From an optimization exercise on the open Yosys and OpenROAD flow, aimed at small area; shortcuts taken in it are not production practice.
RTL that was checked went through simulation tests only; none was proved equivalent to the original.
Some runs may be left out. An edit can pass the tests and still lose a function that they never use.
Only the layout flow was run in runs 2, 3 and 7; the RTL was not checked for function there.
In runs 9 to 12 the design's own scripts or RTL, not TritonCTS, make the clock network.
The flow treats the clock pin as an ideal source. Dropping or thinning the clock tree relies on that and would not hold on a real chip.

**flow/config.mk**
```make
export PLATFORM = sky130hd
export DESIGN_NAME = calculator
export DESIGN_NICKNAME = calculator
export VERILOG_FILES = /design/flow/design.v
export SDC_FILE = /design/flow/constraint.sdc
export NUM_CORES = 4
export LEC_CHECK = 0
export CAP_MARGIN = 20
export CORE_MARGIN = 2
export CORE_UTILIZATION = 40
export SLEW_MARGIN = 20
```
**flow/constraint.sdc**
```tcl
create_clock -name core_clock -period 85.0 [get_ports {clk}]
set_input_delay 17.0000 -clock core_clock [delete_from_list [all_inputs] [get_ports {clk}]]
set_output_delay 17.0000 -clock core_clock [all_outputs]
set_load 0.01 [all_outputs]
```
**flow/design.v**
```verilog
module keypad_encoder_4x4(input [7:0]data,output reg [3:0] encode_data);
  always @(data) begin
    case(data)
      8'h81: encode_data = 4'd0;
      8'h82: encode_data = 4'd1;
      8'h84: encode_data = 4'd2;
      8'h88: encode_data = 4'd3;
      8'h41: encode_data = 4'd4;
      8'h42: encode_data = 4'd5;
      8'h44: encode_data = 4'd6;
      8'h48: encode_data = 4'd7;
      8'h21: encode_data = 4'd8;
      8'h22: encode_data = 4'd9;
      8'h24: encode_data = 4'd10;
      8'h28: encode_data = 4'd11;
      8'h11: encode_data = 4'd12;
      8'h12: encode_data = 4'd13;
      8'h14: encode_data = 4'd14;
      8'h18: encode_data = 4'd15;
      default: encode_data = 4'd0;
  endcase
 end
endmodule
module keypad_scanner #(parameter rows_count=4, 
                        parameter cols_count=4)(input clk, rst, start, input [rows_count-1:0] rows, input ack, 
                                                output reg[cols_count-1:0] cols,output reg[cols_count+rows_count-1:0] data, output reg done);
  typedef enum {scan_rows, detect_row, wait_key_release} States_e;
  States_e state,nextState;
  always_ff @(posedge clk) begin: rst_clk_blk
    if(!rst) begin
      state <= scan_rows;
    end
    else
      state <= nextState;
  end:rst_clk_blk
  always_ff @(posedge clk) begin: Scanning
   if (!rst) begin 
      cols <= '0;
      cols[0] <= 1; 
   end
   else begin
   if(start == 1) begin:start_fsm
    case(state) 
      scan_rows: begin
                     if(rows == 0) begin
                       cols <= {cols[cols_count-2:0],cols[cols_count-1]}; 
                     end
      end
 endcase
   end
  end
  end:Scanning
  always_comb begin
     case(state) 
      scan_rows: begin 
                   data = '0;
                   done = 0;
                 end
      detect_row: begin 
                    if (ack == 0) begin data = {rows,cols};
                                        done = 1;
                                  end
                    else begin data = 0;
                               done = 0;
                  end
                end            
      wait_key_release: begin 
                   data = 0;
                   done = 0;
                 end  
      default: begin 
                   data = 0;
                   done = 0;
                 end  
    endcase
  end
  always_comb begin: state_change
   case(state) 
     scan_rows: begin
                 if(rows != 0 )
                      nextState = detect_row;
                 else
                      nextState = scan_rows;
     end
     detect_row: if(ack == 1) begin
                    nextState = wait_key_release;
                 end
                 else nextState = detect_row;
     wait_key_release: if(rows != 0) nextState = wait_key_release;
                       else          nextState = scan_rows;
     default: nextState = scan_rows;
   endcase
  end:state_change
endmodule
module keypad_controller #(parameter cols_count=4,parameter rows_count=4)(
                           input clk, rst, enable, ack,
                           output [cols_count-1:0] cols,
                           input [rows_count-1:0]rows,
                           output reg [3:0] encode_data,
                           output reg done);
  wire [cols_count+rows_count-1:0] data;
  keypad_scanner kpad_scanner(.clk(clk), .rst(rst), .start(enable), .rows(rows),.cols(cols),.data(data),.ack(ack),.done(done));
  keypad_encoder_4x4 kpad_encode(.data(data),.encode_data(encode_data));
endmodule
module alu #(parameter BCDdigits=2)(           input [3:0]operator,
					       input bit op1_sign,
					       input bit op2_sign,
                                               input [BCDdigits*4-1:0] operand1,operand2,
                                               output reg [BCDdigits*4*2-1:0]result,
                                               output reg sign);
  parameter plus     = 4'd10;
  parameter subtract = 4'd11;
  parameter mul      = 4'd12;
  parameter div      = 4'd13;
  always_comb begin
     sign = 0;
     case(operator) 
        plus: begin
             if(op1_sign == 0 && op2_sign == 0) begin
	     result =  operand1 + operand2;
             sign = 0;
	     end
	     else if(op1_sign == 0 && op2_sign == 1) begin
	     result =  operand1 - operand2;
             sign = 0;
	     end
	     else if(op1_sign == 1 && op2_sign == 0) begin
	       if (operand1 < operand2) begin
	         result =  operand2 - operand1;
                 sign = 0;
	       end
	       else begin
	         result = operand1 - operand2;
	         sign = 1;
	       end
	       end
	     else begin
	     result =  operand1 + operand2;
             sign = 1;
	     end
            end
        subtract: begin
             if(op1_sign == 0 && op2_sign == 0) begin
	      if (operand1 < operand2) begin
               result = operand2 - operand1;
               sign = 1;
             end
             else begin
               result = operand1 - operand2;
               sign = 0;
             end
             end
            else if(op1_sign == 1 && op2_sign == 1) begin
	      if (operand1 < operand2) begin
               result = operand2 - operand1;
               sign = 0;
             end
             else begin
               result = operand1 - operand2;
               sign = 1;
             end
             end
            else if(op1_sign == 0 && op2_sign == 1) begin
	       result = operand1 + operand2;
               sign = 0;
            end
            else begin
	       result = operand1 + operand2;
               sign = 1;
             end
            end
        mul: begin
             if(op1_sign == 0 && op2_sign == 0) begin
	      result =  operand1 * operand2;
              sign = 0;
	     end
	     else if(op1_sign == 0 && op2_sign == 1) begin
	     result =  operand1 * operand2;
             sign = 1;
	     end
	     else if(op1_sign == 1 && op2_sign == 0) begin
	     result =  operand1 * operand2;
             sign = 1;
	     end
	     else begin
	     result =  operand1 * operand2;
             sign = 0;
	     end
            end
        div: begin
               if(operand2 == 0) result = 0;      
               else  begin
             if(op1_sign == 0 && op2_sign == 0) begin
	      result =  operand1 / operand2;
              sign = 0;
	     end
	     else if(op1_sign == 0 && op2_sign == 1) begin
	     result =  operand1 / operand2;
             sign = 1;
	     end
	     else if(op1_sign == 1 && op2_sign == 0) begin
	     result =  operand1 / operand2;
             sign = 1;
	     end
	     else begin
	     result =  operand1 / operand2;
             sign = 0;
	     end
	       end
            end
        default: begin 
	          result = 0;
		  sign = 0;
		 end
      endcase
  end
endmodule
module BCD2binary #(parameter BCDdigits = 4)(input [BCDdigits*4-1:0] bcd,
                                             output reg [BCDdigits*4-1:0] binary);
 always @(bcd)begin
    binary = bcd[15:12]* 10'd1000 + bcd[11:8] * 8'd100 +bcd[7:4] * 8'd10 + bcd[3:0]; 
 end
endmodule
module binary2BCD(input [15:0] binary,
                  output reg [15:0] bcd);
  reg[3:0] digit1,digit2,digit3,digit4;
  integer counter;
  always @(binary) begin
      digit1 = 0;
      digit2 = 0;
      digit3 = 0;
      digit4 = 0;
      counter = 0;
   if(binary <= 16'h270f) begin   
    for (counter = 15; counter >= 0; counter = counter - 1) begin
      if(digit2 >= 5)  digit2 = digit2 + 3;
      if(digit3 >= 5)  digit3 = digit3 + 3;
      if(digit4 >= 5)  digit4 = digit4 + 3;
      digit1 = digit1 << 1;
      digit1[0] = digit2[3];
      digit2 = digit2 << 1;
      digit2[0] = digit3[3];
      digit3 = digit3 << 1;
      digit3[0] = digit4[3];
      digit4 = digit4 << 1;
      digit4[0] = binary[counter];  
    end
   bcd = {digit1,digit2,digit3,digit4};
  end
  else begin
    bcd = {4'h0,4'ha,4'hb,4'hb};
  end
  end
endmodule
`timescale 1 ns / 1 ns
module control_logic #(parameter BCDdigits=2)(input [3:0] data,
                                            input clk, rst, done,
                                            output reg ack,
                                            output reg [BCDdigits*4*2-1:0] display,
                                            output reg sign);
  typedef enum {start, receiveBCDdigits_set1, receiveOperation, receiveBCDdigits_set2, compute_and_continue, ack_BCDdigits_set1, ack_BCDdigits_set2, ack_operation} States_e;
  States_e state,nextState;
  reg [BCDdigits*4-1:0] operand1,operand2;
  reg [3:0] operator;
  reg op1_sign;
  wire [BCDdigits*4*2-1:0] op_bin1,op_bin2;
  wire [BCDdigits*4*2-1:0] op;
  wire op2_sign,alu_sign;
  reg [15:0] alu_op1,alu_op2;    
  reg [31:0] alu_result;
  reg [15:0] condt_result;
  assign condt_result = (alu_result > 32'd9999) ? '1:alu_result[15:0];
  assign op2_sign = '0;
  alu#(.BCDdigits(4)) alu(.operator(operator),.operand1(op_bin1),.operand2(op_bin2),.result(alu_result),.sign(alu_sign),.op1_sign(op1_sign),.op2_sign(op2_sign));  
  BCD2binary bb1(.bcd(alu_op1),.binary(op_bin1));
  BCD2binary bb2(.bcd(alu_op2),.binary(op_bin2));
  binary2BCD b2b(.binary(condt_result),.bcd(op));
  always_ff @(posedge clk) begin: rst_clk_blk
    if(!rst) begin
     state <= start;
    end
    else
      state <= nextState;
  end:rst_clk_blk
 always @(posedge clk) begin:fsm_logic
      case(state)
        start:   begin  ack <= '0;
                   operand1 <= '0;
                   operand2 <= '0;
                   operator <= '0;
                   alu_op1  <= '0;
                   alu_op2  <= '0; 
                   op1_sign <= '0;
                 end
        receiveBCDdigits_set1: begin 
                            ack <= 1;
                            if(data <= 4'd9) begin   
                              operand1 <= {operand1[BCDdigits*4-4-1:0],data};   
                            end
                            sign <= 0;
                           end
        ack_BCDdigits_set1: 
                            begin 
                               ack <= 0;
                               alu_op1 <= operand1;
                               display <= operand1;
                            end
        receiveOperation: begin
                           ack <= 1;
                           operator <= data[3:0];   
                          end
        ack_operation: 
                       begin 
                          ack <= 0;
                       end
        receiveBCDdigits_set2: begin 
                           ack <= 1;
                             operand2 <= {operand2[BCDdigits*4-4-1:0],data};   
                           sign <= 0;
                         end
        ack_BCDdigits_set2: 
                            begin
                              ack <= 0;
			      sign <= 0;
                              display <= operand2;
                              alu_op2 <= operand2;
                            end
        compute_and_continue: begin 
                         ack <= 1;
                         if(data >=4'd9) begin   
                           if(op != 16'habb) alu_op1 <= op;
                           else alu_op1 <= 0;
                           op1_sign <= alu_sign;
                           operand2 <= '0;
                           alu_op2 <= '0;
                           operator <= data[3:0];
                           display <= op; 
			   sign <= alu_sign;
                         end
                   end
        endcase
  end:fsm_logic
  always_comb begin: always_comb_nextstate
    case(state)
         start:           if(done == 1) nextState = receiveBCDdigits_set1;
                          else nextState = start;
        receiveBCDdigits_set1: 
                          if (done == 1) nextState = ack_BCDdigits_set1;
                          else nextState = receiveBCDdigits_set1;
        ack_BCDdigits_set1: 
                         if(done == 1 && data <= 4'd9) 
                           nextState = receiveBCDdigits_set1;
                         else if (done == 1 && data <=4'd13) 
                           nextState = receiveOperation;
                         else if(done ==1)
                           nextState = start;
                         else nextState = ack_BCDdigits_set1;
        receiveOperation:
                          if(done == 1) nextState = ack_operation;
                          else nextState = receiveOperation;
        ack_operation: 
                     if(done==1)
                       nextState = receiveBCDdigits_set2;
                     else nextState = ack_operation;
        receiveBCDdigits_set2:
                          if (done == 1) nextState = ack_BCDdigits_set2;
                          else nextState = receiveBCDdigits_set2;
        ack_BCDdigits_set2:
                         if(done == 1 && data <= 4'd9) 
                           nextState = receiveBCDdigits_set2;
                         else if (done == 1 && data <= 4'd14) 
                           nextState = compute_and_continue;
                         else if(done ==1)
                           nextState = start;
                         else nextState = ack_BCDdigits_set2;
        compute_and_continue: if (data <= 4'd13)
                           nextState = ack_operation;
                         else if (done == 1)
                           nextState = start;
                         else nextState = compute_and_continue;
        default : nextState = start;       
        endcase
  end: always_comb_nextstate
endmodule
module BCD2seg7 (input [3:0] bcd,
                 output reg [7:0]leds);
	always @(bcd)
		case (bcd)      
			4'h0: leds = 8'b0111_1110;
	   		4'h1: leds = 8'b0011_0000;
			4'h2: leds = 8'b0110_1101;
			4'h3: leds = 8'b0111_1001;
			4'h4: leds = 8'b0011_0011;
			4'h5: leds = 8'b0101_1011;
			4'h6: leds = 8'b0101_1111;
			4'h7: leds = 8'b0111_0000;
			4'h8: leds = 8'b0111_1111;
			4'h9: leds = 8'b0111_1011;
			4'ha: leds = 8'b0100_1111;   
			4'hb: leds = 8'b0000_0101;   
			default: leds = 8'b0000_0000;
		endcase
endmodule
module display #(parameter BCDdigits = 2)(input [BCDdigits*4*2-1:0] display_data,
                                          output wire [7:0]seven_seg_data1,seven_seg_data2,seven_seg_data3,seven_seg_data4);
 BCD2seg7 disp1(.bcd(display_data[15:12]),.leds(seven_seg_data1));
 BCD2seg7 disp2(.bcd(display_data[11:8]),.leds(seven_seg_data2));
 BCD2seg7 disp3(.bcd(display_data[7:4]),.leds(seven_seg_data3));
 BCD2seg7 disp4(.bcd(display_data[3:0]),.leds(seven_seg_data4));
endmodule
`timescale 1 ns / 1 ns
module calculator #(parameter BCDdigits = 2,parameter cols_count=4,parameter rows_count=4)(
                                                                                          input clk,rst,start,
                                                                                          output [cols_count-1:0] cols,
                                                                                          input [rows_count-1:0] rows,
                                                                                          output reg [7:0] digit1,digit2,digit3,digit4,
                                                                                          output reg sign);
  wire [BCDdigits*4*2-1:0] display;
  wire [3:0]encode_data;
  wire done,ack;
  keypad_controller kpad_controller(.clk(clk), .rst(rst), .enable(start), .ack(ack),.cols(cols),.rows(rows),.encode_data(encode_data),.done(done));
  control_logic control_logic(.data(encode_data), .clk(clk), .rst(rst), .done(done), .ack(ack), .display(display),.sign(sign));
  display disp(.display_data(display[15:0]),.seven_seg_data1(digit1),.seven_seg_data2(digit2),.seven_seg_data3(digit3),.seven_seg_data4(digit4));
 endmodule
```
**flow/run.sh**
```bash
#!/bin/bash
# synth_recipe.tcl (not shown) runs the flow's synth.tcl, then flattens the netlist and writes it again
# the make line also repeats each setting of config.mk as NAME=value (left out here)
make -C /OpenROAD-flow-scripts/flow DESIGN_CONFIG=/design/flow/config.mk WORK_HOME=/design/flow/orfs CLKGATE_MAP_FILE= SYNTH_SCRIPT=/design/flow/synth_recipe.tcl finish
```
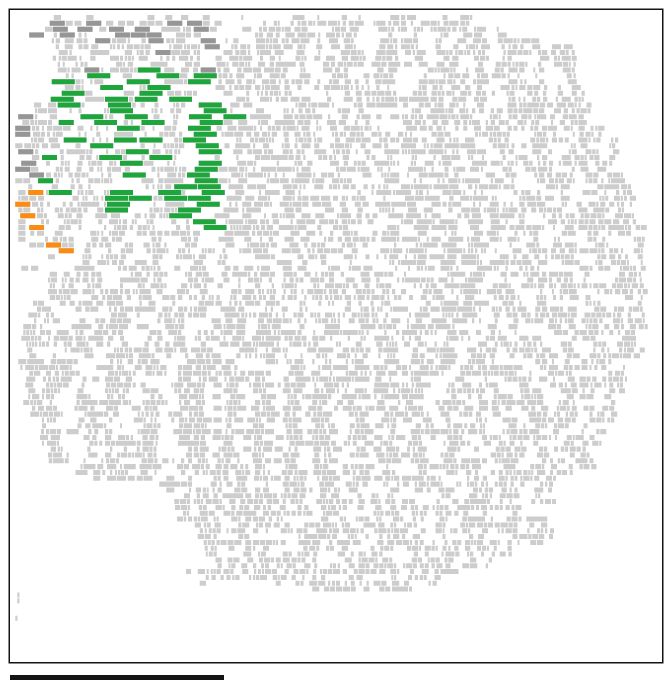
Run 1: sequential cells colored by instance or generate block
Scale bar: 100 um. Other sequential cells in the stronger gray, the rest of the logic in the fainter gray.
[orange] kpad_controller | flops: 6
[green] control_logic | flops: 66 | where: top left
final cell count without fillers: 6039
Total Die Area: 92500 sq um
final core utilization: 43.9%

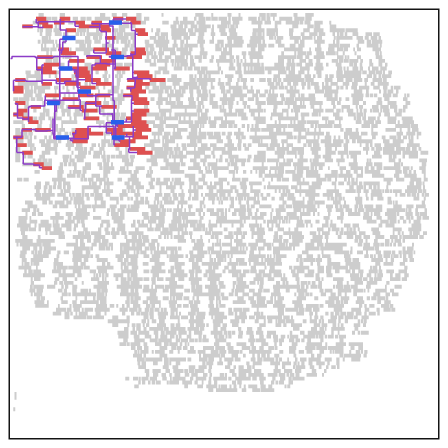
Run 1: clock network drawn from the DEF
[blue] clock-net drivers | count: 9
[red] flip-flops | count: 100
[purple] clock wires | length: 1200 um
flops lie: top left
routed clock nets: 10

==> key figures, run 1 <==
Run status
  • Status: complete, no violations

Worst setup path
  • CP max stage delay: ~0.7 ns
  • Req. time, crit path: approximately 85 ns
  • Slowest CP cell: a2111oi_0
  • Setup crit end kind: register
  • Crit path DAT: around 80 ns
  • CP max FO: 18
  • CP Class: register to register
  • R2r setup slk: 5.48 ns

Drt
  • Routed Antenna Nets: 0
  • Avg WL per Cell: approximately 18 um

Place
  • DP HPWL: 84.9 mm

Global routing
  • Vias in the first global route: roughly 33k
  • Global-route wire length before repair: approximately 170 mm

Timing
  • Rel. slew slack: between 20% and 30%
  • Maximum clock frequency: 12.6 MHz
  • Fin. Hold Viols: 0
  • Worst Skew: between 0.006 and 0.007 ns
  • Final WS setup: about 5.5 ns
  • Worst Max-Slew Pin Slew: between 1 and 1.5 ns

Floorplanning
  • CORE AREA: 89600 sq um
  • Num rows: between 100 and 150

Min path
  • Min-delay src: kpad_controller.kpad_scanner.state[1]
  • HP Class: register to register

CTS
  • H-Tree Depth: 3
  • Maximum root-to-sink buffer count: 2
  • TritonCTS clock tree: done
  • TritonCTS Buffers: 9

Logic synthesis
  • Synthesized cell area: ~36000 sq um
  • Synth Instances: between 4k and 5k
  • Async SR Flop Fraction: 0%
  • Most used DFF post-synth: edfxtp_1

Finish
  • N_diodes: 0
  • # nets final: 5484
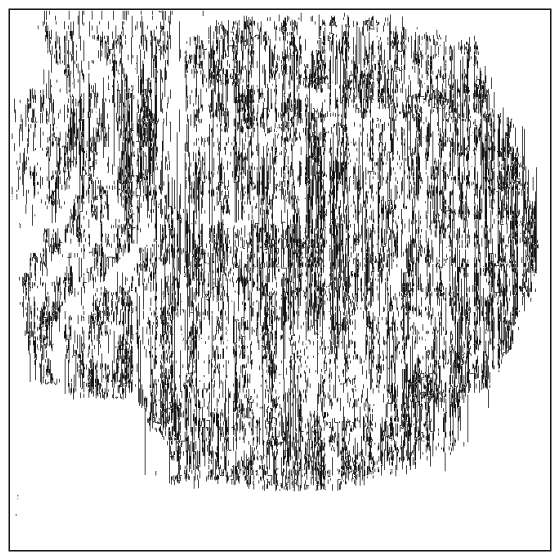
Run 1: the metal 2 layer
nets with wire on the layer: 4659
wire length on this layer: 49.0 mm
longest straight run: 92.2 um

-- run 1: cell usage after synthesis, drive strengths merged (101+ instances only) --
cell type	count	area [sq um]
ha	505	6320
nor2	503	1900
nand2	386	1460
inv	339	1270
a21oi	278	1440
nor3	261	1370
o21ai	229	1160
o21a	190	1430
xnor2	148	1330
fa	114	2280
nand3	105	531
mux2	101	1140
-- run 1: layer usage --
layer  share of wire (%)  up-vias  wire length, um  track usage, %
li1                    -    17900                -               -
met1                  48    16900            51300            31.5
met2                  46      865            49000            36.9
met3                 4.6      133             4970            1.25
met4                 1.6        6             1710            3.92
met5               0.038        -               41               0
-- run 1: cell usage in the layout, fill, tap and decap left out, drive strengths merged, types with 39 or more instances in the layout --
cell / instances
a21o: 80
a21oi: 278
and2: 72
and3: 56
buf: 143
clkdlybuf4s50: 39
edfxtp: 63
fa: 114
ha: 505
inv: 338
mux2: 101
mux2i: 67
nand2: 386
nand2b: 57
nand3: 106
nand4: 49
nor2: 503
nor2b: 42
nor3: 261
nor4: 45
o211ai: 53
o21a: 190
o21ai: 229
o31ai: 59
or2: 73
or3: 46
xnor2: 148
xor2: 83
-- run 1: stage by stage --
step | hold WS, ns | TNS (ns) | instance area, sq um | util, %
5_1_grt | 0.532 | -2.93 | 39400 | 43.9
6_report | 0.508 | 0 | 39400 | 43.9
2_1_floorplan | 0.460 | 0 | 36100 | -
3_3_place_gp | 0.503 | 0 | 38100 | 42.5
4_1_cts | 0.509 | 0 | 38400 | 42.8
3_5_place_dp | 0.499 | -8.26 | 38100 | 42.5
-- run 1: cells by family after synthesis --
family / count (synthesis) / synth area share, %
AND/OR/NAND/NOR: 1802 / 25.0
AO/OA/AOI/OAI: 1371 / 27.6
adder cells (fa/ha/maj): 623 / 24.0
buffers and inverters: 468 / 5.12
XOR/XNOR: 233 / 5.85
multiplexers: 168 / 5.11
flip-flops: 100 / 7.31
other: 2 / 0.0209
-- run 1: final cells by class --
cell class / count / area, sq um / share of cell area (%)
repair buffers: 182 / 1470 / 3.73
well taps: 1176 / 1470 / 3.74
inverters: 344 / 1300 / 3.29
clock buffers: 11 / 253 / 0.642
flip-flops and latches: 100 / 2630 / 6.69
multi-input cells: 4221 / 32200 / 81.8
clock inverters: 5 / 36.3 / 0.0922
-- run 1: critical path, delay by kind of cell, from the launching register on --
| kind | cells | cell delay (ns) |
|---|---|---|
| AO/OA/AOI/OAI | 198 | 39.55 |
| AND/OR/NAND/NOR | 112 | 21.67 |
| adder cells (fa/ha/maj) | 41 | 11.34 |
| buffers and inverters | 33 | 3.61 |
| multiplexers | 9 | 2.52 |
| flip-flops | 1 | 0.45 |
| XOR/XNOR | 1 | 0.09 |
-- run 1: worst max path at each step --
stage | endpoint | slack, ns | depth (start not counted)
CTS | digit4[6] | 0.1 | 396
detailed placement | digit4[6] | -0.86 | 393
finish | digit2[0] | 5.48 | 394
global route | digit4[6] | -0.26 | 400
global placement | digit4[3] | 1.71 | 393
floorplan | digit4[5] | 2.95 | 421
-- run 1: state kept, by name (all words and copies together), names as in the netlist, 2 cells and up --
register,cells
kpad_controller.kpad_scanner.cols,4
control_logic.alu_op1,16
control_logic.operand1,8
control_logic.operator,4
control_logic.operand2,8
control_logic.state,3
kpad_controller.kpad_scanner.state,2
digit1,7
digit2,7
control_logic.display,16
digit4,7
control_logic.alu_op2,8
digit3,7
-- run 1: repair_timing --
item	CTS	global route
endpoints found under the setup margin	35	60
pin swaps	0	24
gates resized for setup	7	122
buffers inserted	0	59
gates cloned	0	2
--- run 2 (changed files replaced; the others as in run 1) ---
==> flow/design.v <==
module calculator #(parameter BCDdigits = 2, parameter cols_count = 4, parameter rows_count = 4)(
  input clk, rst, start,
  output [cols_count-1:0] cols,
  input  [rows_count-1:0] rows,
  output reg [7:0] digit1, digit2, digit3, digit4,
  output reg sign);
  reg [1:0] c;           
  reg       busy;        
  wire      rnz = |rows;
  always @(posedge clk) begin
    busy <= rnz;
    if (!rst) c <= 2'd0;
    else if (start & ~busy & ~rnz) c <= {c[1] ^ c[0], ~c[0]};
  end
  assign cols = {c[1] & c[0], c[1] & ~c[0], ~c[1] & c[0], ~c[1] & ~c[0]};
  wire ev = ~busy & rnz;                          
  wire [3:0] k = {rows[0] | rows[1], rows[0] | rows[2], c};
  wire kdig = ~k[3] | (~k[2] & ~k[1]);            
  wire kop  = k[3] & (k[2] ^ k[1]);               
  wire keq  = k[3] & k[2] & k[1] & ~k[0];         
  wire kclr = k[3] & k[2] & k[1] & k[0];          
  reg e, f;
  reg [1:0] op, nop;     
  reg s;                 
  reg F;                 
  reg act, kind;         
  reg [5:0] cnt;
  reg [15:0] d;          
  reg [13:0] q;          
  wire [7:0] A = d[15:8];
  wire [3:0] st = cnt[3:0];
  wire [1:0] slot = cnt[5:4];
  function [1:0] fa(input a, input b, input ci); fa = {(a & b) | (ci & (a ^ b)), a ^ b ^ ci}; endfunction
  function [1:0] ha(input a, input b); ha = {a & b, a ^ b}; endfunction
  wire [3:0] h = d[7:4], l = d[3:0];
  wire [1:0] b1 = ha(l[1], h[0]);
  wire [1:0] b2 = fa(l[2], h[1], b1[1]);
  wire [1:0] b3a = fa(l[3], h[2], h[0]);
  wire [1:0] b3 = ha(b3a[0], b2[1]);
  wire [1:0] b4a = fa(h[3], h[1], b3a[1]);
  wire [1:0] b4 = ha(b4a[0], b3[1]);
  wire [1:0] b5a = fa(h[2], b4a[1], b4[1]);
  wire [1:0] b6 = ha(h[3], b5a[1]);
  wire [7:0] B = {b6[1], b6[0], b5a[0], b4[0], b3[0], b2[0], b1[0], l[0]};
  wire bz = ~|d[7:0];
  wire mul = ~op[1] & ~op[0];
  wire div = ~op[1] & op[0];
  wire sub = op[1] & (op[0] ^ s);
  wire cmp   = act & kind;
  wire pass1 = cmp & (slot == 2'd0) & ~(st[3] & st[2] & st[1]);
  wire pass2 = cmp & (slot == 2'd1) & ~(st[3] & st[2] & st[1]) & sub;
  wire dab   = cmp & (slot == 2'd2) & ~(st[3] & st[2] & st[1]);
  wire errf  = cmp & (slot == 2'd3) & F;
  wire right = (pass1 & ~div) | pass2;
  wire dv    = pass1 & div;
  wire [7:0] X = dv ? {A[6:0], q[13]} : A;
  wire [7:0] Y = dv ? ~B : (pass1 & (mul ? q[0] : ~(st[3] | st[2] | st[1] | st[0]))) ? B : 8'd0;
  wire cin = dv ? 1'b1 : mul & pass1 ? 1'b0 : (q[0] ^ (pass1 ? sub : ~F));
  wire [8:0] cy;
  wire [7:0] sm;
  assign cy[0] = cin;
  genvar gi;
  generate for (gi = 0; gi < 8; gi = gi + 1) begin : add
    assign {cy[gi+1], sm[gi]} = fa(X[gi], Y[gi], cy[gi]);
  end endgenerate
  wire [8:0] sum = {cy[8], sm};
  wire ge = ~bz & (A[7] | sum[8]);
  wire [7:0] An = dv ? (ge ? sum[7:0] : X) : sum[8:1];
  function [3:0] c3(input [3:0] n, input en);
    reg g;
    begin
      g = en & (n[3] | (n[2] & (n[1] | n[0])));
      c3 = {n[3] | g,
            g ? n[3] & n[0] : n[2],
            g ? (n[2] & n[1] & n[0]) | (n[3] & ~n[0]) : n[1],
            g ? ~n[0] & (n[1] | n[3]) : n[0]};
    end
  endfunction
  wire [15:0] dc = {d[15:12], c3(d[11:8], dab), c3(d[7:4], dab), c3(d[3:0], dab)};
  wire ovf5 = d[15] | (d[14] & (d[13] | d[12]));
  wire [1:0] ei = ~cnt[1:0];
  wire ebit = k[ei] & ~(e & ~f & ~kdig);
  wire pbit = ((st[3] | st[2]) & ~st[0]) | (st[3] & st[1] & st[0]);
  wire ent = act & ~kind;
  wire shl = (ent & ~(cnt[5] | cnt[4] | cnt[3] | cnt[2])) | dab | errf;
  wire sbit = errf ? pbit : dab ? q[13] : ebit;
  wire clr_hi = ent & (cnt == 6'd4);
  wire go   = ev & ~act;
  wire eNEW = go & (~(e | f) | (e & ~f & ~kdig & ~kop) | (e & f & kclr));
  wire eDIG = go & e & kdig;
  wire eOP2 = go & ~e & f;
  wire eCMP = go & e & (kop | (f & keq));
  wire clr_all = eNEW | eOP2 | (cmp & (cnt == 6'd31));
  always @(posedge clk) begin
    if (!rst) begin
      e <= 1'b0; f <= 1'b0; act <= 1'b0;
    end else begin
      if (eNEW) begin e <= 1'b1; f <= 1'b0; end
      if (eOP2) begin e <= 1'b1; f <= 1'b1; end
      if (eCMP) begin e <= 1'b0; f <= ~keq; end
      if (go & (eNEW | eDIG | eOP2 | eCMP)) begin act <= 1'b1; kind <= eCMP; cnt <= 6'd0; end
      else if (act) begin
        cnt <= cnt ^ {&cnt[4:0], &cnt[3:0], &cnt[2:0], &cnt[1:0], cnt[0], 1'b1};
        if ((~kind & cnt == 6'd4) | (kind & cnt == 6'd63)) act <= 1'b0;
      end
    end
    if (eNEW) begin op <= 2'b10; s <= 1'b0; end
    if (eCMP) begin nop <= k[1:0]; F <= 1'b0; end
    if (cmp & cnt == 6'd14) begin
      if (mul) F <= |A;
      if (sub) F <= A[0];
      if (div & bz) s <= 1'b0;
    end
    if (cmp & cnt == 6'd30 & sub) s <= s ^ F;
    if (cmp & cnt == 6'd31 & op[1]) F <= 1'b0;
    if (dab & ovf5) F <= 1'b1;
    if (cmp & cnt == 6'd63) op <= nop;
    if (clr_all) d <= 16'd0;
    else if (shl) d <= {dc[14:0], sbit};
    else begin
      if (clr_hi) d[15:8] <= 8'd0;
      else if (pass1 | pass2) d[15:8] <= An;
    end
    if (eNEW | errf) q <= 14'd0;
    else if (right) q <= {sum[0], q[13:1]};
    else if (dv) q <= {q[12:0], ge};
    else if (dab) q <= {q[12:0], q[13]};
  end
  localparam [15:0] SA = 16'h07ed, SB = 16'h039f, SC = 16'h03fb, SD = 16'h076d,
                    SE = 16'h0d45, SF = 16'h0771, SG = 16'h0f7c;
  function [7:0] seg(input [3:0] n);
    seg = {1'b0, SA[n], SB[n], SC[n], SD[n], SE[n], SF[n], SG[n]};
  endfunction
  always @* begin
    digit1 = seg(d[15:12]);
    digit2 = seg(d[11:8]);
    digit3 = seg(d[7:4]);
    digit4 = seg(d[3:0]);
    sign = s & ~e;
  end
endmodule
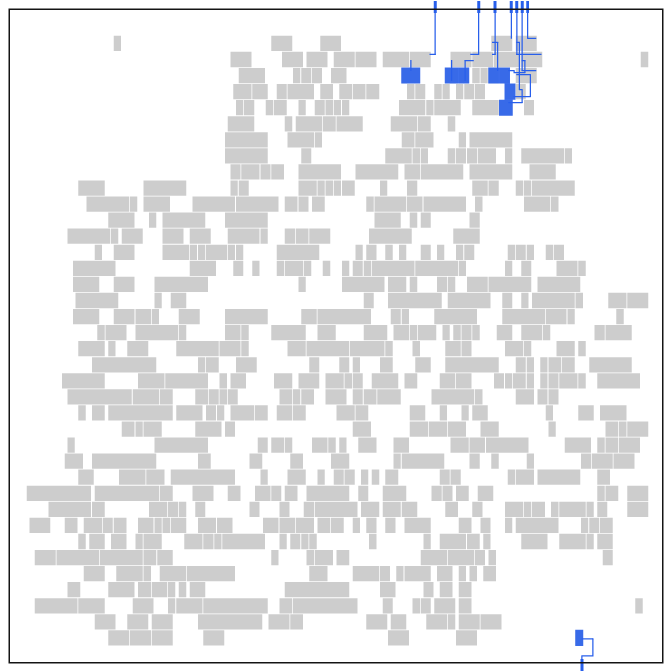
Run 2: I/O nets highlighted
[blue] digit3 | bits: 8 | direction: output | end cells: 8 | buffers: 7 | wire: 110 um
IO Pins: 44
PortBufs: 39

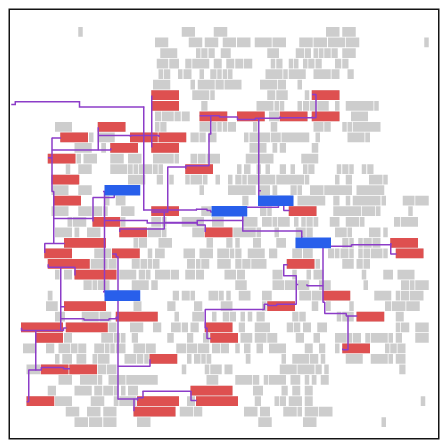
Run 2: clock network drawn from the DEF
[red] flip-flops | count: 49
[blue] clock-net drivers | count: 5
[purple] clock wires | length: 723 um
flops lie: all over the die
Worst Skew: 0.00771 ns
latest clock arrival within the worst-skew pair: 0.30 ns

==> key figures, run 2 <==
Timing
  • Post-Route Setup TNS: 0 ns (unchanged)
  • Worst Max-Slew Pin Slew: 1.01 ns (was 1.09 ns)
  • Rel. slew slack: 32.5% (was 26.3%)
  • Final WS setup: 65.52 ns (was 5.48 ns)
  • Fin. Hold Viols: 0 (unchanged)
  • Maximum clock frequency: 51.3 MHz (was 12.6 MHz)

Worst setup path
  • Req. time, crit path: 68.00 ns (was 85.21 ns)
  • Setup crit end kind: primary output (was register)
  • Crit path DAT: 2.48 ns (was 79.73 ns)
  • CP max FO: 8 (was 18)
  • CP Class: register to primary output (was register to register)

Finish
  • Most common cell after layout, fill and taps aside: nor2_1 (was ha_1)
  • Most frequent cells in the layout: nor2_1, inv_1, o21ai_0 (was ha_1, nor2_1, nand2_1)
  • Top flop regs: d x16, q x14, cnt x6 (was control_logic.alu_op1 x16, control_logic.display x16)
  • # nets final: 627 (was 5484)
  • Finished Cell Area: 5050 sq um (was 39400 sq um)
  • Most flops, register: d
  • Final cell count without fillers: 710 (was 6039)

CTS
  • TritonCTS Buffers: 5 (was 9)
  • Post-CTS sizing: 0 (was 7)
  • H-Tree Depth: 2 (was 3)
  • Setup bufs post-CTS: 0 (unchanged)
  • TritonCTS clock tree: done (unchanged)
  • Maximum root-to-sink buffer count: 2 (unchanged)

Logic synthesis
  • Top-count cell post-synth: nor2_1 (was ha_1)
  • Xor and xnor area share after synthesis: 1.16% (was 5.85%)
  • Yosys top cell by area: dfxtp_1 (was ha_1)
  • Commonest cells post-synth: nor2_1, inv_1, o21ai_0, ha_1, dfxtp_1 (was ha_1, nor2_1, nand2_1, inv_1, a21oi_1)
  • Mux cell area share after synthesis: 4.53% (was 5.11%)
  • Async SR Flop Fraction: 0% (unchanged)
  • Area share of fa/ha/maj cells after synthesis: 16.1% (was 24.0%)
  • Largest family of logic cells by synthesized area: compound AO/OA/AOI/OAI gates (unchanged)
  • Simple-gate portion of the synthesized area: 20.1% (was 25.0%)
  • Share of the synthesized area in the top cell type: 16.8% (was 17.5%)
  • Most used DFF post-synth: dfxtp_1 (was edfxtp_1)
  • Top post-synthesis cells by area: dfxtp_1, ha_1, edfxtp_1 (was ha_1, fa_1, edfxtp_1)
  • Synth Instances: 556 (was 4767)
  • Synth Area in Compound Gates: 25.8% (was 27.6%)

Place
  • Post-Place Cell Area: 4900 sq um (was 38100 sq um)
  • DP HPWL: 7.98 mm (was 84.9 mm)

Drt
  • Routed Antenna Nets: 0 (unchanged)
  • Avg WL per Cell: 15.4 um (was 17.7 um)

Floorplanning
  • Die height: 110 um (was 304 um)
  • Num rows: 38 (was 110)
  • CORE AREA: 10900 sq um (was 89600 sq um)

Run status
  • Status: complete, no violations (unchanged)

Global routing
  • Vias in the first global route: 3788 (was 33.3k)

Min path
  • HP Class: register to register (unchanged)
run 2: layout make-up:
type / instances / area, sq um / share of cell area [%]
well taps: 140 / 175 / 3.47
inverters: 43 / 161 / 3.20
clock buffers: 5 / 125 / 2.48
multi-input cells: 430 / 3080 / 61.0
repair buffers: 40 / 398 / 7.88
clock inverters: 3 / 21.3 / 0.421
flip-flops and latches: 49 / 1090 / 21.6
run 2: critical path: stages, from the launching register on:
cell and delay [ns]:
dfxtp_1 0.40, inv_1 0.26, ha_1 0.21, nor2b_1 0.51, o21ai_0 0.14, o21ai_0 0.10, clkdlybuf4s50_1 0.56
run 2: stage by stage:
stage / hold slack [ns]
after global placement: 0.482
after floorplan: 0.471
after CTS: 0.509
after detailed placement: 0.494
after global routing: 0.543
final: 0.507
run 2: cells by family after synthesis:
kind of cell	Yosys count
AO/OA/AOI/OAI	166
XOR/XNOR	6
other	1
flip-flops	49
multiplexers	19
adder cells (fa/ha/maj)	51
AND/OR/NAND/NOR	184
buffers and inverters	80
run 2: routing by layer:
layer	share of wire (%)	vias to the layer above	global-route usage, %
met1	47	1825	25.4
met2	48	85	31.3
li1	-	1995	-
met3	3.9	14	2.88
met4	1.2	0	3.93
met5	0	-	0
run 2: final timing paths:
| kind | startpoint | to | slack (ns) | cells after the start |
|---|---|---|---|---|
| worst max-delay path | d[5] | digit3[1] | 65.52 | 6 |
| worst min-delay path | nop[1] | op[1] | 0.51 | 1 |
| worst max register to register | act | d[8] | 78.81 | 20 |
| worst min register to register | nop[1] | op[1] | 0.51 | 1 |
==> run 3: changes to the inputs <==
==> flow/flow/run.sh (new file) <==
#!/bin/bash
# Own layout flow: the standard ORFS flow, except
#  - ports are buffered with buf_1 cells.
# Every tool's output goes to a log file in this folder.
set -uo pipefail
W=$PWD
P=$FLOW_PLATFORM
ARGS=$(grep -m1 '^make -C' standard.sh | sed -E 's/.*SYNTH_SCRIPT=[^ ]+ //; s/"\$\{@:-finish\}"//')
export OWN_ABC_SCRIPT=$W/flow/area.abc

regs() { grep -oE '^ *sky130_fd_sc_hd__(df|edf|sdf|dl)[a-z]*_[0-9]+ +[^ ]+' "$1" | sed -E 's/_[0-9]+ +/ /; s/^ *//' | sort; }

# 1. standard synthesis, for reference
make -C $FLOW_HOME DESIGN_CONFIG=$FLOW_CONFIG WORK_HOME=$W/ref CLKGATE_MAP_FILE= SYNTH_SCRIPT=$W/synth_recipe.tcl $ARGS synth > ref_synth.log 2>&1
regs ref/results/$P/calculator/base/1_2_yosys.v > ref_regs.txt

# 2. own synthesis
make -C $FLOW_HOME DESIGN_CONFIG=$FLOW_CONFIG WORK_HOME=$W/orfs CLKGATE_MAP_FILE= SYNTH_SCRIPT=$W/flow/own_synth.tcl $ARGS synth > own_synth.log 2>&1
regs orfs/results/$P/calculator/base/1_2_yosys.v > own_regs.txt
if ! cmp -s ref_regs.txt own_regs.txt || [ ! -s own_regs.txt ]; then
  echo "registers differ from the standard synthesis: using it" > fallback.log
  rm -rf orfs
  SYN=$W/synth_recipe.tcl
else
  SYN=$W/flow/own_synth.tcl
fi

# 3. rest of the flow
make -C $FLOW_HOME DESIGN_CONFIG=$FLOW_CONFIG WORK_HOME=$W/orfs CLKGATE_MAP_FILE= SYNTH_SCRIPT=$SYN $ARGS \
  BUFFER_PORTS_ARGS="-buffer_cell sky130_fd_sc_hd__buf_1" finish > own_finish.log 2>&1

ODB=$W/orfs/results/$P/calculator/base/6_final.odb
if [[ -f $ODB ]]; then
  : # left out here: write the final layout as DEF
fi
==> flow/flow/area.abc (new file) <==
strash
dch -f
amap
strash
dch -f
amap
==> flow/flow/own_synth.tcl (new file) <==
# Same as synth_recipe.tcl (standard synthesis), except that full/half adders are
# not extracted and ABC maps for area with flow/area.abc.  Registers are untouched.
proc synth {args} { yosys synth -nofsm -noshare {*}$args }
proc extract_fa {args} { puts "own flow: extract_fa skipped" }
proc abc {args} {
  set keep {}
  set skip 0
  foreach a $args {
    if {$skip} { set skip 0; continue }
    if {$a eq "-script" || $a eq "-D" || $a eq "-constr"} { set skip 1; continue }
    lappend keep $a
  }
  puts "own flow: abc $keep -script $::env(OWN_ABC_SCRIPT)"
  yosys abc {*}$keep -script $::env(OWN_ABC_SCRIPT)
}
source $::env(SCRIPTS_DIR)/synth.tcl
# left out here: clear keep_hierarchy, flatten, clean up, hide names made inside functions, write 1_2_yosys.v
==> flow/standard.sh (new file) <==
#!/bin/bash
# synth_recipe.tcl (not shown) runs the flow's synth.tcl, then flattens the netlist and writes it again
# the make line also repeats each setting of config.mk as NAME=value (left out here)
make -C /OpenROAD-flow-scripts/flow DESIGN_CONFIG=/design/flow/config.mk WORK_HOME=/design/flow/orfs CLKGATE_MAP_FILE= SYNTH_SCRIPT=/design/flow/synth_recipe.tcl "${@:-finish}"
removed: flow/run.sh
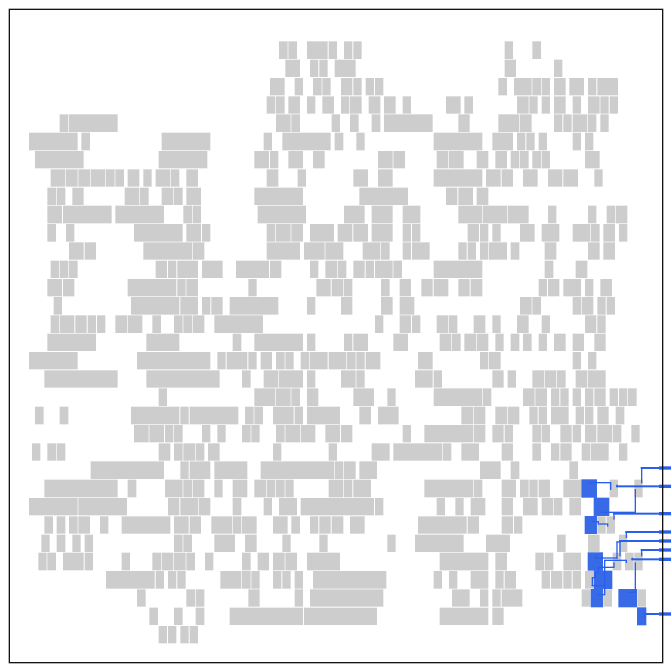
Run 3: I/O nets highlighted
[blue] digit3 | bits: 8 | direction: output | end cells: 8 | buffers: 7 | wire: 88.6 um

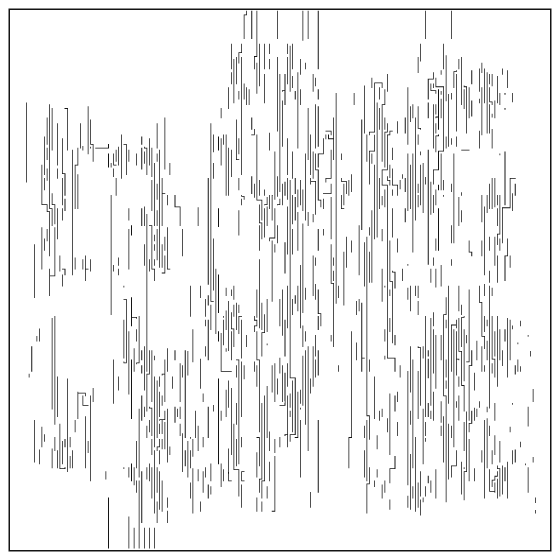
Run 3: the metal 2 layer
longest straight run: 37.7 um
wire length on this layer: 4140 um
main direction: vertical
share of all routed wire: 44%
nets with wire on the layer: 490

==> key figures, run 3 <==
Run status
  • Status: complete, no violations (unchanged)

CTS
  • TritonCTS Buffers: 5 (unchanged)
  • Post-CTS sizing: 0 (unchanged)
  • Maximum root-to-sink buffer count: 2 (unchanged)
  • H-Tree Depth: 2 (unchanged)
  • TritonCTS clock tree: done (unchanged)
  • Latest clock arrival within the worst-skew pair: 0.30 ns (about the same)

Drt
  • DRC: 0 (unchanged)
  • Avg WL per Cell: 13.7 um (was 15.4 um)
  • Routed Antenna Nets: 0 (unchanged)

Worst setup path
  • CP max stage delay: 0.75 ns (was 0.56 ns)
  • Worst path cell trace: buf_1 -> nor2_1 -> clkinv_1 -> nor3_1 -> nor3_1 -> clkinv_1 -> nor3_1 -> clkinv_1 -> o21ai_0 -> a21oi_1 -> nor2_1 (was inv_1 -> ha_1 -> nor2b_1 -> o21ai_0 -> o21ai_0 -> clkdlybuf4s50_1)
  • R2r setup slk: 78.74 ns (was 78.81 ns)
  • Crit path DAT: 19.56 ns (was 2.48 ns)
  • Slowest CP cell: nor3_1 (was clkdlybuf4s50_1)
  • CP Class: primary input to register (was register to primary output)
  • CP max FO: 8 (unchanged)
  • Worst Path Buf+Inv: 4 (was 2)
  • CP delay by family, top: simple AND/OR/NAND/NOR gates (was buffers and inverters)
  • Req. time, crit path: 85.24 ns (was 68.00 ns)
  • Setup crit end kind: register (was primary output)

Logic synthesis
  • Synthesized cell area: 3470 sq um (was 4530 sq um)
  • Top post-synthesis cells by area: dfxtp_1, nor2_1, o21ai_0 (was dfxtp_1, ha_1, edfxtp_1)
  • Top-count cell post-synth: nor2_1 (unchanged)
  • Yosys top cell by area: dfxtp_1 (unchanged)
  • Share of the synthesized area in the top cell type: 21.9% (was 16.8%)
  • Commonest cells post-synth: nor2_1, nand2_1, o21ai_0, clkinv_1, dfxtp_1 (was nor2_1, inv_1, o21ai_0, ha_1, dfxtp_1)
  • Async SR Flop Fraction: 0% (unchanged)
  • Most used DFF post-synth: dfxtp_1 (unchanged)
  • Synth Instances: 530 (was 556)

Timing
  • Maximum clock frequency: 51.8 MHz (was 51.3 MHz)
  • Post-Route Setup TNS: 0 ns (unchanged)
  • Worst Max-Slew Pin Slew: 0.976 ns (was 1.01 ns)
  • Endpoints failing setup: 0 (unchanged)
  • Worst Skew: 0.0114 ns (was 0.00771 ns)
  • Rel. slew slack: 34.7% (was 32.5%)
  • Final worst path period need: 19.32 ns (was 19.48 ns)
  • Fin. Hold Viols: 0 (unchanged)

Global routing
  • Vias in the first global route: 3501 (was 3788)
  • Antenna violations before repair: 0 (unchanged)
  • Pin count of the biggest net entering global routing: 26 (was 28)
  • Global-route wire length before repair: 16.1 mm (was 18.3 mm)

Place
  • DP HPWL: 7.15 mm (was 7.98 mm)
  • PortBufs: 39 (unchanged)

Finish
  • Most flops, register: d (unchanged)
  • Most frequent cells in the layout: nor2_1, nand2_1, o21ai_0 (was nor2_1, inv_1, o21ai_0)
  • N_diodes: 0 (unchanged)
  • Final core utilization: 46.3% (was 46.2%)
  • # nets final: 585 (was 627)
  • Top flop regs: d x16, q x14, cnt x6 (unchanged)
  • Most common cell after layout, fill and taps aside: nor2_1 (unchanged)
  • Max reg flops: 16 (unchanged)

Floorplanning
  • CORE AREA: 8300 sq um (was 10900 sq um)
  • Total Die Area: 9430 sq um (was 12200 sq um)
  • IO Pins: 44 (unchanged)

Min path
  • HP Class: register to register (unchanged)
[run 3: kinds of logic after synthesis]
group	count (synthesis)	synth area share, %
AND/OR/NAND/NOR	214	24.9
AO/OA/AOI/OAI	205	36.5
buffers and inverters	61	7.04
flip-flops	49	31.5
other	1	0.108
[run 3: path summary, 6_finish.rpt]
check,from,end,cells after the start
max reg2reg,cnt[5],d[9],31
max,rows[0],f,11
min,q[11],q[10],2
min reg2reg,q[11],q[10],2
[run 3: cell type report]
class                      count  area [sq um]
clock inverter                 2          13.8
clock buffer                   6          82.6
multi-input combinational    423          2140
sequential                    49          1090
timing repair buffer          42           169
inverter                      57           214
tap                          105           131
fill                         925          4450
[run 3: tightest hold or removal path: cells and delay by family, from the launching register on]
family | cells | cell delay (ns)
AO/OA/AOI/OAI | 1 | 0.07
AND/OR/NAND/NOR | 1 | 0.06
flip-flops | 1 | 0.33
[run 3: stage by stage]
| stage | setup slack [ns] | area (sq um) | hold WS, ns | instances |
|---|---|---|---|---|
| after global placement | 65.54 | 3750 | 0.465 | 676 |
| after floorplan | 66.12 | 3480 | 0.449 | 533 |
| after global routing | 65.27 | 3840 | 0.509 | 684 |
| after CTS | 65.68 | 3840 | 0.484 | 684 |
| final | 65.68 | 3840 | 0.483 | 684 |
| after detailed placement | 65.37 | 3750 | 0.472 | 676 |
[run 3: per-layer routing]
metal / vias up / track usage (%) / share of wire [%]
met5: - / 0 / 0
met4: 0 / 4.12 / 1.3
met3: 13 / 2.81 / 4.2
met2: 82 / 32.4 / 44
met1: 1784 / 27.6 / 50
li1: 2029 / - / -
==> run 4: changes to the inputs <==
--- a/flow/design.v
+++ b/flow/design.v
@@ -23,7 +23,7 @@
   reg [1:0] op, nop;     
   reg s;                 
   reg F;                 
-  reg act, kind;         
+  reg act;               
   reg [5:0] cnt;
   reg [15:0] d;          
   reg [13:0] q;          
@@ -46,16 +46,17 @@
   wire mul = ~op[1] & ~op[0];
   wire div = ~op[1] & op[0];
   wire sub = op[1] & (op[0] ^ s);
-  wire cmp   = act & kind;
+  wire cmp   = act & ~e;
   wire pass1 = cmp & (slot == 2'd0) & ~(st[3] & st[2] & st[1]);
   wire pass2 = cmp & (slot == 2'd1) & ~(st[3] & st[2] & st[1]) & sub;
   wire dab   = cmp & (slot == 2'd2) & ~(st[3] & st[2] & st[1]);
   wire errf  = cmp & (slot == 2'd3) & F;
   wire right = (pass1 & ~div) | pass2;
   wire dv    = pass1 & div;
-  wire [7:0] X = dv ? {A[6:0], q[13]} : A;
-  wire [7:0] Y = dv ? ~B : (pass1 & (mul ? q[0] : ~(st[3] | st[2] | st[1] | st[0]))) ? B : 8'd0;
-  wire cin = dv ? 1'b1 : mul & pass1 ? 1'b0 : (q[0] ^ (pass1 ? sub : ~F));
+  wire q0 = q[0] & ~(pass1 & F);
+  wire [7:0] X = dv ? {A[6:0], q[13] & ~F} : A;
+  wire [7:0] Y = dv ? ~B : (pass1 & (mul ? q0 : ~(st[3] | st[2] | st[1] | st[0]))) ? B : 8'd0;
+  wire cin = dv ? 1'b1 : mul & pass1 ? 1'b0 : (q0 ^ (pass1 ? sub : ~F));
   wire [8:0] cy;
   wire [7:0] sm;
   assign cy[0] = cin;
@@ -81,7 +82,7 @@
   wire [1:0] ei = ~cnt[1:0];
   wire ebit = k[ei] & ~(e & ~f & ~kdig);
   wire pbit = ((st[3] | st[2]) & ~st[0]) | (st[3] & st[1] & st[0]);
-  wire ent = act & ~kind;
+  wire ent = act & e;
   wire shl = (ent & ~(cnt[5] | cnt[4] | cnt[3] | cnt[2])) | dab | errf;
   wire sbit = errf ? pbit : dab ? q[13] : ebit;
   wire clr_hi = ent & (cnt == 6'd4);
@@ -98,17 +99,16 @@
       if (eNEW) begin e <= 1'b1; f <= 1'b0; end
       if (eOP2) begin e <= 1'b1; f <= 1'b1; end
       if (eCMP) begin e <= 1'b0; f <= ~keq; end
-      if (go & (eNEW | eDIG | eOP2 | eCMP)) begin act <= 1'b1; kind <= eCMP; cnt <= 6'd0; end
+      if (go & (eNEW | eDIG | eOP2 | eCMP)) begin act <= 1'b1; cnt <= 6'd0; end
       else if (act) begin
         cnt <= cnt ^ {&cnt[4:0], &cnt[3:0], &cnt[2:0], &cnt[1:0], cnt[0], 1'b1};
-        if ((~kind & cnt == 6'd4) | (kind & cnt == 6'd63)) act <= 1'b0;
+        if ((e & cnt == 6'd4) | (~e & cnt == 6'd63)) act <= 1'b0;
       end
     end
-    if (eNEW) begin op <= 2'b10; s <= 1'b0; end
-    if (eCMP) begin nop <= k[1:0]; F <= 1'b0; end
+    if (eNEW) begin op <= 2'b10; s <= 1'b0; F <= 1'b1; end
+    if (eCMP) nop <= k[1:0];
     if (cmp & cnt == 6'd14) begin
-      if (mul) F <= |A;
-      if (sub) F <= A[0];
+      F <= (mul & |A) | (sub & A[0]);
       if (div & bz) s <= 1'b0;
     end
     if (cmp & cnt == 6'd30 & sub) s <= s ^ F;
@@ -121,8 +121,7 @@
       if (clr_hi) d[15:8] <= 8'd0;
       else if (pass1 | pass2) d[15:8] <= An;
     end
-    if (eNEW | errf) q <= 14'd0;
-    else if (right) q <= {sum[0], q[13:1]};
+    if (right) q <= {sum[0], q[13:1]};
     else if (dv) q <= {q[12:0], ge};
     else if (dab) q <= {q[12:0], q[13]};
   end
@@ -131,9 +130,20 @@
   function [7:0] seg(input [3:0] n);
     seg = {1'b0, SA[n], SB[n], SC[n], SD[n], SE[n], SF[n], SG[n]};
   endfunction
+  function [7:0] seg09(input [3:0] n, input e10);
+    seg09 = {1'b0,
+      n[3] | (~n[2] & ~n[0]) | (n[2] & n[0]) | n[1],
+      e10 ? (~n[3] & ~n[2]) | (n[3] & ~n[1]) | (~n[1] & ~n[0]) | (n[1] & n[0])
+          : ~n[2] | (~n[1] & ~n[0]) | (n[1] & n[0]),
+      n[2] | ~n[1] | n[0],
+      n[3] | (~n[2] & n[1]) | (~n[2] & ~n[0]) | (n[2] & ~n[1] & n[0]) | (n[1] & ~n[0]),
+      (~n[2] & ~n[0]) | (n[1] & ~n[0]),
+      n[3] | (n[2] & ~n[1]) | (n[2] & ~n[0]) | (~n[1] & ~n[0]),
+      n[3] | (~n[2] & n[1]) | (n[2] & ~n[1]) | (n[2] & ~n[0])};
+  endfunction
   always @* begin
-    digit1 = seg(d[15:12]);
-    digit2 = seg(d[11:8]);
+    digit1 = seg09(d[15:12], 1'b0);
+    digit2 = seg09(d[11:8], 1'b1);
     digit3 = seg(d[7:4]);
     digit4 = seg(d[3:0]);
     sign = s & ~e;
--- a/flow/config.mk
+++ b/flow/config.mk
@@ -8,4 +8,6 @@
 export CAP_MARGIN = 20
 export CORE_MARGIN = 2
 export CORE_UTILIZATION = 40
+export CTS_BUF_LIST = sky130_fd_sc_hd__clkbuf_8
+export CTS_CLUSTER_SIZE = 25
 export SLEW_MARGIN = 20
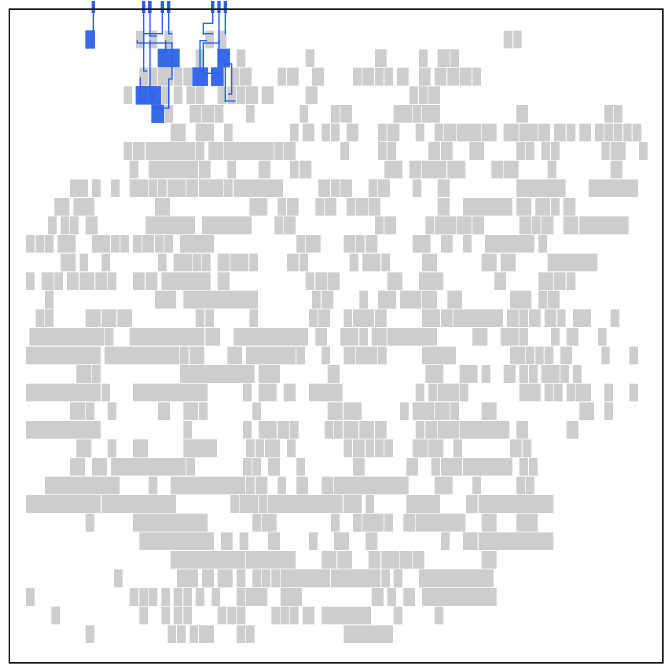
Run 4: I/O nets highlighted
[blue] digit3 | bits: 8 | direction: output | end cells: 8 | buffers: 7 | wire: 106 um

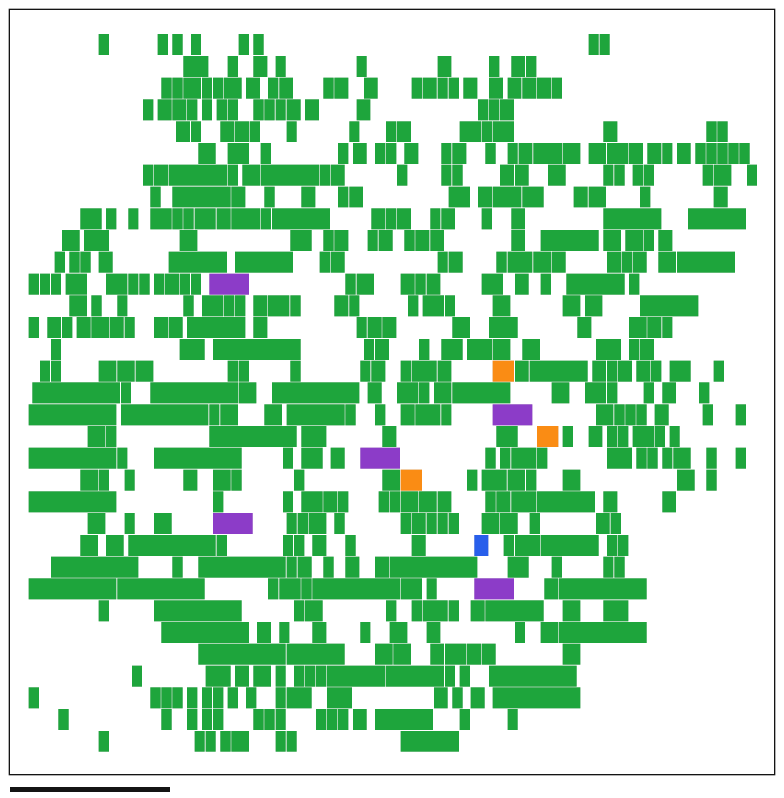
Run 4: cells by drive strength
Scale bar: 20 um.
[green] x1 and smaller | cells: 516 | share: 98%
[orange] x3 and x4 | cells: 3 | share: 0.57%
[blue] x2 | cells: 1 | share: 0.19%
[purple] x6 and larger | cells: 5 | share: 0.95%
Signal buffers: 41
Finished Cell Area: 3700 sq um
Final WS setup: 65.60 ns
Area Growth Syn to Fin: 10.7%

==> key figures, run 4 <==
Worst setup path
  • CP max FO: 10 (was 8)
  • CP max stage delay: 0.55 ns (was 0.75 ns)
  • Slowest CP cell: nor2_1 (was nor3_1)
  • Setup crit end kind: register (unchanged)
  • CP Class: primary input to register (unchanged)
  • CP delay by family, top: simple AND/OR/NAND/NOR gates (unchanged)
  • Req. time, crit path: 85.22 ns (was 85.24 ns)
  • Worst Path Buf+Inv: 3 (was 4)
  • Crit path DAT: 19.61 ns (was 19.56 ns)

CTS
  • Maximum root-to-sink buffer count: 2 (unchanged)
  • Post-CTS sizing: 0 (unchanged)
  • H-Tree Depth: 2 (unchanged)
  • TritonCTS Buffers: 5 (unchanged)
  • TritonCTS clock tree: done (unchanged)
  • Setup bufs post-CTS: 0 (unchanged)

Floorplanning
  • Total Die Area: 9110 sq um (was 9430 sq um)
  • CORE AREA: 8180 sq um (was 8300 sq um)
  • Die height: 95.4 um (was 97.1 um)
  • Num rows: 33 (unchanged)
  • IO Pins: 44 (unchanged)

Place
  • Placed Cells: 622 (was 676)

Timing
  • Worst Max-Slew Pin Slew: 0.820 ns (was 0.976 ns)
  • Final worst path period need: 19.40 ns (was 19.32 ns)
  • Worst Skew: 0.00945 ns (was 0.0114 ns)
  • Post-Route Setup TNS: 0 ns (unchanged)
  • Maximum clock frequency: 51.6 MHz (was 51.8 MHz)
  • Fin. Hold Viols: 0 (unchanged)
  • Endpoints failing setup: 0 (unchanged)
  • Rel. slew slack: 44.7% (was 34.7%)

Finish
  • Top flop regs: d x16, q x14, cnt x6 (unchanged)
  • Max reg flops: 16 (unchanged)
  • Most common cell after layout, fill and taps aside: nor2_1 (unchanged)
  • Area used by multi-input combinational logic: 1880 sq um (was 2140 sq um)
  • Most frequent cells in the layout: nor2_1, clkinv_1, o21ai_0 (was nor2_1, nand2_1, o21ai_0)
  • Final cell count without fillers: 630 (was 684)
  • # nets final: 531 (was 585)

Global routing
  • Global-route wire length before repair: 14.5 mm (was 16.1 mm)
  • Pin count of the biggest net entering global routing: 25 (was 26)
  • Antenna violations before repair: 0 (unchanged)

Logic synthesis
  • Top-count cell post-synth: nor2_1 (unchanged)
  • Top post-synthesis cells by area: edfxtp_1, dfxtp_1, o21ai_0 (was dfxtp_1, nor2_1, o21ai_0)
  • Synthesized cell area: 3340 sq um (was 3470 sq um)
  • Most used DFF post-synth: edfxtp_1 (was dfxtp_1)
  • Share of the synthesized area in the top cell type: 21.5% (was 21.9%)
  • Async SR Flop Fraction: 0% (unchanged)

Min path
  • Min-delay src: nop[1] (was q[11])
  • HP Class: register to register (unchanged)
  • WHS Endpoint: op[1] (was q[10])

Drt
  • Routed Antenna Nets: 0 (unchanged)
  • Avg WL per Cell: 13.7 um (about the same)
  • DRC: 0 (unchanged)

Run status
  • Status: complete, no violations (unchanged)
## run 4: cell count changes after synthesis, sizes merged, moves of 5 or more
| cell | delta |
|---|---|
| nor2 | -25 |
| nand2 | -19 |
| dfxtp | -14 |
| edfxtp | +13 |
| a31oi | -11 |
| clkinv | +7 |
| o21ai | -6 |
| nor3 | -5 |
| o211ai | +5 |
## run 4: final cells by class
cell class	instances	share of cell area (%)
Tap cell	105	3.55
Inverter	64	6.49
Sequential cell	48	32.4
Timing Repair Buffer	41	4.36
Clock inverter	3	0.439
Clock buffer	5	1.86
Multi-Input combinational cell	364	50.9
## run 4: kinds of logic after synthesis
group / synth area share [%]
other: 0.112
DFF: 35.9
and+or+nand+nor: 22.0
AOI/OAI and AO/OA: 33.9
buffers and inverters: 8.08
## run 4: metrics by stage
stage	setup slack [ns]
3_5_place_dp	65.29
2_1_floorplan	66.06
5_1_grt	65.25
6_report	65.60
3_3_place_gp	65.41
4_1_cts	65.61
## run 4: metal layers
layer	vias to the layer above	part of all wire, %	routed length (um)	GRT usage (%)
met4	0	1.5	127	6.07
met5	-	0	0	0
met2	80	43	3720	29.7
li1	1847	-	-	-
met3	12	4.4	382	3.08
met1	1587	51	4430	29.9
## run 4: how the worst max path moves through the flow
| stage | from | end | cells after the start |
|---|---|---|---|
| after global routing | rows[0] | d[2] | 10 |
| after CTS | rows[0] | d[2] | 10 |
| final | rows[0] | d[2] | 10 |
| after global placement | rows[0] | d[2] | 10 |
| after floorplan | rows[1] | d[0] | 9 |
| after detailed placement | rows[0] | d[2] | 10 |
==> run 5: changes to the inputs <==
--- a/flow/design.v
+++ b/flow/design.v
@@ -54,9 +54,10 @@
   wire right = (pass1 & ~div) | pass2;
   wire dv    = pass1 & div;
   wire q0 = q[0] & ~(pass1 & F);
-  wire [7:0] X = dv ? {A[6:0], q[13] & ~F} : A;
-  wire [7:0] Y = dv ? ~B : (pass1 & (mul ? q0 : ~(st[3] | st[2] | st[1] | st[0]))) ? B : 8'd0;
-  wire cin = dv ? 1'b1 : mul & pass1 ? 1'b0 : (q0 ^ (pass1 ? sub : ~F));
+  wire st0 = ~(st[3] | st[2] | st[1] | st[0]);
+  wire [7:0] X = dv ? {A[6:0] | {7{st0}}, ~(q[13] & ~F)} : A;
+  wire [7:0] Y = (dv | (pass1 & (mul ? q0 : st0))) ? B : 8'd0;
+  wire cin = ~dv & ~(mul & pass1) & (q0 ^ (pass1 ? sub : ~F));
   wire [8:0] cy;
   wire [7:0] sm;
   assign cy[0] = cin;
@@ -65,7 +66,7 @@
     assign {cy[gi+1], sm[gi]} = fa(X[gi], Y[gi], cy[gi]);
   end endgenerate
   wire [8:0] sum = {cy[8], sm};
-  wire ge = ~bz & (A[7] | sum[8]);
+  wire ge = ~bz & ~((A[7] | st0) & sum[8]);
   wire [7:0] An = dv ? (ge ? sum[7:0] : X) : sum[8:1];
   function [3:0] c3(input [3:0] n, input en);
     reg g;
@@ -92,6 +93,8 @@
   wire eOP2 = go & ~e & f;
   wire eCMP = go & e & (kop | (f & keq));
   wire clr_all = eNEW | eOP2 | (cmp & (cnt == 6'd31));
+  always @(posedge clk)
+    cnt <= go ? 6'd0 : cnt ^ {&cnt[4:0], &cnt[3:0], &cnt[2:0], &cnt[1:0], cnt[0], 1'b1};
   always @(posedge clk) begin
     if (!rst) begin
       e <= 1'b0; f <= 1'b0; act <= 1'b0;
@@ -99,11 +102,8 @@
       if (eNEW) begin e <= 1'b1; f <= 1'b0; end
       if (eOP2) begin e <= 1'b1; f <= 1'b1; end
       if (eCMP) begin e <= 1'b0; f <= ~keq; end
-      if (go & (eNEW | eDIG | eOP2 | eCMP)) begin act <= 1'b1; cnt <= 6'd0; end
-      else if (act) begin
-        cnt <= cnt ^ {&cnt[4:0], &cnt[3:0], &cnt[2:0], &cnt[1:0], cnt[0], 1'b1};
-        if ((e & cnt == 6'd4) | (~e & cnt == 6'd63)) act <= 1'b0;
-      end
+      if (go) act <= 1'b1;
+      else if ((e & cnt == 6'd4) | (~e & cnt == 6'd63)) act <= 1'b0;
     end
     if (eNEW) begin op <= 2'b10; s <= 1'b0; F <= 1'b1; end
     if (eCMP) nop <= k[1:0];
==> flow/flow/area.abc (replaced) <==
strash
dc2
dc2
dch -f
amap
strash
dch -f
amap
strash
dch -f
amap
--- a/flow/config.mk
+++ b/flow/config.mk
@@ -8,6 +8,7 @@
 export CAP_MARGIN = 20
 export CORE_MARGIN = 2
 export CORE_UTILIZATION = 40
-export CTS_BUF_LIST = sky130_fd_sc_hd__clkbuf_8
-export CTS_CLUSTER_SIZE = 25
+export CTS_BUF_LIST = sky130_fd_sc_hd__clkbuf_16
+export CTS_CLUSTER_DIAMETER = 500
+export CTS_CLUSTER_SIZE = 50
 export SLEW_MARGIN = 20
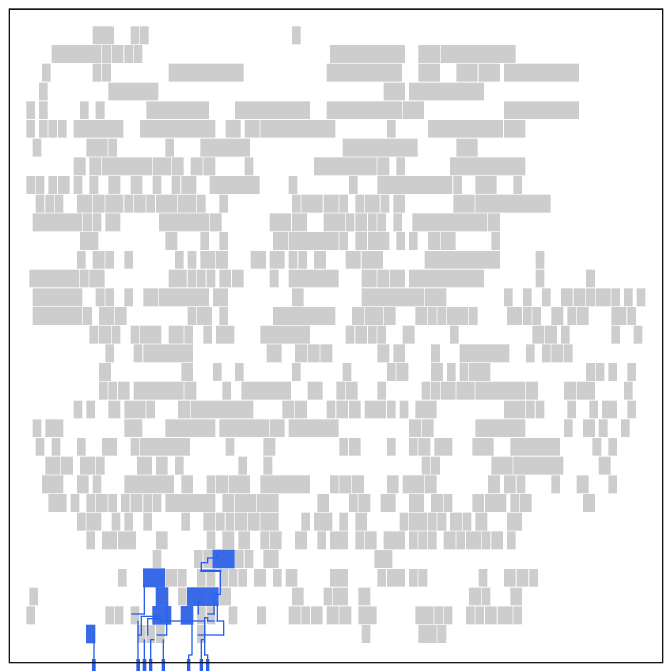
Run 5: I/O nets highlighted
[blue] digit3 | bits: 8 | direction: output | end cells: 8 | buffers: 7 | wire: 92.0 um

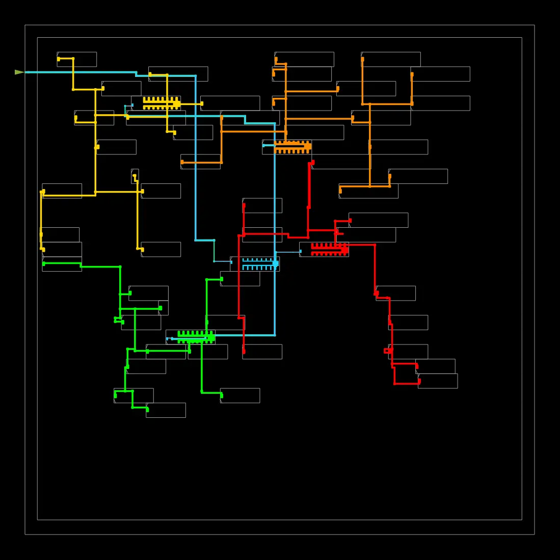
Run 5: clock tree branches
clock net sink count: 48
sequential cells: 48

==> key figures, run 5 <==
Finish
  • Fillers: 885 (was 873)
  • Max reg flops: 16 (unchanged)
  • Final cell count without fillers: 628 (was 630)
  • N_diodes: 0 (unchanged)
  • Most frequent cells in the layout: nor2_1, clkinv_1, o21ai_0 (unchanged)
  • Reg area: 1140 sq um (was 1200 sq um)
  • Most flops, register: d (unchanged)
  • Area used by multi-input combinational logic: 1910 sq um (was 1880 sq um)
  • Area Growth Syn to Fin: 13.1% (was 10.7%)
  • Most common cell after layout, fill and taps aside: nor2_1 (unchanged)
  • Top flop regs: d x16, q x14, cnt x6 (unchanged)
  • # nets final: 529 (was 531)

Logic synthesis
  • Async SR Flop Fraction: 0% (unchanged)
  • Synthesized cell area: 3300 sq um (was 3340 sq um)
  • Yosys top cell by area: dfxtp_1 (was edfxtp_1)
  • Top-count cell post-synth: nor2_1 (unchanged)
  • Share of the synthesized area in the top cell type: 18.2% (was 21.5%)
  • Top post-synthesis cells by area: dfxtp_1, edfxtp_1, nor2_1 (was edfxtp_1, dfxtp_1, o21ai_0)
  • Commonest cells post-synth: nor2_1, clkinv_1, o21ai_0, nand2_1, a21oi_1 (unchanged)
  • Synth Instances: 476 (was 477)

Worst setup path
  • Reg-to-reg critical path endpoint: d[13] (was d[12])
  • Worst R2R Path Depth: 31 (unchanged)
  • R2r startpoint: act (was e)
  • R2r setup slk: 78.71 ns (was 78.92 ns)

CTS
  • H-Tree Depth: 2 (unchanged)
  • TritonCTS Buffers: 5 (unchanged)
  • Post-CTS sizing: 0 (unchanged)
  • Setup bufs post-CTS: 0 (unchanged)
  • Latest clock arrival within the worst-skew pair: 0.29 ns (was 0.30 ns)
  • TritonCTS clock tree: done (unchanged)
  • Maximum root-to-sink buffer count: 2 (unchanged)

Floorplanning
  • CORE AREA: 8090 sq um (was 8180 sq um)
  • Num rows: 33 (unchanged)
  • IO Pins: 44 (unchanged)
  • Die height: 94.8 um (was 95.4 um)

Timing
  • Rel. slew slack: 35.6% (was 44.7%)
  • Worst Max-Slew Pin Slew: 0.966 ns (was 0.820 ns)
  • Final worst path period need: 19.24 ns (was 19.40 ns)
  • Maximum clock frequency: 52.0 MHz (was 51.6 MHz)
  • Post-Route Setup TNS: 0 ns (unchanged)
  • Min Hold Slack: 0.497 ns (was 0.531 ns)
  • Fin. Hold Viols: 0 (unchanged)

Min path
  • WHS Endpoint: op[1] (unchanged)
  • HP Class: register to register (unchanged)
  • Hold path cells: 1 (unchanged)

Place
  • Placed Cells: 620 (was 622)
  • PortBufs: 39 (unchanged)

Run status
  • Status: complete, no violations (unchanged)

Global routing
  • Antenna violations before repair: 0 (unchanged)
  • Vias in the first global route: 3248 (was 3035)
  • Global-route wire length before repair: 15.2 mm (was 14.5 mm)

Drt
  • Avg WL per Cell: 14.4 um (was 13.7 um)
-- run 5: cell types whose count changed after synthesis, sizes merged, moves of 4 or more --
cell and change:
o22ai -20, nor2 +17, nand2 -15, nor3 +14, o21ai -14, o22a +12, a22oi -7, dfxtp +6
edfxtp -6, a32oi +4, nand3 +4
-- run 5: metal layers --
metal  vias to the layer above  part of all wire, %  global-route usage [%]
met3                        12                  6.0                    3.51
met4                         0                  1.2                    5.92
li1                       1823                    -                       -
met2                       130                   44                    32.5
met5                         -                    0                       0
met1                      1649                   49                    30.4
-- run 5: logic make-up (layout without fill, tap and decap cells) --
family                 after synthesis  count (layout)  synth area share [%]
and+or+nand+nor                    199             199                  25.9
AOI/OAI and AO/OA                  162             162                  31.4
buffers and inverters               66             110                  7.97
DFF                                 48              48                  34.6
other                                1               4                 0.114
-- run 5: final cells by class --
cell class                      count  share of cell area, %
Clock inverter                      3                   1.04
Timing Repair Buffer               40                   4.13
Inverter                           62                   6.24
Sequential cell                    48                   30.6
Tap cell                          105                   3.52
Multi-Input combinational cell    365                   51.1
Clock buffer                        5                   3.36
-- run 5: worst max-delay path: stages --
cell and delay [ns]:
buf_1 0.08, nor2_1 0.19, clkinv_1 0.14, nor3_1 0.30, nor3_1 0.19, clkinv_1 0.14, nor2_1 0.05, o221ai_1 0.16
o31ai_1 0.19, nor2_1 0.28, clkinv_1 0.39, a311oi_1 0.34
-- run 5: worst max-delay path by stage --
stage | to | slack [ns] | cells after the start
detailed placement | d[0] | 65.44 | 12
finish | d[0] | 65.76 | 12
floorplan | d[0] | 66.12 | 11
global placement | d[0] | 65.60 | 12
CTS | d[0] | 65.75 | 12
global route | d[13] | 65.34 | 12
-- run 5: per-stage QoR --
| stage | area [sq um] | setup WS (ns) | utilization (%) |
|---|---|---|---|
| global route | 3730 | 65.34 | 46.1 |
| global placement | 3560 | 65.60 | 44.0 |
| floorplan | 3310 | 66.12 | - |
| CTS | 3730 | 65.75 | 46.1 |
| finish | 3730 | 65.76 | 46.1 |
| detailed placement | 3560 | 65.44 | 44.0 |
==> run 6: changes to the inputs <==
--- a/flow/flow/run.sh
+++ b/flow/flow/run.sh
@@ -7,6 +7,9 @@
 P=$FLOW_PLATFORM
 ARGS=$(grep -m1 '^make -C' standard.sh | sed -E 's/.*SYNTH_SCRIPT=[^ ]+ //; s/"\$\{@:-finish\}"//')
 export OWN_ABC_SCRIPT=$W/flow/area.abc
+# extra make arguments for the layout steps, one per line
+EXTRA=()
+if [[ -f flow/extra_args.txt ]]; then mapfile -t EXTRA < flow/extra_args.txt; fi
 
 regs() { grep -oE '^ *sky130_fd_sc_hd__(df|edf|sdf|dl)[a-z]*_[0-9]+ +[^ ]+' "$1" | sed -E 's/_[0-9]+ +/ /; s/^ *//' | sort; }
 
@@ -27,7 +30,7 @@
 
 # 3. rest of the flow
 make -C $FLOW_HOME DESIGN_CONFIG=$FLOW_CONFIG WORK_HOME=$W/orfs CLKGATE_MAP_FILE= SYNTH_SCRIPT=$SYN $ARGS \
-  BUFFER_PORTS_ARGS="-buffer_cell sky130_fd_sc_hd__buf_1" finish > own_finish.log 2>&1
+  BUFFER_PORTS_ARGS="-buffer_cell sky130_fd_sc_hd__buf_1" "${EXTRA[@]}" finish > own_finish.log 2>&1
 
 ODB=$W/orfs/results/$P/calculator/base/6_final.odb
 if [[ -f $ODB ]]; then
==> flow/flow/area.abc (replaced) <==
strash
&get -n
&deepsyn -T 30
&put
dch -f
amap
strash
dch -f
amap
strash
dch -f
amap
==> flow/flow/extra_args.txt (new file) <==
CTS_ARGS=-sink_clustering_enable -repair_clock_nets -buf_list sky130_fd_sc_hd__clkbuf_8 -root_buf sky130_fd_sc_hd__clkbuf_8 -sink_clustering_size 30 -sink_clustering_max_diameter 300 -dont_use_dummy_load
--- a/flow/config.mk
+++ b/flow/config.mk
@@ -8,7 +8,4 @@
 export CAP_MARGIN = 20
 export CORE_MARGIN = 2
 export CORE_UTILIZATION = 40
-export CTS_BUF_LIST = sky130_fd_sc_hd__clkbuf_16
-export CTS_CLUSTER_DIAMETER = 500
-export CTS_CLUSTER_SIZE = 50
 export SLEW_MARGIN = 20
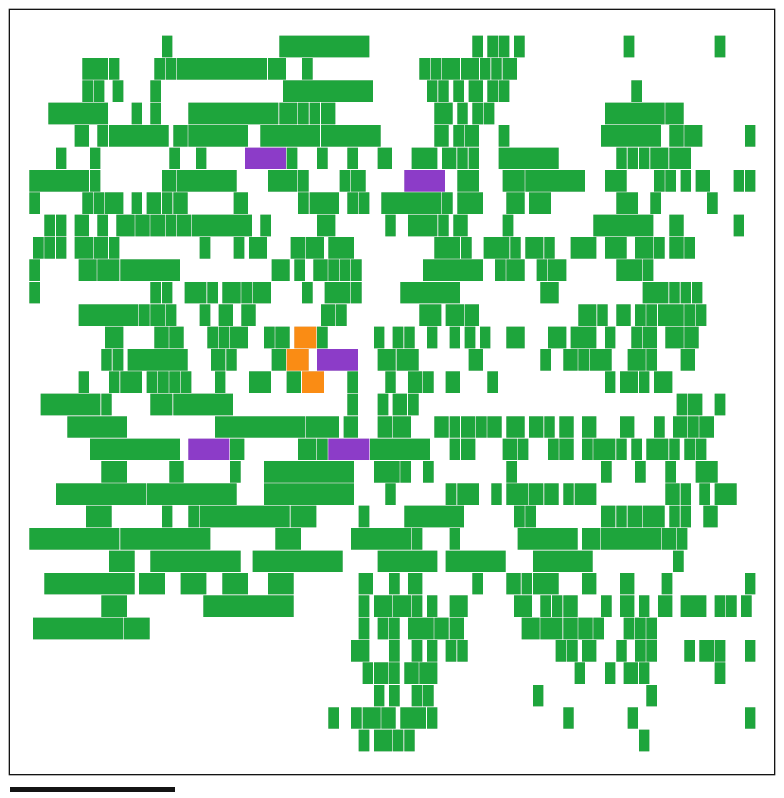
Run 6: cells by drive strength
Scale bar: 20 um.
[purple] x6 and larger | cells: 5 | share: 1.0%
[orange] x3 and x4 | cells: 3 | share: 0.60%
[green] x1 and smaller | cells: 489 | share: 98%

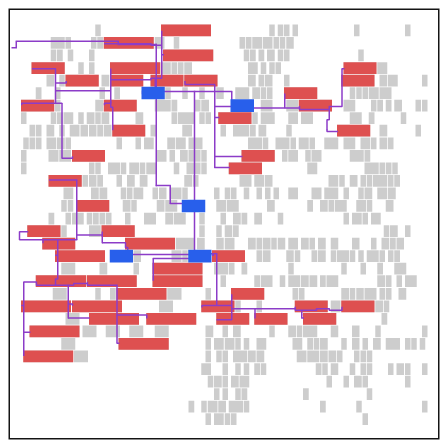
Run 6: clock network drawn from the DEF
[purple] clock wires | length: 555 um
[red] flip-flops | count: 48
[blue] clock-net drivers | count: 5
routed clock nets: 6
Worst Skew: 0.0270 ns

==> key figures, run 6 <==
Min path
  • HP Class: register to register (unchanged)
  • Min-delay src: nop[1] (unchanged)

Logic synthesis
  • Share of the synthesized area in the top cell type: 19.0% (was 18.2%)
  • Commonest cells post-synth: nor2_1, clkinv_1, nand2_1, o21ai_0, dfxtp_1 (was nor2_1, clkinv_1, o21ai_0, nand2_1, a21oi_1)
  • Synth Instances: 451 (was 476)
  • Most used DFF post-synth: dfxtp_1 (unchanged)
  • Top post-synthesis cells by area: dfxtp_1, edfxtp_1, nor2_1 (unchanged)

Finish
  • Max reg flops: 16 (unchanged)
  • Top flop regs: d x16, q x14, cnt x6 (unchanged)
  • Area used by multi-input combinational logic: 1810 sq um (was 1910 sq um)
  • Most frequent cells in the layout: nor2_1, clkinv_1, nand2_1 (was nor2_1, clkinv_1, o21ai_0)
  • Most flops, register: d (unchanged)
  • Reg area: 1140 sq um (unchanged)
  • Most common cell after layout, fill and taps aside: nor2_1 (unchanged)
  • Fillers: 824 (was 885)

Global routing
  • Vias in the first global route: 3162 (was 3248)
  • Antenna violations before repair: 0 (unchanged)
  • Global-route wire length before repair: 14.2 mm (was 15.2 mm)

CTS
  • Setup bufs post-CTS: 0 (unchanged)
  • H-Tree Depth: 2 (unchanged)
  • Maximum root-to-sink buffer count: 2 (unchanged)
  • TritonCTS clock tree: done (unchanged)
  • TritonCTS Buffers: 5 (unchanged)
  • Latest clock arrival within the worst-skew pair: 0.31 ns (was 0.29 ns)

Run status
  • Status: complete, no violations (unchanged)

Worst setup path
  • CP startpoint: rows[0] (unchanged)
  • CP max FO: 15 (was 12)
  • R2r startpoint: act (unchanged)
  • CP max stage delay: 0.46 ns (was 0.39 ns)
  • Worst path cell trace: buf_1 -> nor2_1 -> clkinv_1 -> nor3_1 -> nor3_1 -> o21ai_0 -> clkinv_1 -> nor3_1 -> clkinv_1 -> a2111oi_0 (was buf_1 -> nor2_1 -> clkinv_1 -> nor3_1 -> nor3_1 -> clkinv_1 -> nor2_1 -> o221ai_1 -> o31ai_1 -> nor2_1 -> clkinv_1 -> a311oi_1)
  • Crit path DAT: 19.75 ns (was 19.44 ns)
  • Req. time, crit path: 85.17 ns (was 85.20 ns)

Timing
  • Rel. slew slack: 37.0% (was 35.6%)
  • Post-Route Setup TNS: 0 ns (unchanged)
  • Fin. Hold Viols: 0 (unchanged)
  • Maximum clock frequency: 51.1 MHz (was 52.0 MHz)

Drt
  • Avg WL per Cell: 13.9 um (was 14.4 um)
  • DRC: 0 (unchanged)

Floorplanning
  • CORE AREA: 7690 sq um (was 8090 sq um)
  • Total Die Area: 8620 sq um (was 8990 sq um)

Place
  • PortBufs: 39 (unchanged)
==> run 6: kinds of logic (layout without fill, tap and decap cells) <==
family,count (synthesis),in the layout,synth area share [%]
AOI/OAI and AO/OA,141,141,29.3
buffers and inverters,53,96,6.78
DFF,48,48,36.2
other,1,4,0.119
and+or+nand+nor,208,208,27.7
==> run 6: final timing paths <==
path	to	depth (start not counted)	slack, ns
setup reg to reg	d[13]	24	79.37
setup / recovery	d[0]	10	65.42
hold reg to reg	op[1]	1	0.52
hold / removal	op[1]	1	0.52
==> run 6: cell type report <==
class / instances / area share (%)
multi-input cells: 353 / 51.7
flip-flops and latches: 48 / 32.6
inverters: 49 / 5.25
repair buffers: 42 / 4.82
well taps: 102 / 3.64
clock buffers: 5 / 1.96
==> run 6: per-layer routing <==
layer | vias to the layer above | wire length (um) | GRT usage, % | share of wire [%]
met5 | - | 0 | 0 | 0
met4 | 0 | 89 | 4.90 | 1.1
met3 | 9 | 411 | 2.20 | 4.9
met2 | 93 | 4060 | 35.1 | 49
met1 | 1524 | 3780 | 25.8 | 45
li1 | 1729 | - | - | -
==> run 6: critical path: cells and delay by family <==
family	cells	cell delay [ns]
simple gates	4	1.02
buf+inv	4	0.85
compound gates	2	0.88
==> run 6: through the flow <==
stage	utilization, %	setup slack [ns]	hold WS (ns)	cells	cell area [sq um]
after floorplan	-	65.88	0.463	454	3170
after global placement	44.7	65.30	0.498	594	3430
after global routing	45.6	65.05	0.555	599	3500
after CTS	45.6	65.41	0.518	599	3500
after detailed placement	44.7	65.10	0.500	594	3430
final	45.6	65.42	0.522	599	3500
==> run 7: changes to the inputs <==
--- a/flow/design.v
+++ b/flow/design.v
@@ -84,9 +84,9 @@
   wire ebit = k[ei] & ~(e & ~f & ~kdig);
   wire pbit = ((st[3] | st[2]) & ~st[0]) | (st[3] & st[1] & st[0]);
   wire ent = act & e;
-  wire shl = (ent & ~(cnt[5] | cnt[4] | cnt[3] | cnt[2])) | dab | errf;
+  wire shl_hi = dab | errf;                                   
+  wire shl = (ent & ~(cnt[5] | cnt[4] | cnt[3] | cnt[2])) | shl_hi;   
   wire sbit = errf ? pbit : dab ? q[13] : ebit;
-  wire clr_hi = ent & (cnt == 6'd4);
   wire go   = ev & ~act;
   wire eNEW = go & (~(e | f) | (e & ~f & ~kdig & ~kop) | (e & f & kclr));
   wire eDIG = go & e & kdig;
@@ -103,7 +103,7 @@
       if (eOP2) begin e <= 1'b1; f <= 1'b1; end
       if (eCMP) begin e <= 1'b0; f <= ~keq; end
       if (go) act <= 1'b1;
-      else if ((e & cnt == 6'd4) | (~e & cnt == 6'd63)) act <= 1'b0;
+      else if ((e & cnt == 6'd3) | (~e & cnt == 6'd63)) act <= 1'b0;
     end
     if (eNEW) begin op <= 2'b10; s <= 1'b0; F <= 1'b1; end
     if (eCMP) nop <= k[1:0];
@@ -116,9 +116,9 @@
     if (dab & ovf5) F <= 1'b1;
     if (cmp & cnt == 6'd63) op <= nop;
     if (clr_all) d <= 16'd0;
-    else if (shl) d <= {dc[14:0], sbit};
     else begin
-      if (clr_hi) d[15:8] <= 8'd0;
+      if (shl) d[7:0] <= {dc[6:0], sbit};
+      if (shl_hi) d[15:8] <= dc[14:7];
       else if (pass1 | pass2) d[15:8] <= An;
     end
     if (right) q <= {sum[0], q[13:1]};
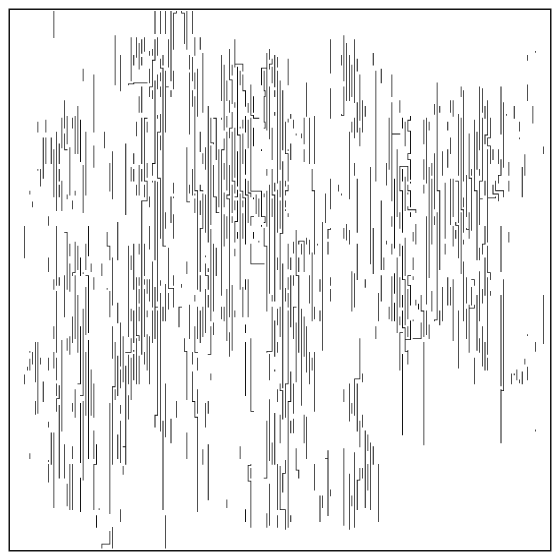
Run 7: the metal 2 layer
share of all routed wire: 45%
main direction: vertical
longest straight run: 30.8 um
wire length on this layer: 4060 um
GR Util met2: 34.5%
via count: 3442
Total Wirelength: 8.94 mm

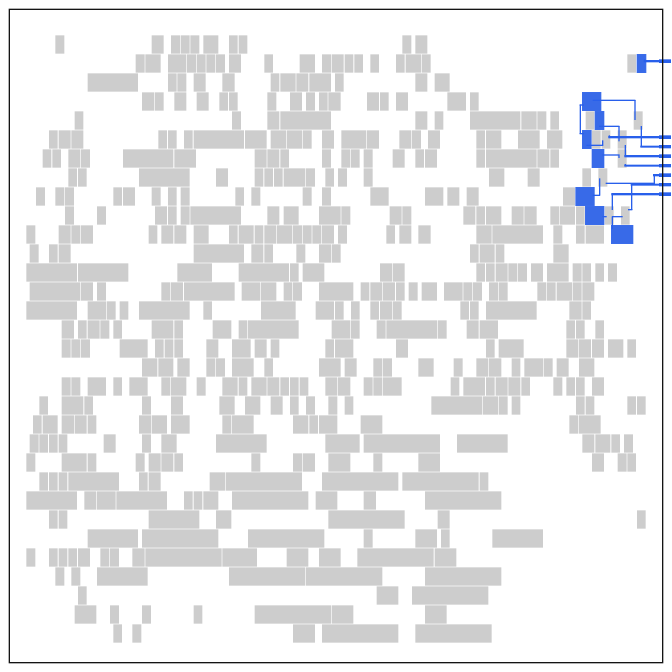
Run 7: I/O nets highlighted
[blue] digit3 | bits: 8 | direction: output | end cells: 8 | buffers: 7 | wire: 83.1 um

==> key figures, run 7 <==
Place
  • Pre-CTS worst setup slack: 65.29 ns (was 65.10 ns)
  • DP HPWL: 6.88 mm (was 6.40 mm)

CTS
  • Setup bufs post-CTS: 0 (unchanged)
  • Post-CTS sizing: 0 (unchanged)
  • H-Tree Depth: 2 (unchanged)
  • Latest clock arrival within the worst-skew pair: 0.31 ns (about the same)
  • Maximum root-to-sink buffer count: 2 (unchanged)

Worst setup path
  • CP max stage delay: 0.54 ns (was 0.46 ns)
  • CP max FO: 12 (was 15)
  • Worst R2R Path Depth: 30 (was 24)
  • Worst Path Buf+Inv: 3 (was 4)
  • CP most frequent cell: o22ai_1
  • Crit path DAT: 19.47 ns (was 19.75 ns)

Timing
  • Final WS setup: 65.75 ns (was 65.42 ns)
  • Worst Max-Slew Pin Slew: 0.962 ns (was 0.945 ns)

Min path
  • Hold path cells: 1 (unchanged)

Finish
  • Reg area: 1140 sq um (unchanged)
  • Fillers: 809 (was 824)
  • # nets final: 518 (was 506)

Run status
  • Status: complete, no violations (unchanged)

Global routing
  • Pin count of the biggest net entering global routing: 17 (was 18)
  • Global-route wire length before repair: 15.0 mm (was 14.2 mm)
  • GR Util met1: 29.7% (was 25.8%)

Logic synthesis
  • Synthesized cell area: 3190 sq um (was 3160 sq um)
  • Yosys top cell by area: dfxtp_1 (unchanged)
  • Commonest cells post-synth: nor2_1, clkinv_1, o21ai_0, nand2_1, a21oi_1 (was nor2_1, clkinv_1, nand2_1, o21ai_0, dfxtp_1)
  • Top post-synthesis cells by area: dfxtp_1, edfxtp_1, nor2_1 (unchanged)

Floorplanning
  • Die height: 93.3 um (was 92.8 um)
[run 7: cell families after synthesis]
group | count (synthesis) | share of synthesized area (%)
AO/OA/AOI/OAI | 139 | 28.0
buffers and inverters | 61 | 7.64
other | 1 | 0.117
flip-flops | 48 | 35.7
AND/OR/NAND/NOR | 214 | 28.5
[run 7: area by class of cell]
class | count | area share (%)
multi-input cells | 357 | 51.5
repair buffers | 42 | 4.77
clock buffers | 5 | 1.94
flip-flops and latches | 48 | 32.2
well taps | 102 | 3.60
inverters | 57 | 6.04
[run 7: worst paths after layout]
kind	startpoint	end	slack, ns
worst max-delay path	rows[1]	d[13]	65.75
worst min-delay path	s	s	0.48
worst max register to register	act	d[15]	78.78
worst min register to register	s	s	0.48
[run 7: through the flow]
stage / hold WS (ns) / instance area, sq um
2_1_floorplan: 0.441 / 3200
3_3_place_gp: 0.453 / 3470
5_1_grt: 0.495 / 3540
3_5_place_dp: 0.469 / 3470
6_report: 0.479 / 3540
4_1_cts: 0.485 / 3540
[run 7: worst register-to-register path, delay by kind of cell, from the launching register on]
family | cells | cell delay, ns
compound gates | 15 | 3.37
simple gates | 13 | 2.06
flops | 1 | 0.45
buf+inv | 2 | 0.25
[run 7: layer usage]
layer / vias to the layer above / share of wire, %
met1: 1568 / 47
li1: 1740 / -
met5: - / 0
met3: 14 / 5.8
met4: 0 / 1.4
met2: 120 / 45
==> run 8: changes to the inputs <==
--- a/flow/design.v
+++ b/flow/design.v
@@ -55,9 +55,10 @@
   wire dv    = pass1 & div;
   wire q0 = q[0] & ~(pass1 & F);
   wire st0 = ~(st[3] | st[2] | st[1] | st[0]);
-  wire [7:0] X = dv ? {A[6:0] | {7{st0}}, ~(q[13] & ~F)} : A;
-  wire [7:0] Y = (dv | (pass1 & (mul ? q0 : st0))) ? B : 8'd0;
-  wire cin = ~dv & ~(mul & pass1) & (q0 ^ (pass1 ? sub : ~F));
+  wire q13m = q[13] & ~F;
+  wire [7:0] X = dv ? {A[6:0], q13m} : A;
+  wire [7:0] Y = dv ? ~B : (pass1 & (mul ? q0 : st0)) ? B : 8'd0;
+  wire cin = dv | (~(mul & pass1) & (q0 ^ (pass1 ? sub : ~F)));
   wire [8:0] cy;
   wire [7:0] sm;
   assign cy[0] = cin;
@@ -66,8 +67,9 @@
     assign {cy[gi+1], sm[gi]} = fa(X[gi], Y[gi], cy[gi]);
   end endgenerate
   wire [8:0] sum = {cy[8], sm};
-  wire ge = ~bz & ~((A[7] | st0) & sum[8]);
-  wire [7:0] An = dv ? (ge ? sum[7:0] : X) : sum[8:1];
+  wire ge = ~bz & (A[7] | sum[8]);
+  wire dsh = dv & ~ge;                  
+  wire [7:0] An = dv ? sum[7:0] : sum[8:1];
   function [3:0] c3(input [3:0] n, input en);
     reg g;
     begin
@@ -118,7 +120,7 @@
     if (clr_all) d <= 16'd0;
     else begin
       if (shl) d[7:0] <= {dc[6:0], sbit};
-      if (shl_hi) d[15:8] <= dc[14:7];
+      if (shl_hi | dsh) d[15:8] <= {dc[14:8], dv ? q13m : dc[7]};
       else if (pass1 | pass2) d[15:8] <= An;
     end
     if (right) q <= {sum[0], q[13:1]};
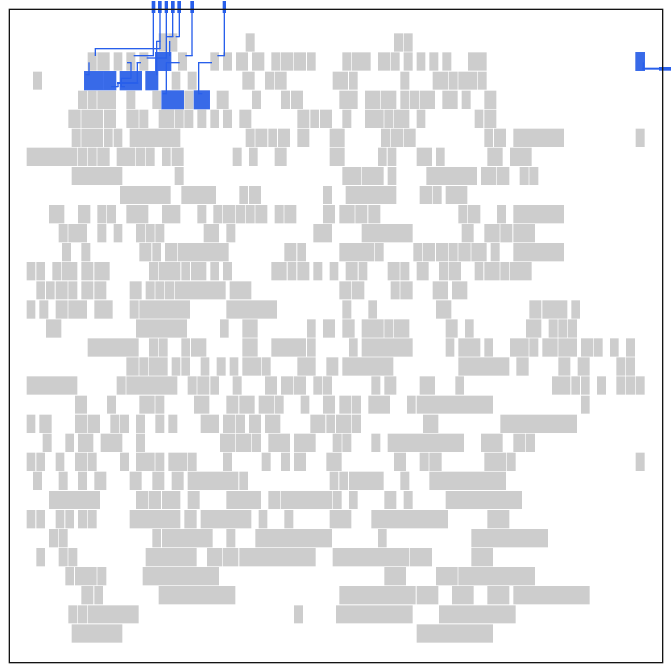
Run 8: I/O nets highlighted
[blue] digit3 | bits: 8 | direction: output | end cells: 8 | buffers: 7 | wire: 95.9 um

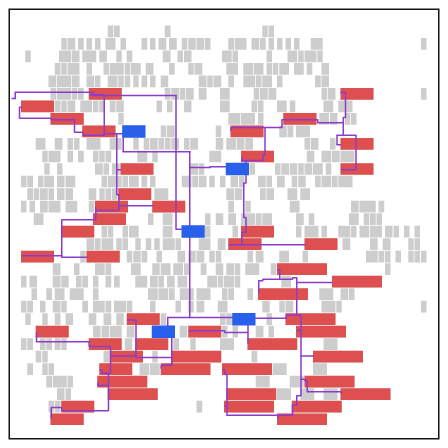
Run 8: clock network drawn from the DEF
[blue] clock-net drivers | count: 5
[purple] clock wires | length: 586 um
[red] flip-flops | count: 48
routed clock nets: 6

==> key figures, run 8 <==
Run status
  • Status: complete, no violations (unchanged)

Logic synthesis
  • Most used DFF post-synth: dfxtp_1 (unchanged)
  • Synth Instances: 453 (was 463)
  • Top post-synthesis cells by area: dfxtp_1, edfxtp_1, nor2_1 (unchanged)
  • Top-count cell post-synth: nor2_1 (unchanged)
  • Number of synthesized flops with an enable pin: 18 (unchanged)
  • Yosys top cell by area: dfxtp_1 (unchanged)
  • Commonest cells post-synth: nor2_1, clkinv_1, o21ai_0, nand2_1, dfxtp_1 (was nor2_1, clkinv_1, o21ai_0, nand2_1, a21oi_1)
  • Async SR Flop Fraction: 0% (unchanged)
  • YS warnings: 1 (unchanged)

Global routing
  • Antenna violations before repair: 0 (unchanged)
  • Global-route wire length before repair: 14.0 mm (was 15.0 mm)
  • Vias in the first global route: 3033 (was 3160)

Worst setup path
  • CP max FO: 16 (was 12)
  • Reg-to-reg critical path endpoint: d[13] (was d[15])
  • Setup crit end kind: register (unchanged)
  • Req. time, crit path: 85.16 ns (was 85.21 ns)
  • R2r setup slk: 79.67 ns (was 78.78 ns)
  • CP startpoint: rows[0] (was rows[1])
  • Critical Path End: d[15] (was d[13])
  • R2r startpoint: act (unchanged)

Timing
  • Worst Skew: 0.0162 ns (was 0.0180 ns)
  • Endpoints failing setup: 0 (unchanged)
  • Rel. slew slack: 33.0% (was 35.2%)
  • Min Hold Slack: 0.486 ns (was 0.479 ns)
  • Worst Max-Slew Pin Slew: 1.01 ns (was 0.962 ns)
  • Post-Route Setup TNS: 0 ns (unchanged)
  • Final worst path period need: 19.61 ns (was 19.25 ns)
  • Fin. Hold Viols: 0 (unchanged)

Finish
  • Most frequent cells in the layout: nor2_1, clkinv_1, o21ai_0 (was nor2_1, clkinv_1, o21ai_0, buf_1, nand2_1)
  • # nets final: 506 (was 518)
  • N_diodes: 0 (unchanged)
  • Area Growth Syn to Fin: 10.5% (was 11.0%)
  • Area used by multi-input combinational logic: 1800 sq um (was 1820 sq um)
  • Top flop regs: d x16, q x14, cnt x6 (unchanged)
  • Final cell count without fillers: 599 (was 611)

Floorplanning
  • Total Die Area: 8660 sq um (was 8710 sq um)
  • Die height: 93.0 um (was 93.3 um)
  • Num rows: 32 (unchanged)
  • CORE AREA: 7690 sq um (was 7730 sq um)

Drt
  • Avg WL per Cell: 13.2 um (was 14.6 um)
  • Total Wirelength: 7.91 mm (was 8.94 mm)
  • Via count: 3332 (was 3442)
  • Routed Antenna Nets: 0 (unchanged)
  • DRC: 0 (unchanged)

CTS
  • Setup bufs post-CTS: 0 (unchanged)
  • Maximum root-to-sink buffer count: 2 (unchanged)
  • H-Tree Depth: 2 (unchanged)
  • Post-CTS sizing: 0 (unchanged)
  • Latest clock arrival within the worst-skew pair: 0.30 ns (was 0.31 ns)
  • TritonCTS clock tree: done (unchanged)

Place
  • PortBufs: 39 (unchanged)
  • Placed Cells: 594 (was 606)
  • DP HPWL: 5.97 mm (was 6.88 mm)
## run 8: how the worst min path moves through the flow
stage | start | endpoint | slack (ns) | cells after the start
final | cnt[2] | cnt[2] | 0.49 | 2
after global routing | cnt[2] | cnt[2] | 0.53 | 2
after CTS | cnt[2] | cnt[2] | 0.49 | 2
after detailed placement | cnt[2] | cnt[2] | 0.48 | 2
after global placement | cnt[2] | cnt[2] | 0.47 | 2
after floorplan | cnt[2] | cnt[2] | 0.45 | 2
## run 8: final cells by class
type                    instances  share of cell area (%)
well taps                     102                    3.64
flip-flops and latches         48                    32.6
inverters                      56                    6.00
clock buffers                   5                    1.96
multi-input cells             348                    51.4
repair buffers                 40                    4.39
## run 8: logic make-up after synthesis
kind of cell | share of synthesized area, %
and+or+nand+nor | 25.6
other | 0.118
DFF | 36.0
buffers and inverters | 7.57
AOI/OAI and AO/OA | 30.7
## run 8: per-stage QoR
step                instance area, sq um  setup WS [ns]  util [%]
floorplan                           3180          66.01         -
global placement                    3430          65.29      44.7
detailed placement                  3430          65.12      44.7
CTS                                 3500          65.40      45.6
global route                        3500          65.04      45.6
finish                              3500          65.39      45.6
## run 8: routing by layer
metal / GRT usage, % / wire (um) / up-vias
li1: - / - / 1729
met1: 28.0 / 3980 / 1517
met5: 0 / 0 / -
met3: 2.74 / 317 / 6
met4: 5.39 / 57 / 0
met2: 30.4 / 3550 / 80
## run 8: critical path: stages
cell and delay (ns):
buf_1 0.12, nor2_1 0.08, clkinv_1 0.07, nor3_1 0.07, nor3_1 0.67, clkinv_1 0.31
o21ai_0 0.40, or2_0 0.83, a21oi_1 0.06, o21ai_0 0.11, a31oi_1 0.05
==> run 9: changes to the inputs <==
--- a/flow/flow/run.sh
+++ b/flow/flow/run.sh
@@ -10,6 +10,7 @@
 # extra make arguments for the layout steps, one per line
 EXTRA=()
 if [[ -f flow/extra_args.txt ]]; then mapfile -t EXTRA < flow/extra_args.txt; fi
+EXTRA=("${EXTRA[@]//@W@/$W}")
 
 regs() { grep -oE '^ *sky130_fd_sc_hd__(df|edf|sdf|dl)[a-z]*_[0-9]+ +[^ ]+' "$1" | sed -E 's/_[0-9]+ +/ /; s/^ *//' | sort; }
 
==> flow/flow/cts_hook.tcl (new file) <==
# Sourced before ORFS's CTS step: replaces TritonCTS by a one-level clock
# tree.  The clock net's sinks are split by x position into OWN_CTS_GROUPS
# groups of equal size, each driven by one OWN_CTS_BUF placed at its
# group's centre.  The clock port then drives only these buffers.
rename clock_tree_synthesis tritoncts_clock_tree_synthesis
proc clock_tree_synthesis {args} {
  set ngroups $::env(OWN_CTS_GROUPS)
  set block [ord::get_db_block]
  set db [ord::get_db]
  set master [$db findMaster $::env(OWN_CTS_BUF)]
  set clk [$block findNet $::env(OWN_CTS_NET)]
  set sinks {}
  foreach it [$clk getITerms] {
    set inst [$it getInst]
    set loc [$inst getLocation]
    lappend sinks [list [lindex $loc 0] [lindex $loc 1] $it]
  }
  set sinks [lsort -integer -index 0 $sinks]
  set n [llength $sinks]
  puts "own CTS: $n sinks, $ngroups buffers of [$master getName]"
  for {set g 0} {$g < $ngroups} {incr g} {
    set lo [expr {$g * $n / $ngroups}]
    set hi [expr {($g + 1) * $n / $ngroups - 1}]
    set grp [lrange $sinks $lo $hi]
    set sx 0; set sy 0
    foreach s $grp { incr sx [lindex $s 0]; incr sy [lindex $s 1] }
    set cx [expr {$sx / [llength $grp]}]
    set cy [expr {$sy / [llength $grp]}]
    set buf [odb::dbInst_create $block $master "clkbuf_own_$g"]
    set net [odb::dbNet_create $block "clknet_own_$g"]
    $net setSigType CLOCK
    [$buf findITerm A] connect $clk
    [$buf findITerm X] connect $net
    foreach s $grp {
      set it [lindex $s 2]
      $it disconnect
      $it connect $net
    }
    $buf setLocation $cx $cy
    $buf setPlacementStatus PLACED
    puts "own CTS: clkbuf_own_$g drives [llength $grp] sinks at ($cx, $cy)"
  }
  $clk setSigType CLOCK
}
==> flow/flow/extra_args.txt (replaced) <==
PRE_CTS_TCL=@W@/flow/cts_hook.tcl
OWN_CTS_GROUPS=3
OWN_CTS_BUF=sky130_fd_sc_hd__clkbuf_8
OWN_CTS_NET=clk
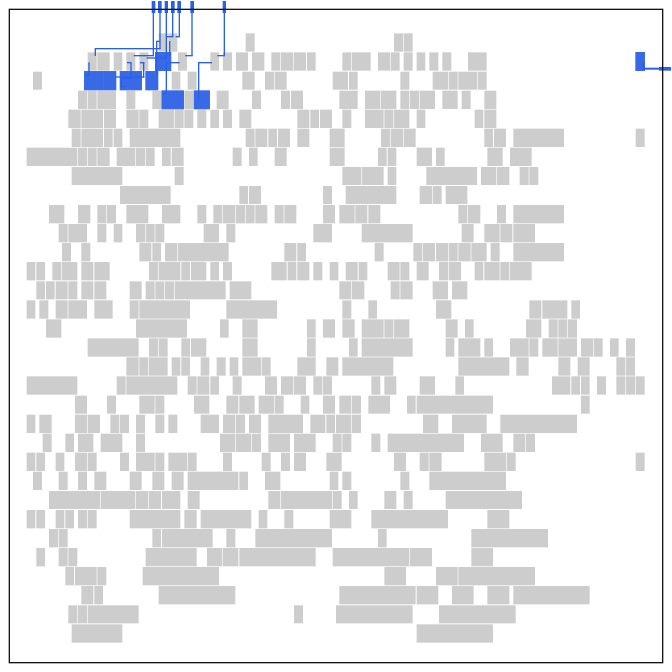
Run 9: I/O nets highlighted
[blue] digit3 | bits: 8 | direction: output | end cells: 8 | buffers: 7 | wire: 95.3 um

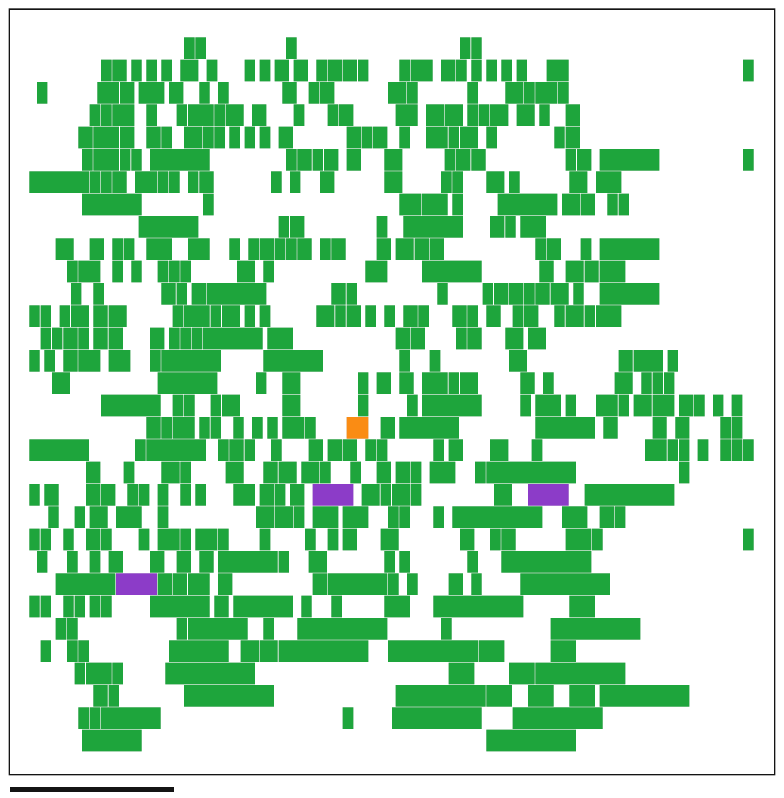
Run 9: cells by drive strength
Scale bar: 20 um.
[green] x1 and smaller | cells: 491 | share: 99%
[purple] x6 and larger | cells: 3 | share: 0.61%
[orange] x3 and x4 | cells: 1 | share: 0.20%

==> key figures, run 9 <==
Timing
  • Final WS setup: 65.30 ns (was 65.39 ns)
  • Maximum clock frequency: 50.8 MHz (was 51.0 MHz)
  • Endpoints failing setup: 0 (unchanged)
  • Worst Max-Slew Pin Slew: 0.968 ns (was 1.01 ns)
  • Final worst path period need: 19.70 ns (was 19.61 ns)
  • Min Hold Slack: 0.489 ns (was 0.486 ns)
  • Worst Skew: 0.00695 ns (was 0.0162 ns)
  • Post-Route Setup TNS: 0 ns (unchanged)

Logic synthesis
  • Synthesized cell area: 3170 sq um (unchanged)
  • Commonest cells post-synth: nor2_1, clkinv_1, o21ai_0, nand2_1, dfxtp_1 (unchanged)
  • Top-count cell post-synth: nor2_1 (unchanged)
  • Yosys top cell by area: dfxtp_1 (unchanged)
  • Async SR Flop Fraction: 0% (unchanged)
  • Share of the synthesized area in the top cell type: 18.9% (unchanged)
  • YS warnings: 1 (unchanged)

Worst setup path
  • Setup crit end kind: register (unchanged)
  • CP max FO: 16 (unchanged)
  • Req. time, crit path: 85.03 ns (was 85.16 ns)
  • CP Class: primary input to register (unchanged)

Drt
  • Total Wirelength: 7.97 mm (was 7.91 mm)
  • Via count: 3330 (was 3332)
  • Routed Antenna Nets: 0 (unchanged)
  • DRC: 0 (unchanged)

Finish
  • # nets final: 504 (was 506)
  • Finished Cell Area: 3480 sq um (was 3500 sq um)
  • Max reg flops: 16 (unchanged)
  • Area Growth Syn to Fin: 9.59% (was 10.5%)
  • Final cell count without fillers: 597 (was 599)
  • Most flops, register: d (unchanged)

Floorplanning
  • Num rows: 32 (unchanged)
  • IO Pins: 44 (unchanged)
  • Total Die Area: 8660 sq um (unchanged)

CTS
  • Setup bufs post-CTS: 0 (unchanged)
  • Latest clock arrival within the worst-skew pair: 0.16 ns (was 0.30 ns)
  • Post-CTS sizing: 0 (unchanged)

Run status
  • Status: complete, no violations (unchanged)

Place
  • Placed Cells: 594 (unchanged)
  • Pre-CTS worst setup slack: 65.12 ns (unchanged)
  • Post-Place Cell Area: 3430 sq um (unchanged)

Global routing
  • Vias in the first global route: 3035 (was 3033)
[run 9: cell counts after synthesis]
No cell type changed its count.
[run 9: cells by family (layout without fill, tap and decap cells)]
group	after synthesis	in the layout	synth area share (%)
buffers and inverters	60	99	7.57
AO/OA/AOI/OAI	154	154	30.7
AND/OR/NAND/NOR	190	190	25.6
flip-flops	48	48	36.0
other	1	4	0.118
[run 9: critical path, stage by stage]
cell and delay [ns]:
buf_1 0.12, nor2_1 0.08, clkinv_1 0.07, nor3_1 0.07, nor3_1 0.66, clkinv_1 0.31
o21ai_0 0.40, or2_0 0.80, a21oi_1 0.06, o21ai_0 0.12, a31oi_1 0.05
[run 9: layout make-up]
| class | count | area [sq um] |
|---|---|---|
| inverters | 56 | 210 |
| plain buffers | 3 | 41.3 |
| repair buffers | 40 | 154 |
| well taps | 102 | 128 |
| fillers | 858 | 4210 |
| multi-input cells | 348 | 1800 |
| flip-flops and latches | 48 | 1140 |
[run 9: final timing paths]
path / start / to
worst max-delay path: rows[0] / d[15]
worst min-delay path: cnt[2] / cnt[2]
worst max register to register: act / d[13]
worst min register to register: cnt[2] / cnt[2]
[run 9: layer usage]
| metal | routed length (um) | part of all wire (%) | vias up | global-route usage [%] |
|---|---|---|---|---|
| li1 | - | - | 1718 | - |
| met1 | 3980 | 50 | 1526 | 27.4 |
| met2 | 3580 | 45 | 79 | 31.4 |
| met5 | 0 | 0 | - | 0 |
| met3 | 309 | 3.9 | 7 | 0.806 |
| met4 | 93 | 1.2 | 0 | 2.45 |
[run 9: metrics by stage]
stage | util (%)
finish | 45.2
global placement | 44.7
detailed placement | 44.7
global route | 45.2
floorplan | -
CTS | 45.2
==> run 10: changes to the inputs <==
==> flow/flow/extra_args.txt (replaced) <==
PRE_CTS_TCL=@W@/flow/cts_hook.tcl
OWN_CTS_GROUPS=3
OWN_CTS_BUF=sky130_fd_sc_hd__clkbuf_8
OWN_CTS_NET=clk
SKIP_REPAIR_TIE_FANOUT=1
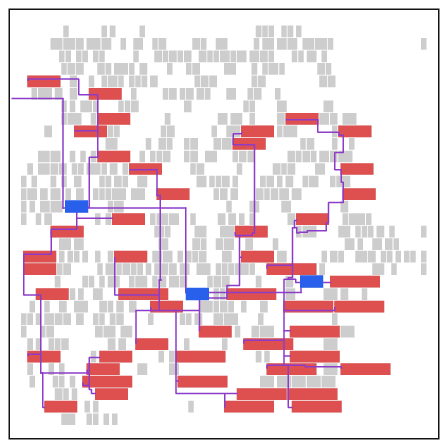
Run 10: clock network drawn from the DEF
[purple] clock wires | length: 587 um
[blue] clock-net drivers | count: 3
[red] flip-flops | count: 48
flops lie: all over the die

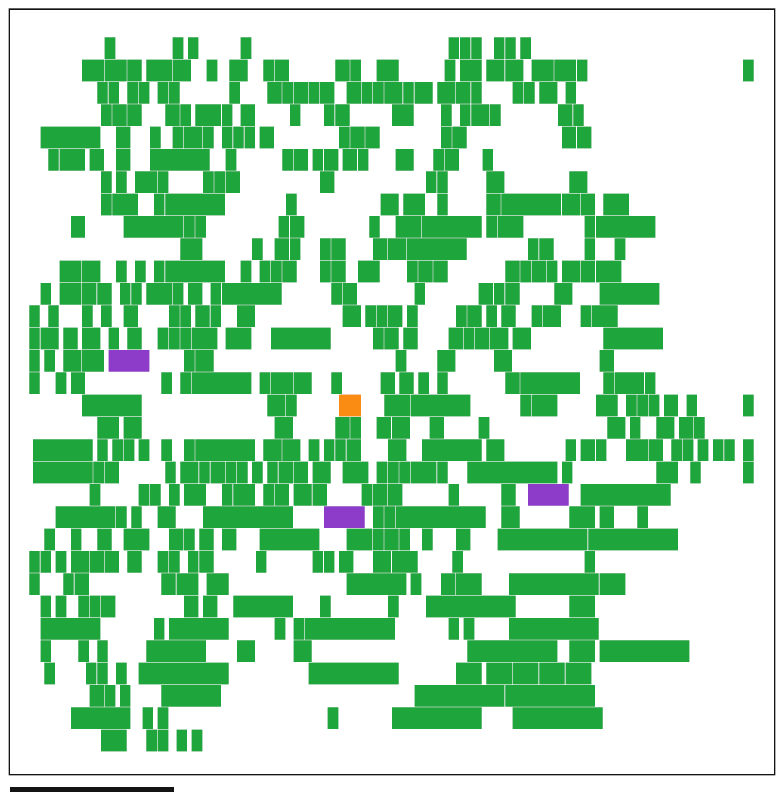
Run 10: cells by drive strength
Scale bar: 20 um.
[orange] x3 and x4 | cells: 1 | share: 0.20%
[green] x1 and smaller | cells: 488 | share: 99%
[purple] x6 and larger | cells: 3 | share: 0.61%
Finished Cell Area: 3460 sq um
Area Growth Syn to Fin: 9.23%
Final WS setup: 65.33 ns

==> key figures, run 10 <==
Run status
  • Status: complete, no violations (unchanged)

Timing
  • Maximum clock frequency: 50.8 MHz (about the same)
  • Post-Route Setup TNS: 0 ns (unchanged)
  • Final worst path period need: 19.67 ns (was 19.70 ns)
  • Rel. slew slack: 34.9% (was 35.5%)
  • Worst Max-Slew Pin Slew: 0.977 ns (was 0.968 ns)
  • Fin. Hold Viols: 0 (unchanged)

Place
  • DP HPWL: 6.07 mm (was 5.97 mm)

Finish
  • Most frequent cells in the layout: nor2_1, clkinv_1, o21ai_0 (unchanged)
  • Fillers: 841 (was 858)
  • N_diodes: 0 (unchanged)
  • Most common cell after layout, fill and taps aside: nor2_1 (unchanged)
  • Reg area: 1140 sq um (unchanged)
  • Most flops, register: d (unchanged)

Worst setup path
  • Worst R2R Path Depth: 28 (unchanged)
  • Setup crit end kind: register (unchanged)

CTS
  • Post-CTS sizing: 0 (unchanged)
  • Latest clock arrival within the worst-skew pair: 0.16 ns (about the same)
  • Setup bufs post-CTS: 0 (unchanged)

Min path
  • HP Class: register to register (unchanged)
  • Hold path cells: 2 (unchanged)

Logic synthesis
  • Most used DFF post-synth: dfxtp_1 (unchanged)
  • Synth Instances: 453 (unchanged)
  • Top post-synthesis cells by area: dfxtp_1, edfxtp_1, nor2_1 (unchanged)
  • Commonest cells post-synth: nor2_1, clkinv_1, o21ai_0, nand2_1, dfxtp_1 (unchanged)

Global routing
  • Pin count of the biggest net entering global routing: 25 (unchanged)

Drt
  • Routed Antenna Nets: 0 (unchanged)
  • Via count: 3306 (was 3330)

Floorplanning
  • Die height: 93.0 um (unchanged)
  • IO Pins: 44 (unchanged)
==> run 10: cell counts after synthesis <==
No cell type changed its count.
==> run 10: worst paths after layout <==
kind / to / slack [ns] / start
min: cnt[2] / 0.49 / cnt[2]
max reg2reg: d[13] / 79.58 / act
min reg2reg: cnt[2] / 0.49 / cnt[2]
max: d[15] / 65.33 / rows[0]
==> run 10: worst max-delay path: stages <==
cell	delay, ns
buf_1	0.11
nor2_1	0.08
clkinv_1	0.07
nor3_1	0.06
nor3_1	0.71
clkinv_1	0.30
o21ai_0	0.34
or2_0	0.80
a21oi_1	0.06
o21ai_0	0.12
a31oi_1	0.05
==> run 10: per-stage QoR <==
stage	util, %	hold slack, ns	cells	area, sq um
global placement	44.5	0.477	591	3420
floorplan	-	0.452	453	3170
finish	45.1	0.486	594	3460
global route	45.1	0.512	594	3460
CTS	45.1	0.475	594	3460
detailed placement	44.5	0.472	591	3420
==> run 10: per-layer routing <==
metal,up-vias,GRT usage (%),share of wire [%]
li1,1730,-,-
met1,1499,26.8,50
met2,65,31.8,45
met3,12,0.806,3.4
met4,0,2.33,1.6
met5,-,0,0
==> run 10: kinds of logic (layout without fill, tap and decap cells) <==
| family | after synthesis | count (layout) | share of synthesized area, % |
|---|---|---|---|
| buffers and inverters | 60 | 99 | 7.57 |
| AO/OA/AOI/OAI | 154 | 154 | 30.7 |
| other | 1 | 1 | 0.118 |
| AND/OR/NAND/NOR | 190 | 190 | 25.6 |
| flip-flops | 48 | 48 | 36.0 |
==> run 10: area by class of cell <==
type                    count  area share, %
plain buffers               3           1.19
well taps                 102           3.68
flip-flops and latches     48           32.9
multi-input cells         345           51.7
repair buffers             40           4.44
inverters                  56           6.07
==> run 11: changes to the inputs <==
--- a/flow/flow/run.sh
+++ b/flow/flow/run.sh
@@ -7,6 +7,7 @@
 P=$FLOW_PLATFORM
 ARGS=$(grep -m1 '^make -C' standard.sh | sed -E 's/.*SYNTH_SCRIPT=[^ ]+ //; s/"\$\{@:-finish\}"//')
 export OWN_ABC_SCRIPT=$W/flow/area.abc
+export OWN_ABC_SEEDS="0 1 2 3 4 5 6 7 8 9"
 # extra make arguments for the layout steps, one per line
 EXTRA=()
 if [[ -f flow/extra_args.txt ]]; then mapfile -t EXTRA < flow/extra_args.txt; fi
==> flow/flow/area.abc (replaced) <==
strash
&get -n
&deepsyn -T 30 -S @SEED@
&put
dch -f
amap
strash
dch -f
amap
strash
dch -f
amap
==> flow/flow/own_synth.tcl (replaced) <==
# Same as synth_recipe.tcl (standard synthesis), except that full/half adders are
# not extracted and ABC maps for area with flow/area.abc, tried with each
# random seed in OWN_ABC_SEEDS; the smallest netlist is kept.  Registers are
# untouched.
proc synth {args} { yosys synth -nofsm -noshare {*}$args }
proc extract_fa {args} { puts "own flow: extract_fa skipped" }
proc abc {args} {
  set keep {}
  set libs {}
  set skip 0
  set prev ""
  foreach a $args {
    if {$skip} { set skip 0; continue }
    if {$a eq "-script" || $a eq "-D" || $a eq "-constr"} { set skip 1; continue }
    lappend keep $a
    if {$prev eq "-liberty"} { lappend libs -liberty $a }
    set prev $a
  }
  set fd [open $::env(OWN_ABC_SCRIPT) r]
  set template [read $fd]
  close $fd
  yosys design -save own_pre_abc
  set best_area ""
  set best_script ""
  foreach seed $::env(OWN_ABC_SEEDS) {
    set script $::env(RESULTS_DIR)/own_area_$seed.abc
    set fd [open $script w]
    puts -nonewline $fd [string map [list @SEED@ $seed] $template]
    close $fd
    yosys design -load own_pre_abc
    yosys abc {*}$keep -script $script
    set statfile $::env(RESULTS_DIR)/own_abc_stat_$seed.txt
    yosys tee -q -o $statfile stat {*}$libs
    set fd [open $statfile r]
    set area ""
    foreach line [split [read $fd] "\n"] {
      if {[regexp {Chip area for module .*: ([0-9.]+)} $line -> a]} { set area $a }
    }
    close $fd
    puts "own flow: abc seed $seed area $area"
    if {$area ne "" && ($best_area eq "" || $area < $best_area)} {
      set best_area $area
      set best_script $script
    }
  }
  puts "own flow: keeping $best_script (area $best_area)"
  yosys design -load own_pre_abc
  yosys abc {*}$keep -script $best_script
}
source $::env(SCRIPTS_DIR)/synth.tcl
# left out here: clear keep_hierarchy, flatten, clean up, hide names made inside functions, write 1_2_yosys.v
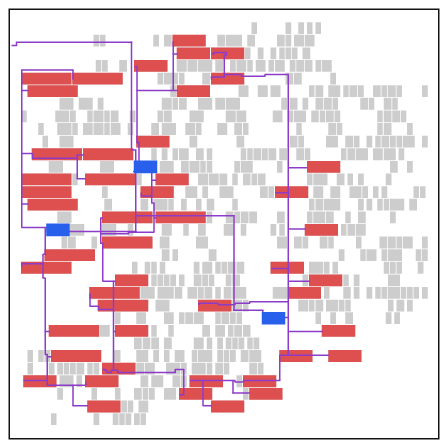
Run 11: clock network drawn from the DEF
[purple] clock wires | length: 617 um
[blue] clock-net drivers | count: 3
[red] flip-flops | count: 48
flops lie: all over the die

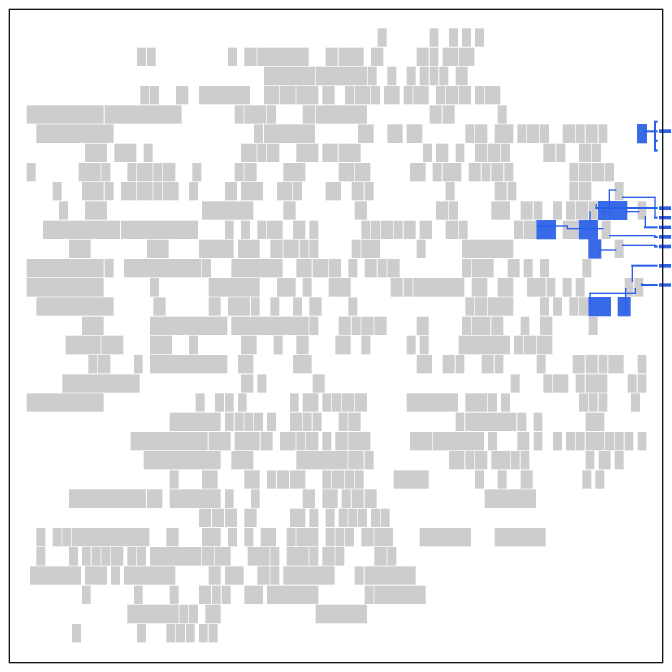
Run 11: I/O nets highlighted
[blue] digit3 | bits: 8 | direction: output | end cells: 8 | buffers: 7 | wire: 79.0 um

==> key figures, run 11 <==
Run status
  • Status: complete, no violations (unchanged)

Timing
  • Final WS setup: 65.40 ns (was 65.33 ns)
  • Final worst path period need: 19.60 ns (was 19.67 ns)
  • Rel. slew slack: 34.5% (was 34.9%)
  • Worst Skew: 0.0101 ns (was 0.00829 ns)
  • Maximum clock frequency: 51.0 MHz (was 50.8 MHz)

Drt
  • Routed Antenna Nets: 0 (unchanged)
  • Avg WL per Cell: 13.9 um (was 13.4 um)
  • Total Wirelength: 8.12 mm (was 7.99 mm)

Min path
  • HP Class: register to register (unchanged)

Worst setup path
  • CP delay by family, top: simple AND/OR/NAND/NOR gates (unchanged)
  • Setup crit end kind: register (unchanged)
  • CP max stage delay: 0.79 ns (was 0.80 ns)

Floorplanning
  • Die height: 92.3 um (was 93.0 um)
  • CORE AREA: 7650 sq um (was 7690 sq um)
  • IO Pins: 44 (unchanged)
  • Num rows: 32 (unchanged)

CTS
  • Setup bufs post-CTS: 0 (unchanged)
  • Post-CTS sizing: 0 (unchanged)

Global routing
  • Antenna violations before repair: 0 (unchanged)

Finish
  • Most common cell after layout, fill and taps aside: nor2_1 (unchanged)
  • Most flops, register: d (unchanged)

Logic synthesis
  • YS warnings: 1 (unchanged)
  • Share of the synthesized area in the top cell type: 19.3% (was 18.9%)
  • Top post-synthesis cells by area: dfxtp_1, edfxtp_1, nor2_1 (unchanged)
  • Top-count cell post-synth: nor2_1 (unchanged)

Place
  • DP HPWL: 6.17 mm (was 6.07 mm)
==> run 11: metrics by stage <==
stage / cell area (sq um) / cells
3_5_place_dp: 3370 / 580
4_1_cts: 3410 / 583
2_1_floorplan: 3120 / 442
6_report: 3410 / 583
5_1_grt: 3410 / 583
3_3_place_gp: 3370 / 580
==> run 11: cell type report <==
class | instances | area [sq um] | share of cell area [%]
multi-input cells | 338 | 1750 | 51.4
flip-flops and latches | 48 | 1140 | 33.4
inverters | 52 | 195 | 5.72
repair buffers | 40 | 154 | 4.51
well taps | 102 | 128 | 3.74
plain buffers | 3 | 41.3 | 1.21
==> run 11: worst paths after layout <==
check          start      to  slack (ns)  cells after the start
max          rows[0]   d[12]       65.40                      8
min             c[1]  nop[1]        0.53                      0
max reg2reg        e   d[12]       79.40                     27
min reg2reg     c[1]  nop[1]        0.53                      0
==> run 11: worst register-to-register path: stages, from the launching register on <==
cell      delay, ns
dfxtp_1        0.38
clkinv_1       0.13
nand4_1        0.11
nor2_1         0.19
clkinv_1       0.15
o21ai_0        0.24
nor2_1         0.08
o21ai_0        0.71
nor2_1         0.11
a21oi_1        0.20
nand2_1        0.08
o21ai_0        0.13
o21ai_0        0.17
o21ai_0        0.33
o21ai_0        0.15
nand2_1        0.10
nand2_1        0.07
nand2_1        0.08
nand2_1        0.07
nand2_1        0.08
nand2_1        0.09
o22ai_1        0.17
o21a_1         0.14
nor2_1         0.05
nor2_1         0.44
clkinv_1       0.44
or3_1          0.49
o22ai_1        0.15
==> run 11: kinds of logic (layout without fill, tap and decap cells) <==
family | after synthesis | after routing | share of synthesized area (%)
other cells | 1 | 1 | 0.120
simple gates | 187 | 187 | 25.4
buf+inv | 56 | 95 | 7.22
flops | 48 | 48 | 36.6
compound gates | 150 | 150 | 30.7
==> run 11: layer usage <==
metal	vias up	routed length (um)	GRT usage [%]
met4	0	107	2.11
met2	63	3580	31.3
met1	1423	4100	28.7
met5	-	0	0
met3	11	332	1.55
li1	1682	-	-
==> run 12: changes to the inputs <==
--- a/flow/design.v
+++ b/flow/design.v
@@ -52,13 +52,14 @@
   wire dab   = cmp & (slot == 2'd2) & ~(st[3] & st[2] & st[1]);
   wire errf  = cmp & (slot == 2'd3) & F;
   wire right = (pass1 & ~div) | pass2;
-  wire dv    = pass1 & div;
+  wire divp  = cmp & div & ((slot == 2'd0) | ((slot == 2'd1) & ~(st[3] & st[2])));
+  wire dsft  = divp & ~cnt[0];
+  wire dsub  = divp & cnt[0];
   wire q0 = q[0] & ~(pass1 & F);
   wire st0 = ~(st[3] | st[2] | st[1] | st[0]);
-  wire q13m = q[13] & ~F;
-  wire [7:0] X = dv ? {A[6:0], q13m} : A;
-  wire [7:0] Y = dv ? ~B : (pass1 & (mul ? q0 : st0)) ? B : 8'd0;
-  wire cin = dv | (~(mul & pass1) & (q0 ^ (pass1 ? sub : ~F)));
+  wire [7:0] X = A;
+  wire [7:0] Y = dsub ? ~B : (pass1 & ~div & (mul ? q0 : st0)) ? B : 8'd0;
+  wire cin = dsub | (~(mul & pass1) & (q0 ^ (pass1 ? sub : ~F)));
   wire [8:0] cy;
   wire [7:0] sm;
   assign cy[0] = cin;
@@ -67,9 +68,8 @@
     assign {cy[gi+1], sm[gi]} = fa(X[gi], Y[gi], cy[gi]);
   end endgenerate
   wire [8:0] sum = {cy[8], sm};
-  wire ge = ~bz & (A[7] | sum[8]);
-  wire dsh = dv & ~ge;                  
-  wire [7:0] An = dv ? sum[7:0] : sum[8:1];
+  wire ge = ~bz & ~F & (q[0] | sum[8]);    
+  wire [7:0] An = dsub ? sum[7:0] : sum[8:1];
   function [3:0] c3(input [3:0] n, input en);
     reg g;
     begin
@@ -110,22 +110,22 @@
     if (eNEW) begin op <= 2'b10; s <= 1'b0; F <= 1'b1; end
     if (eCMP) nop <= k[1:0];
     if (cmp & cnt == 6'd14) begin
-      F <= (mul & |A) | (sub & A[0]);
+      if (~div) F <= (mul & |A) | (sub & A[0]);
       if (div & bz) s <= 1'b0;
     end
     if (cmp & cnt == 6'd30 & sub) s <= s ^ F;
-    if (cmp & cnt == 6'd31 & op[1]) F <= 1'b0;
+    if (cmp & cnt == 6'd31 & ~mul) F <= 1'b0;
     if (dab & ovf5) F <= 1'b1;
     if (cmp & cnt == 6'd63) op <= nop;
     if (clr_all) d <= 16'd0;
     else begin
       if (shl) d[7:0] <= {dc[6:0], sbit};
-      if (shl_hi | dsh) d[15:8] <= {dc[14:8], dv ? q13m : dc[7]};
-      else if (pass1 | pass2) d[15:8] <= An;
+      if (shl_hi | dsft) d[15:8] <= {dc[14:8], dsft ? q[13] : dc[7]};
+      else if (right | (dsub & ge)) d[15:8] <= An;
     end
     if (right) q <= {sum[0], q[13:1]};
-    else if (dv) q <= {q[12:0], ge};
-    else if (dab) q <= {q[12:0], q[13]};
+    else if (dsft | dab) q <= {q[12:0], dsft ? A[7] : q[13]};
+    else if (dsub) q[0] <= ge;
   end
   localparam [15:0] SA = 16'h07ed, SB = 16'h039f, SC = 16'h03fb, SD = 16'h076d,
                     SE = 16'h0d45, SF = 16'h0771, SG = 16'h0f7c;
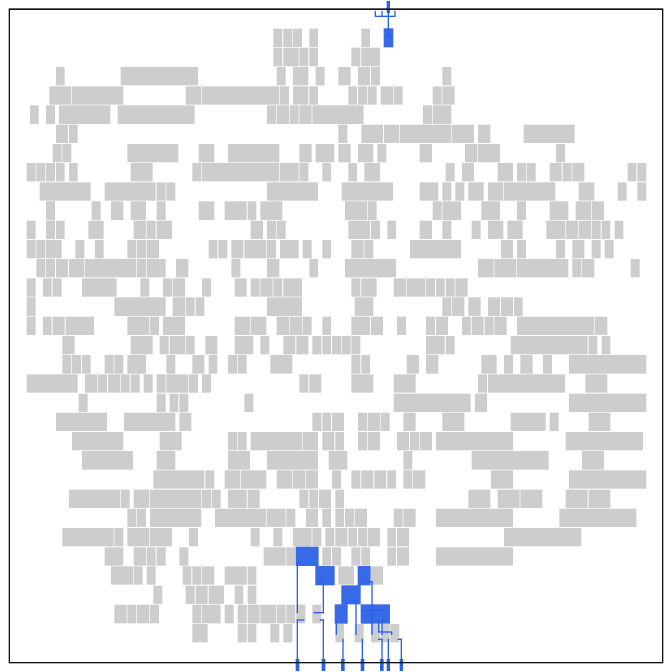
Run 12: I/O nets highlighted
[blue] digit3 | bits: 8 | direction: output | end cells: 8 | buffers: 7 | wire: 75.9 um

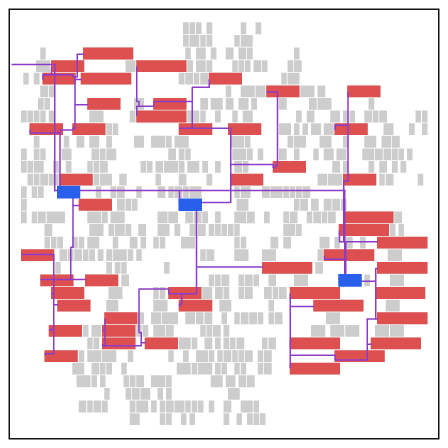
Run 12: clock network drawn from the DEF
[blue] clock-net drivers | count: 3
[red] flip-flops | count: 48
[purple] clock wires | length: 557 um
routed clock nets: 4
Worst Skew: 0.0130 ns
latest clock arrival within the worst-skew pair: 0.16 ns

==> key figures, run 12 <==
Worst setup path
  • Worst R2R Path Depth: 26 (was 27)
  • CP max FO: 9 (was 14)

CTS
  • Setup bufs post-CTS: 0 (unchanged)

Timing
  • Rel. slew slack: 50.9% (was 34.5%)
  • Maximum clock frequency: 52.3 MHz (was 51.0 MHz)
  • Final worst path period need: 19.13 ns (was 19.60 ns)
  • Endpoints failing setup: 0 (unchanged)
  • Worst Max-Slew Pin Slew: 0.737 ns (was 0.975 ns)

Floorplanning
  • Total Die Area: 8530 sq um (was 8520 sq um)
  • Die height: 92.3 um (about the same)
  • Num rows: 32 (unchanged)

Finish
  • Final cell count without fillers: 582 (was 583)
  • Fillers: 796 (was 813)
  • Most flops, register: d (unchanged)
  • Sequential cells: 48 (unchanged)

Global routing
  • Vias in the first global route: 2931 (was 2902)
  • GR Util met2: 33.2% (was 31.3%)
  • Layer carrying the most global-route usage: met2 (unchanged)
  • Antenna violations before repair: 0 (unchanged)
  • M3 GR Usage: 0.976% (was 1.55%)

Drt
  • Avg WL per Cell: 13.7 um (was 13.9 um)
  • DRC: 0 (unchanged)
  • Post-Route M1 WL: 3.76 mm (was 4.10 mm)

Logic synthesis
  • YS warnings: 1 (unchanged)
  • Synthesized cell area: 3120 sq um (about the same)
  • Top post-synthesis cells by area: dfxtp_1, edfxtp_1, nor2_1 (unchanged)

Place
  • Placed Cells: 579 (was 580)
  • DP HPWL: 6.23 mm (was 6.17 mm)

Run status
  • Status: complete, no violations (unchanged)
==> run 12: cell count changes in the layout (fill, tap and decap cells not counted), moves of 4 or more <==
cell and change:
a221oi_1 -5, clkinv_1 +6, nand3_1 +6, nor3_1 -4, o21ai_0 -7, o22ai_1 -9, o32ai_1 +4
==> run 12: through the flow <==
| step | cell area [sq um] | util, % | hold WS, ns |
|---|---|---|---|
| 2_1_floorplan | 3120 | - | 0.453 |
| 3_3_place_gp | 3380 | 44.2 | 0.483 |
| 3_5_place_dp | 3380 | 44.2 | 0.492 |
| 4_1_cts | 3420 | 44.7 | 0.492 |
| 5_1_grt | 3420 | 44.7 | 0.532 |
| 6_report | 3420 | 44.7 | 0.499 |
==> run 12: worst min-delay path by stage <==
stage | end | cells after the start
after CTS | op[1] | 1
after global placement | op[1] | 1
final | op[1] | 1
after global routing | op[1] | 1
after detailed placement | op[1] | 1
after floorplan | cnt[0] | 1
==> run 12: cell families (layout without fill, tap and decap cells) <==
kind of cell,Yosys count,count (layout),share of synthesized area [%]
simple gates,186,186,25.2
compound gates,143,143,30.2
buf+inv,62,102,7.94
flops,48,48,36.6
other cells,1,1,0.120
==> run 12: critical path, delay by kind of cell (launching register included) <==
kind                   cells  cell delay, ns
AND/OR/NAND/NOR            2            0.50
flip-flops                 1            0.53
AO/OA/AOI/OAI              3            0.43
buffers and inverters      3            0.50

separate check: timing with driven ports:
The flow's constraints put no driver on any port. The routed layouts listed below were extracted and timed again, unchanged, in two steps. Step 1: set_driving_cell puts a clkbuf_16 on clk and a buf_2 on each other input, an assumption about the parent block. Step 2 also shifts input and output timing later by t, the mid clock arrival at the registers, as if the neighbouring blocks saw the same clock. Three values: ideal, step 1, step 2; two values: the first two.
run	t, ns	setup slack, ns	hold slack, ns	slew at the worst register clock pin (ns)	pins driven straight from the clock port
run 1	0.380	5.485 / 5.485 / 5.485	0.508 / 0.508 / 0.508	0.07 / 0.07	1
run 2	0.325	65.523 / 65.490 / 65.541	0.507 / 0.507 / 0.507	0.07 / 0.07	1
run 3	0.322	65.681 / 65.684 / 65.362	0.483 / 0.483 / 0.483	0.10 / 0.10	1
run 4	0.333	65.603 / 65.617 / 65.285	0.531 / 0.531 / 0.531	0.09 / 0.09	1
run 5	0.320	65.759 / 65.774 / 65.455	0.497 / 0.497 / 0.497	0.06 / 0.06	1
run 6	0.323	65.415 / 65.426 / 65.103	0.522 / 0.522 / 0.522	0.10 / 0.10	1
run 7	0.330	65.748 / 65.759 / 65.430	0.479 / 0.479 / 0.479	0.10 / 0.10	1
run 8	0.323	65.388 / 65.388 / 65.066	0.486 / 0.486 / 0.486	0.09 / 0.09	1
run 9	0.208	65.303 / 65.327 / 65.118	0.489 / 0.489 / 0.489	0.11 / 0.11	3
run 10	0.205	65.325 / 65.350 / 65.145	0.486 / 0.486 / 0.486	0.11 / 0.11	3
run 11	0.209	65.398 / 65.429 / 65.219	0.526 / 0.526 / 0.526	0.11 / 0.11	3
run 12	0.207	65.874 / 65.823 / 65.699	0.499 / 0.499 / 0.499	0.11 / 0.11	3
After both steps setup and hold are still met in every run listed. For run 8, which loses most, drivers alone change the setup slack by 0.000 ns; drivers and shift together by -0.322 ns.
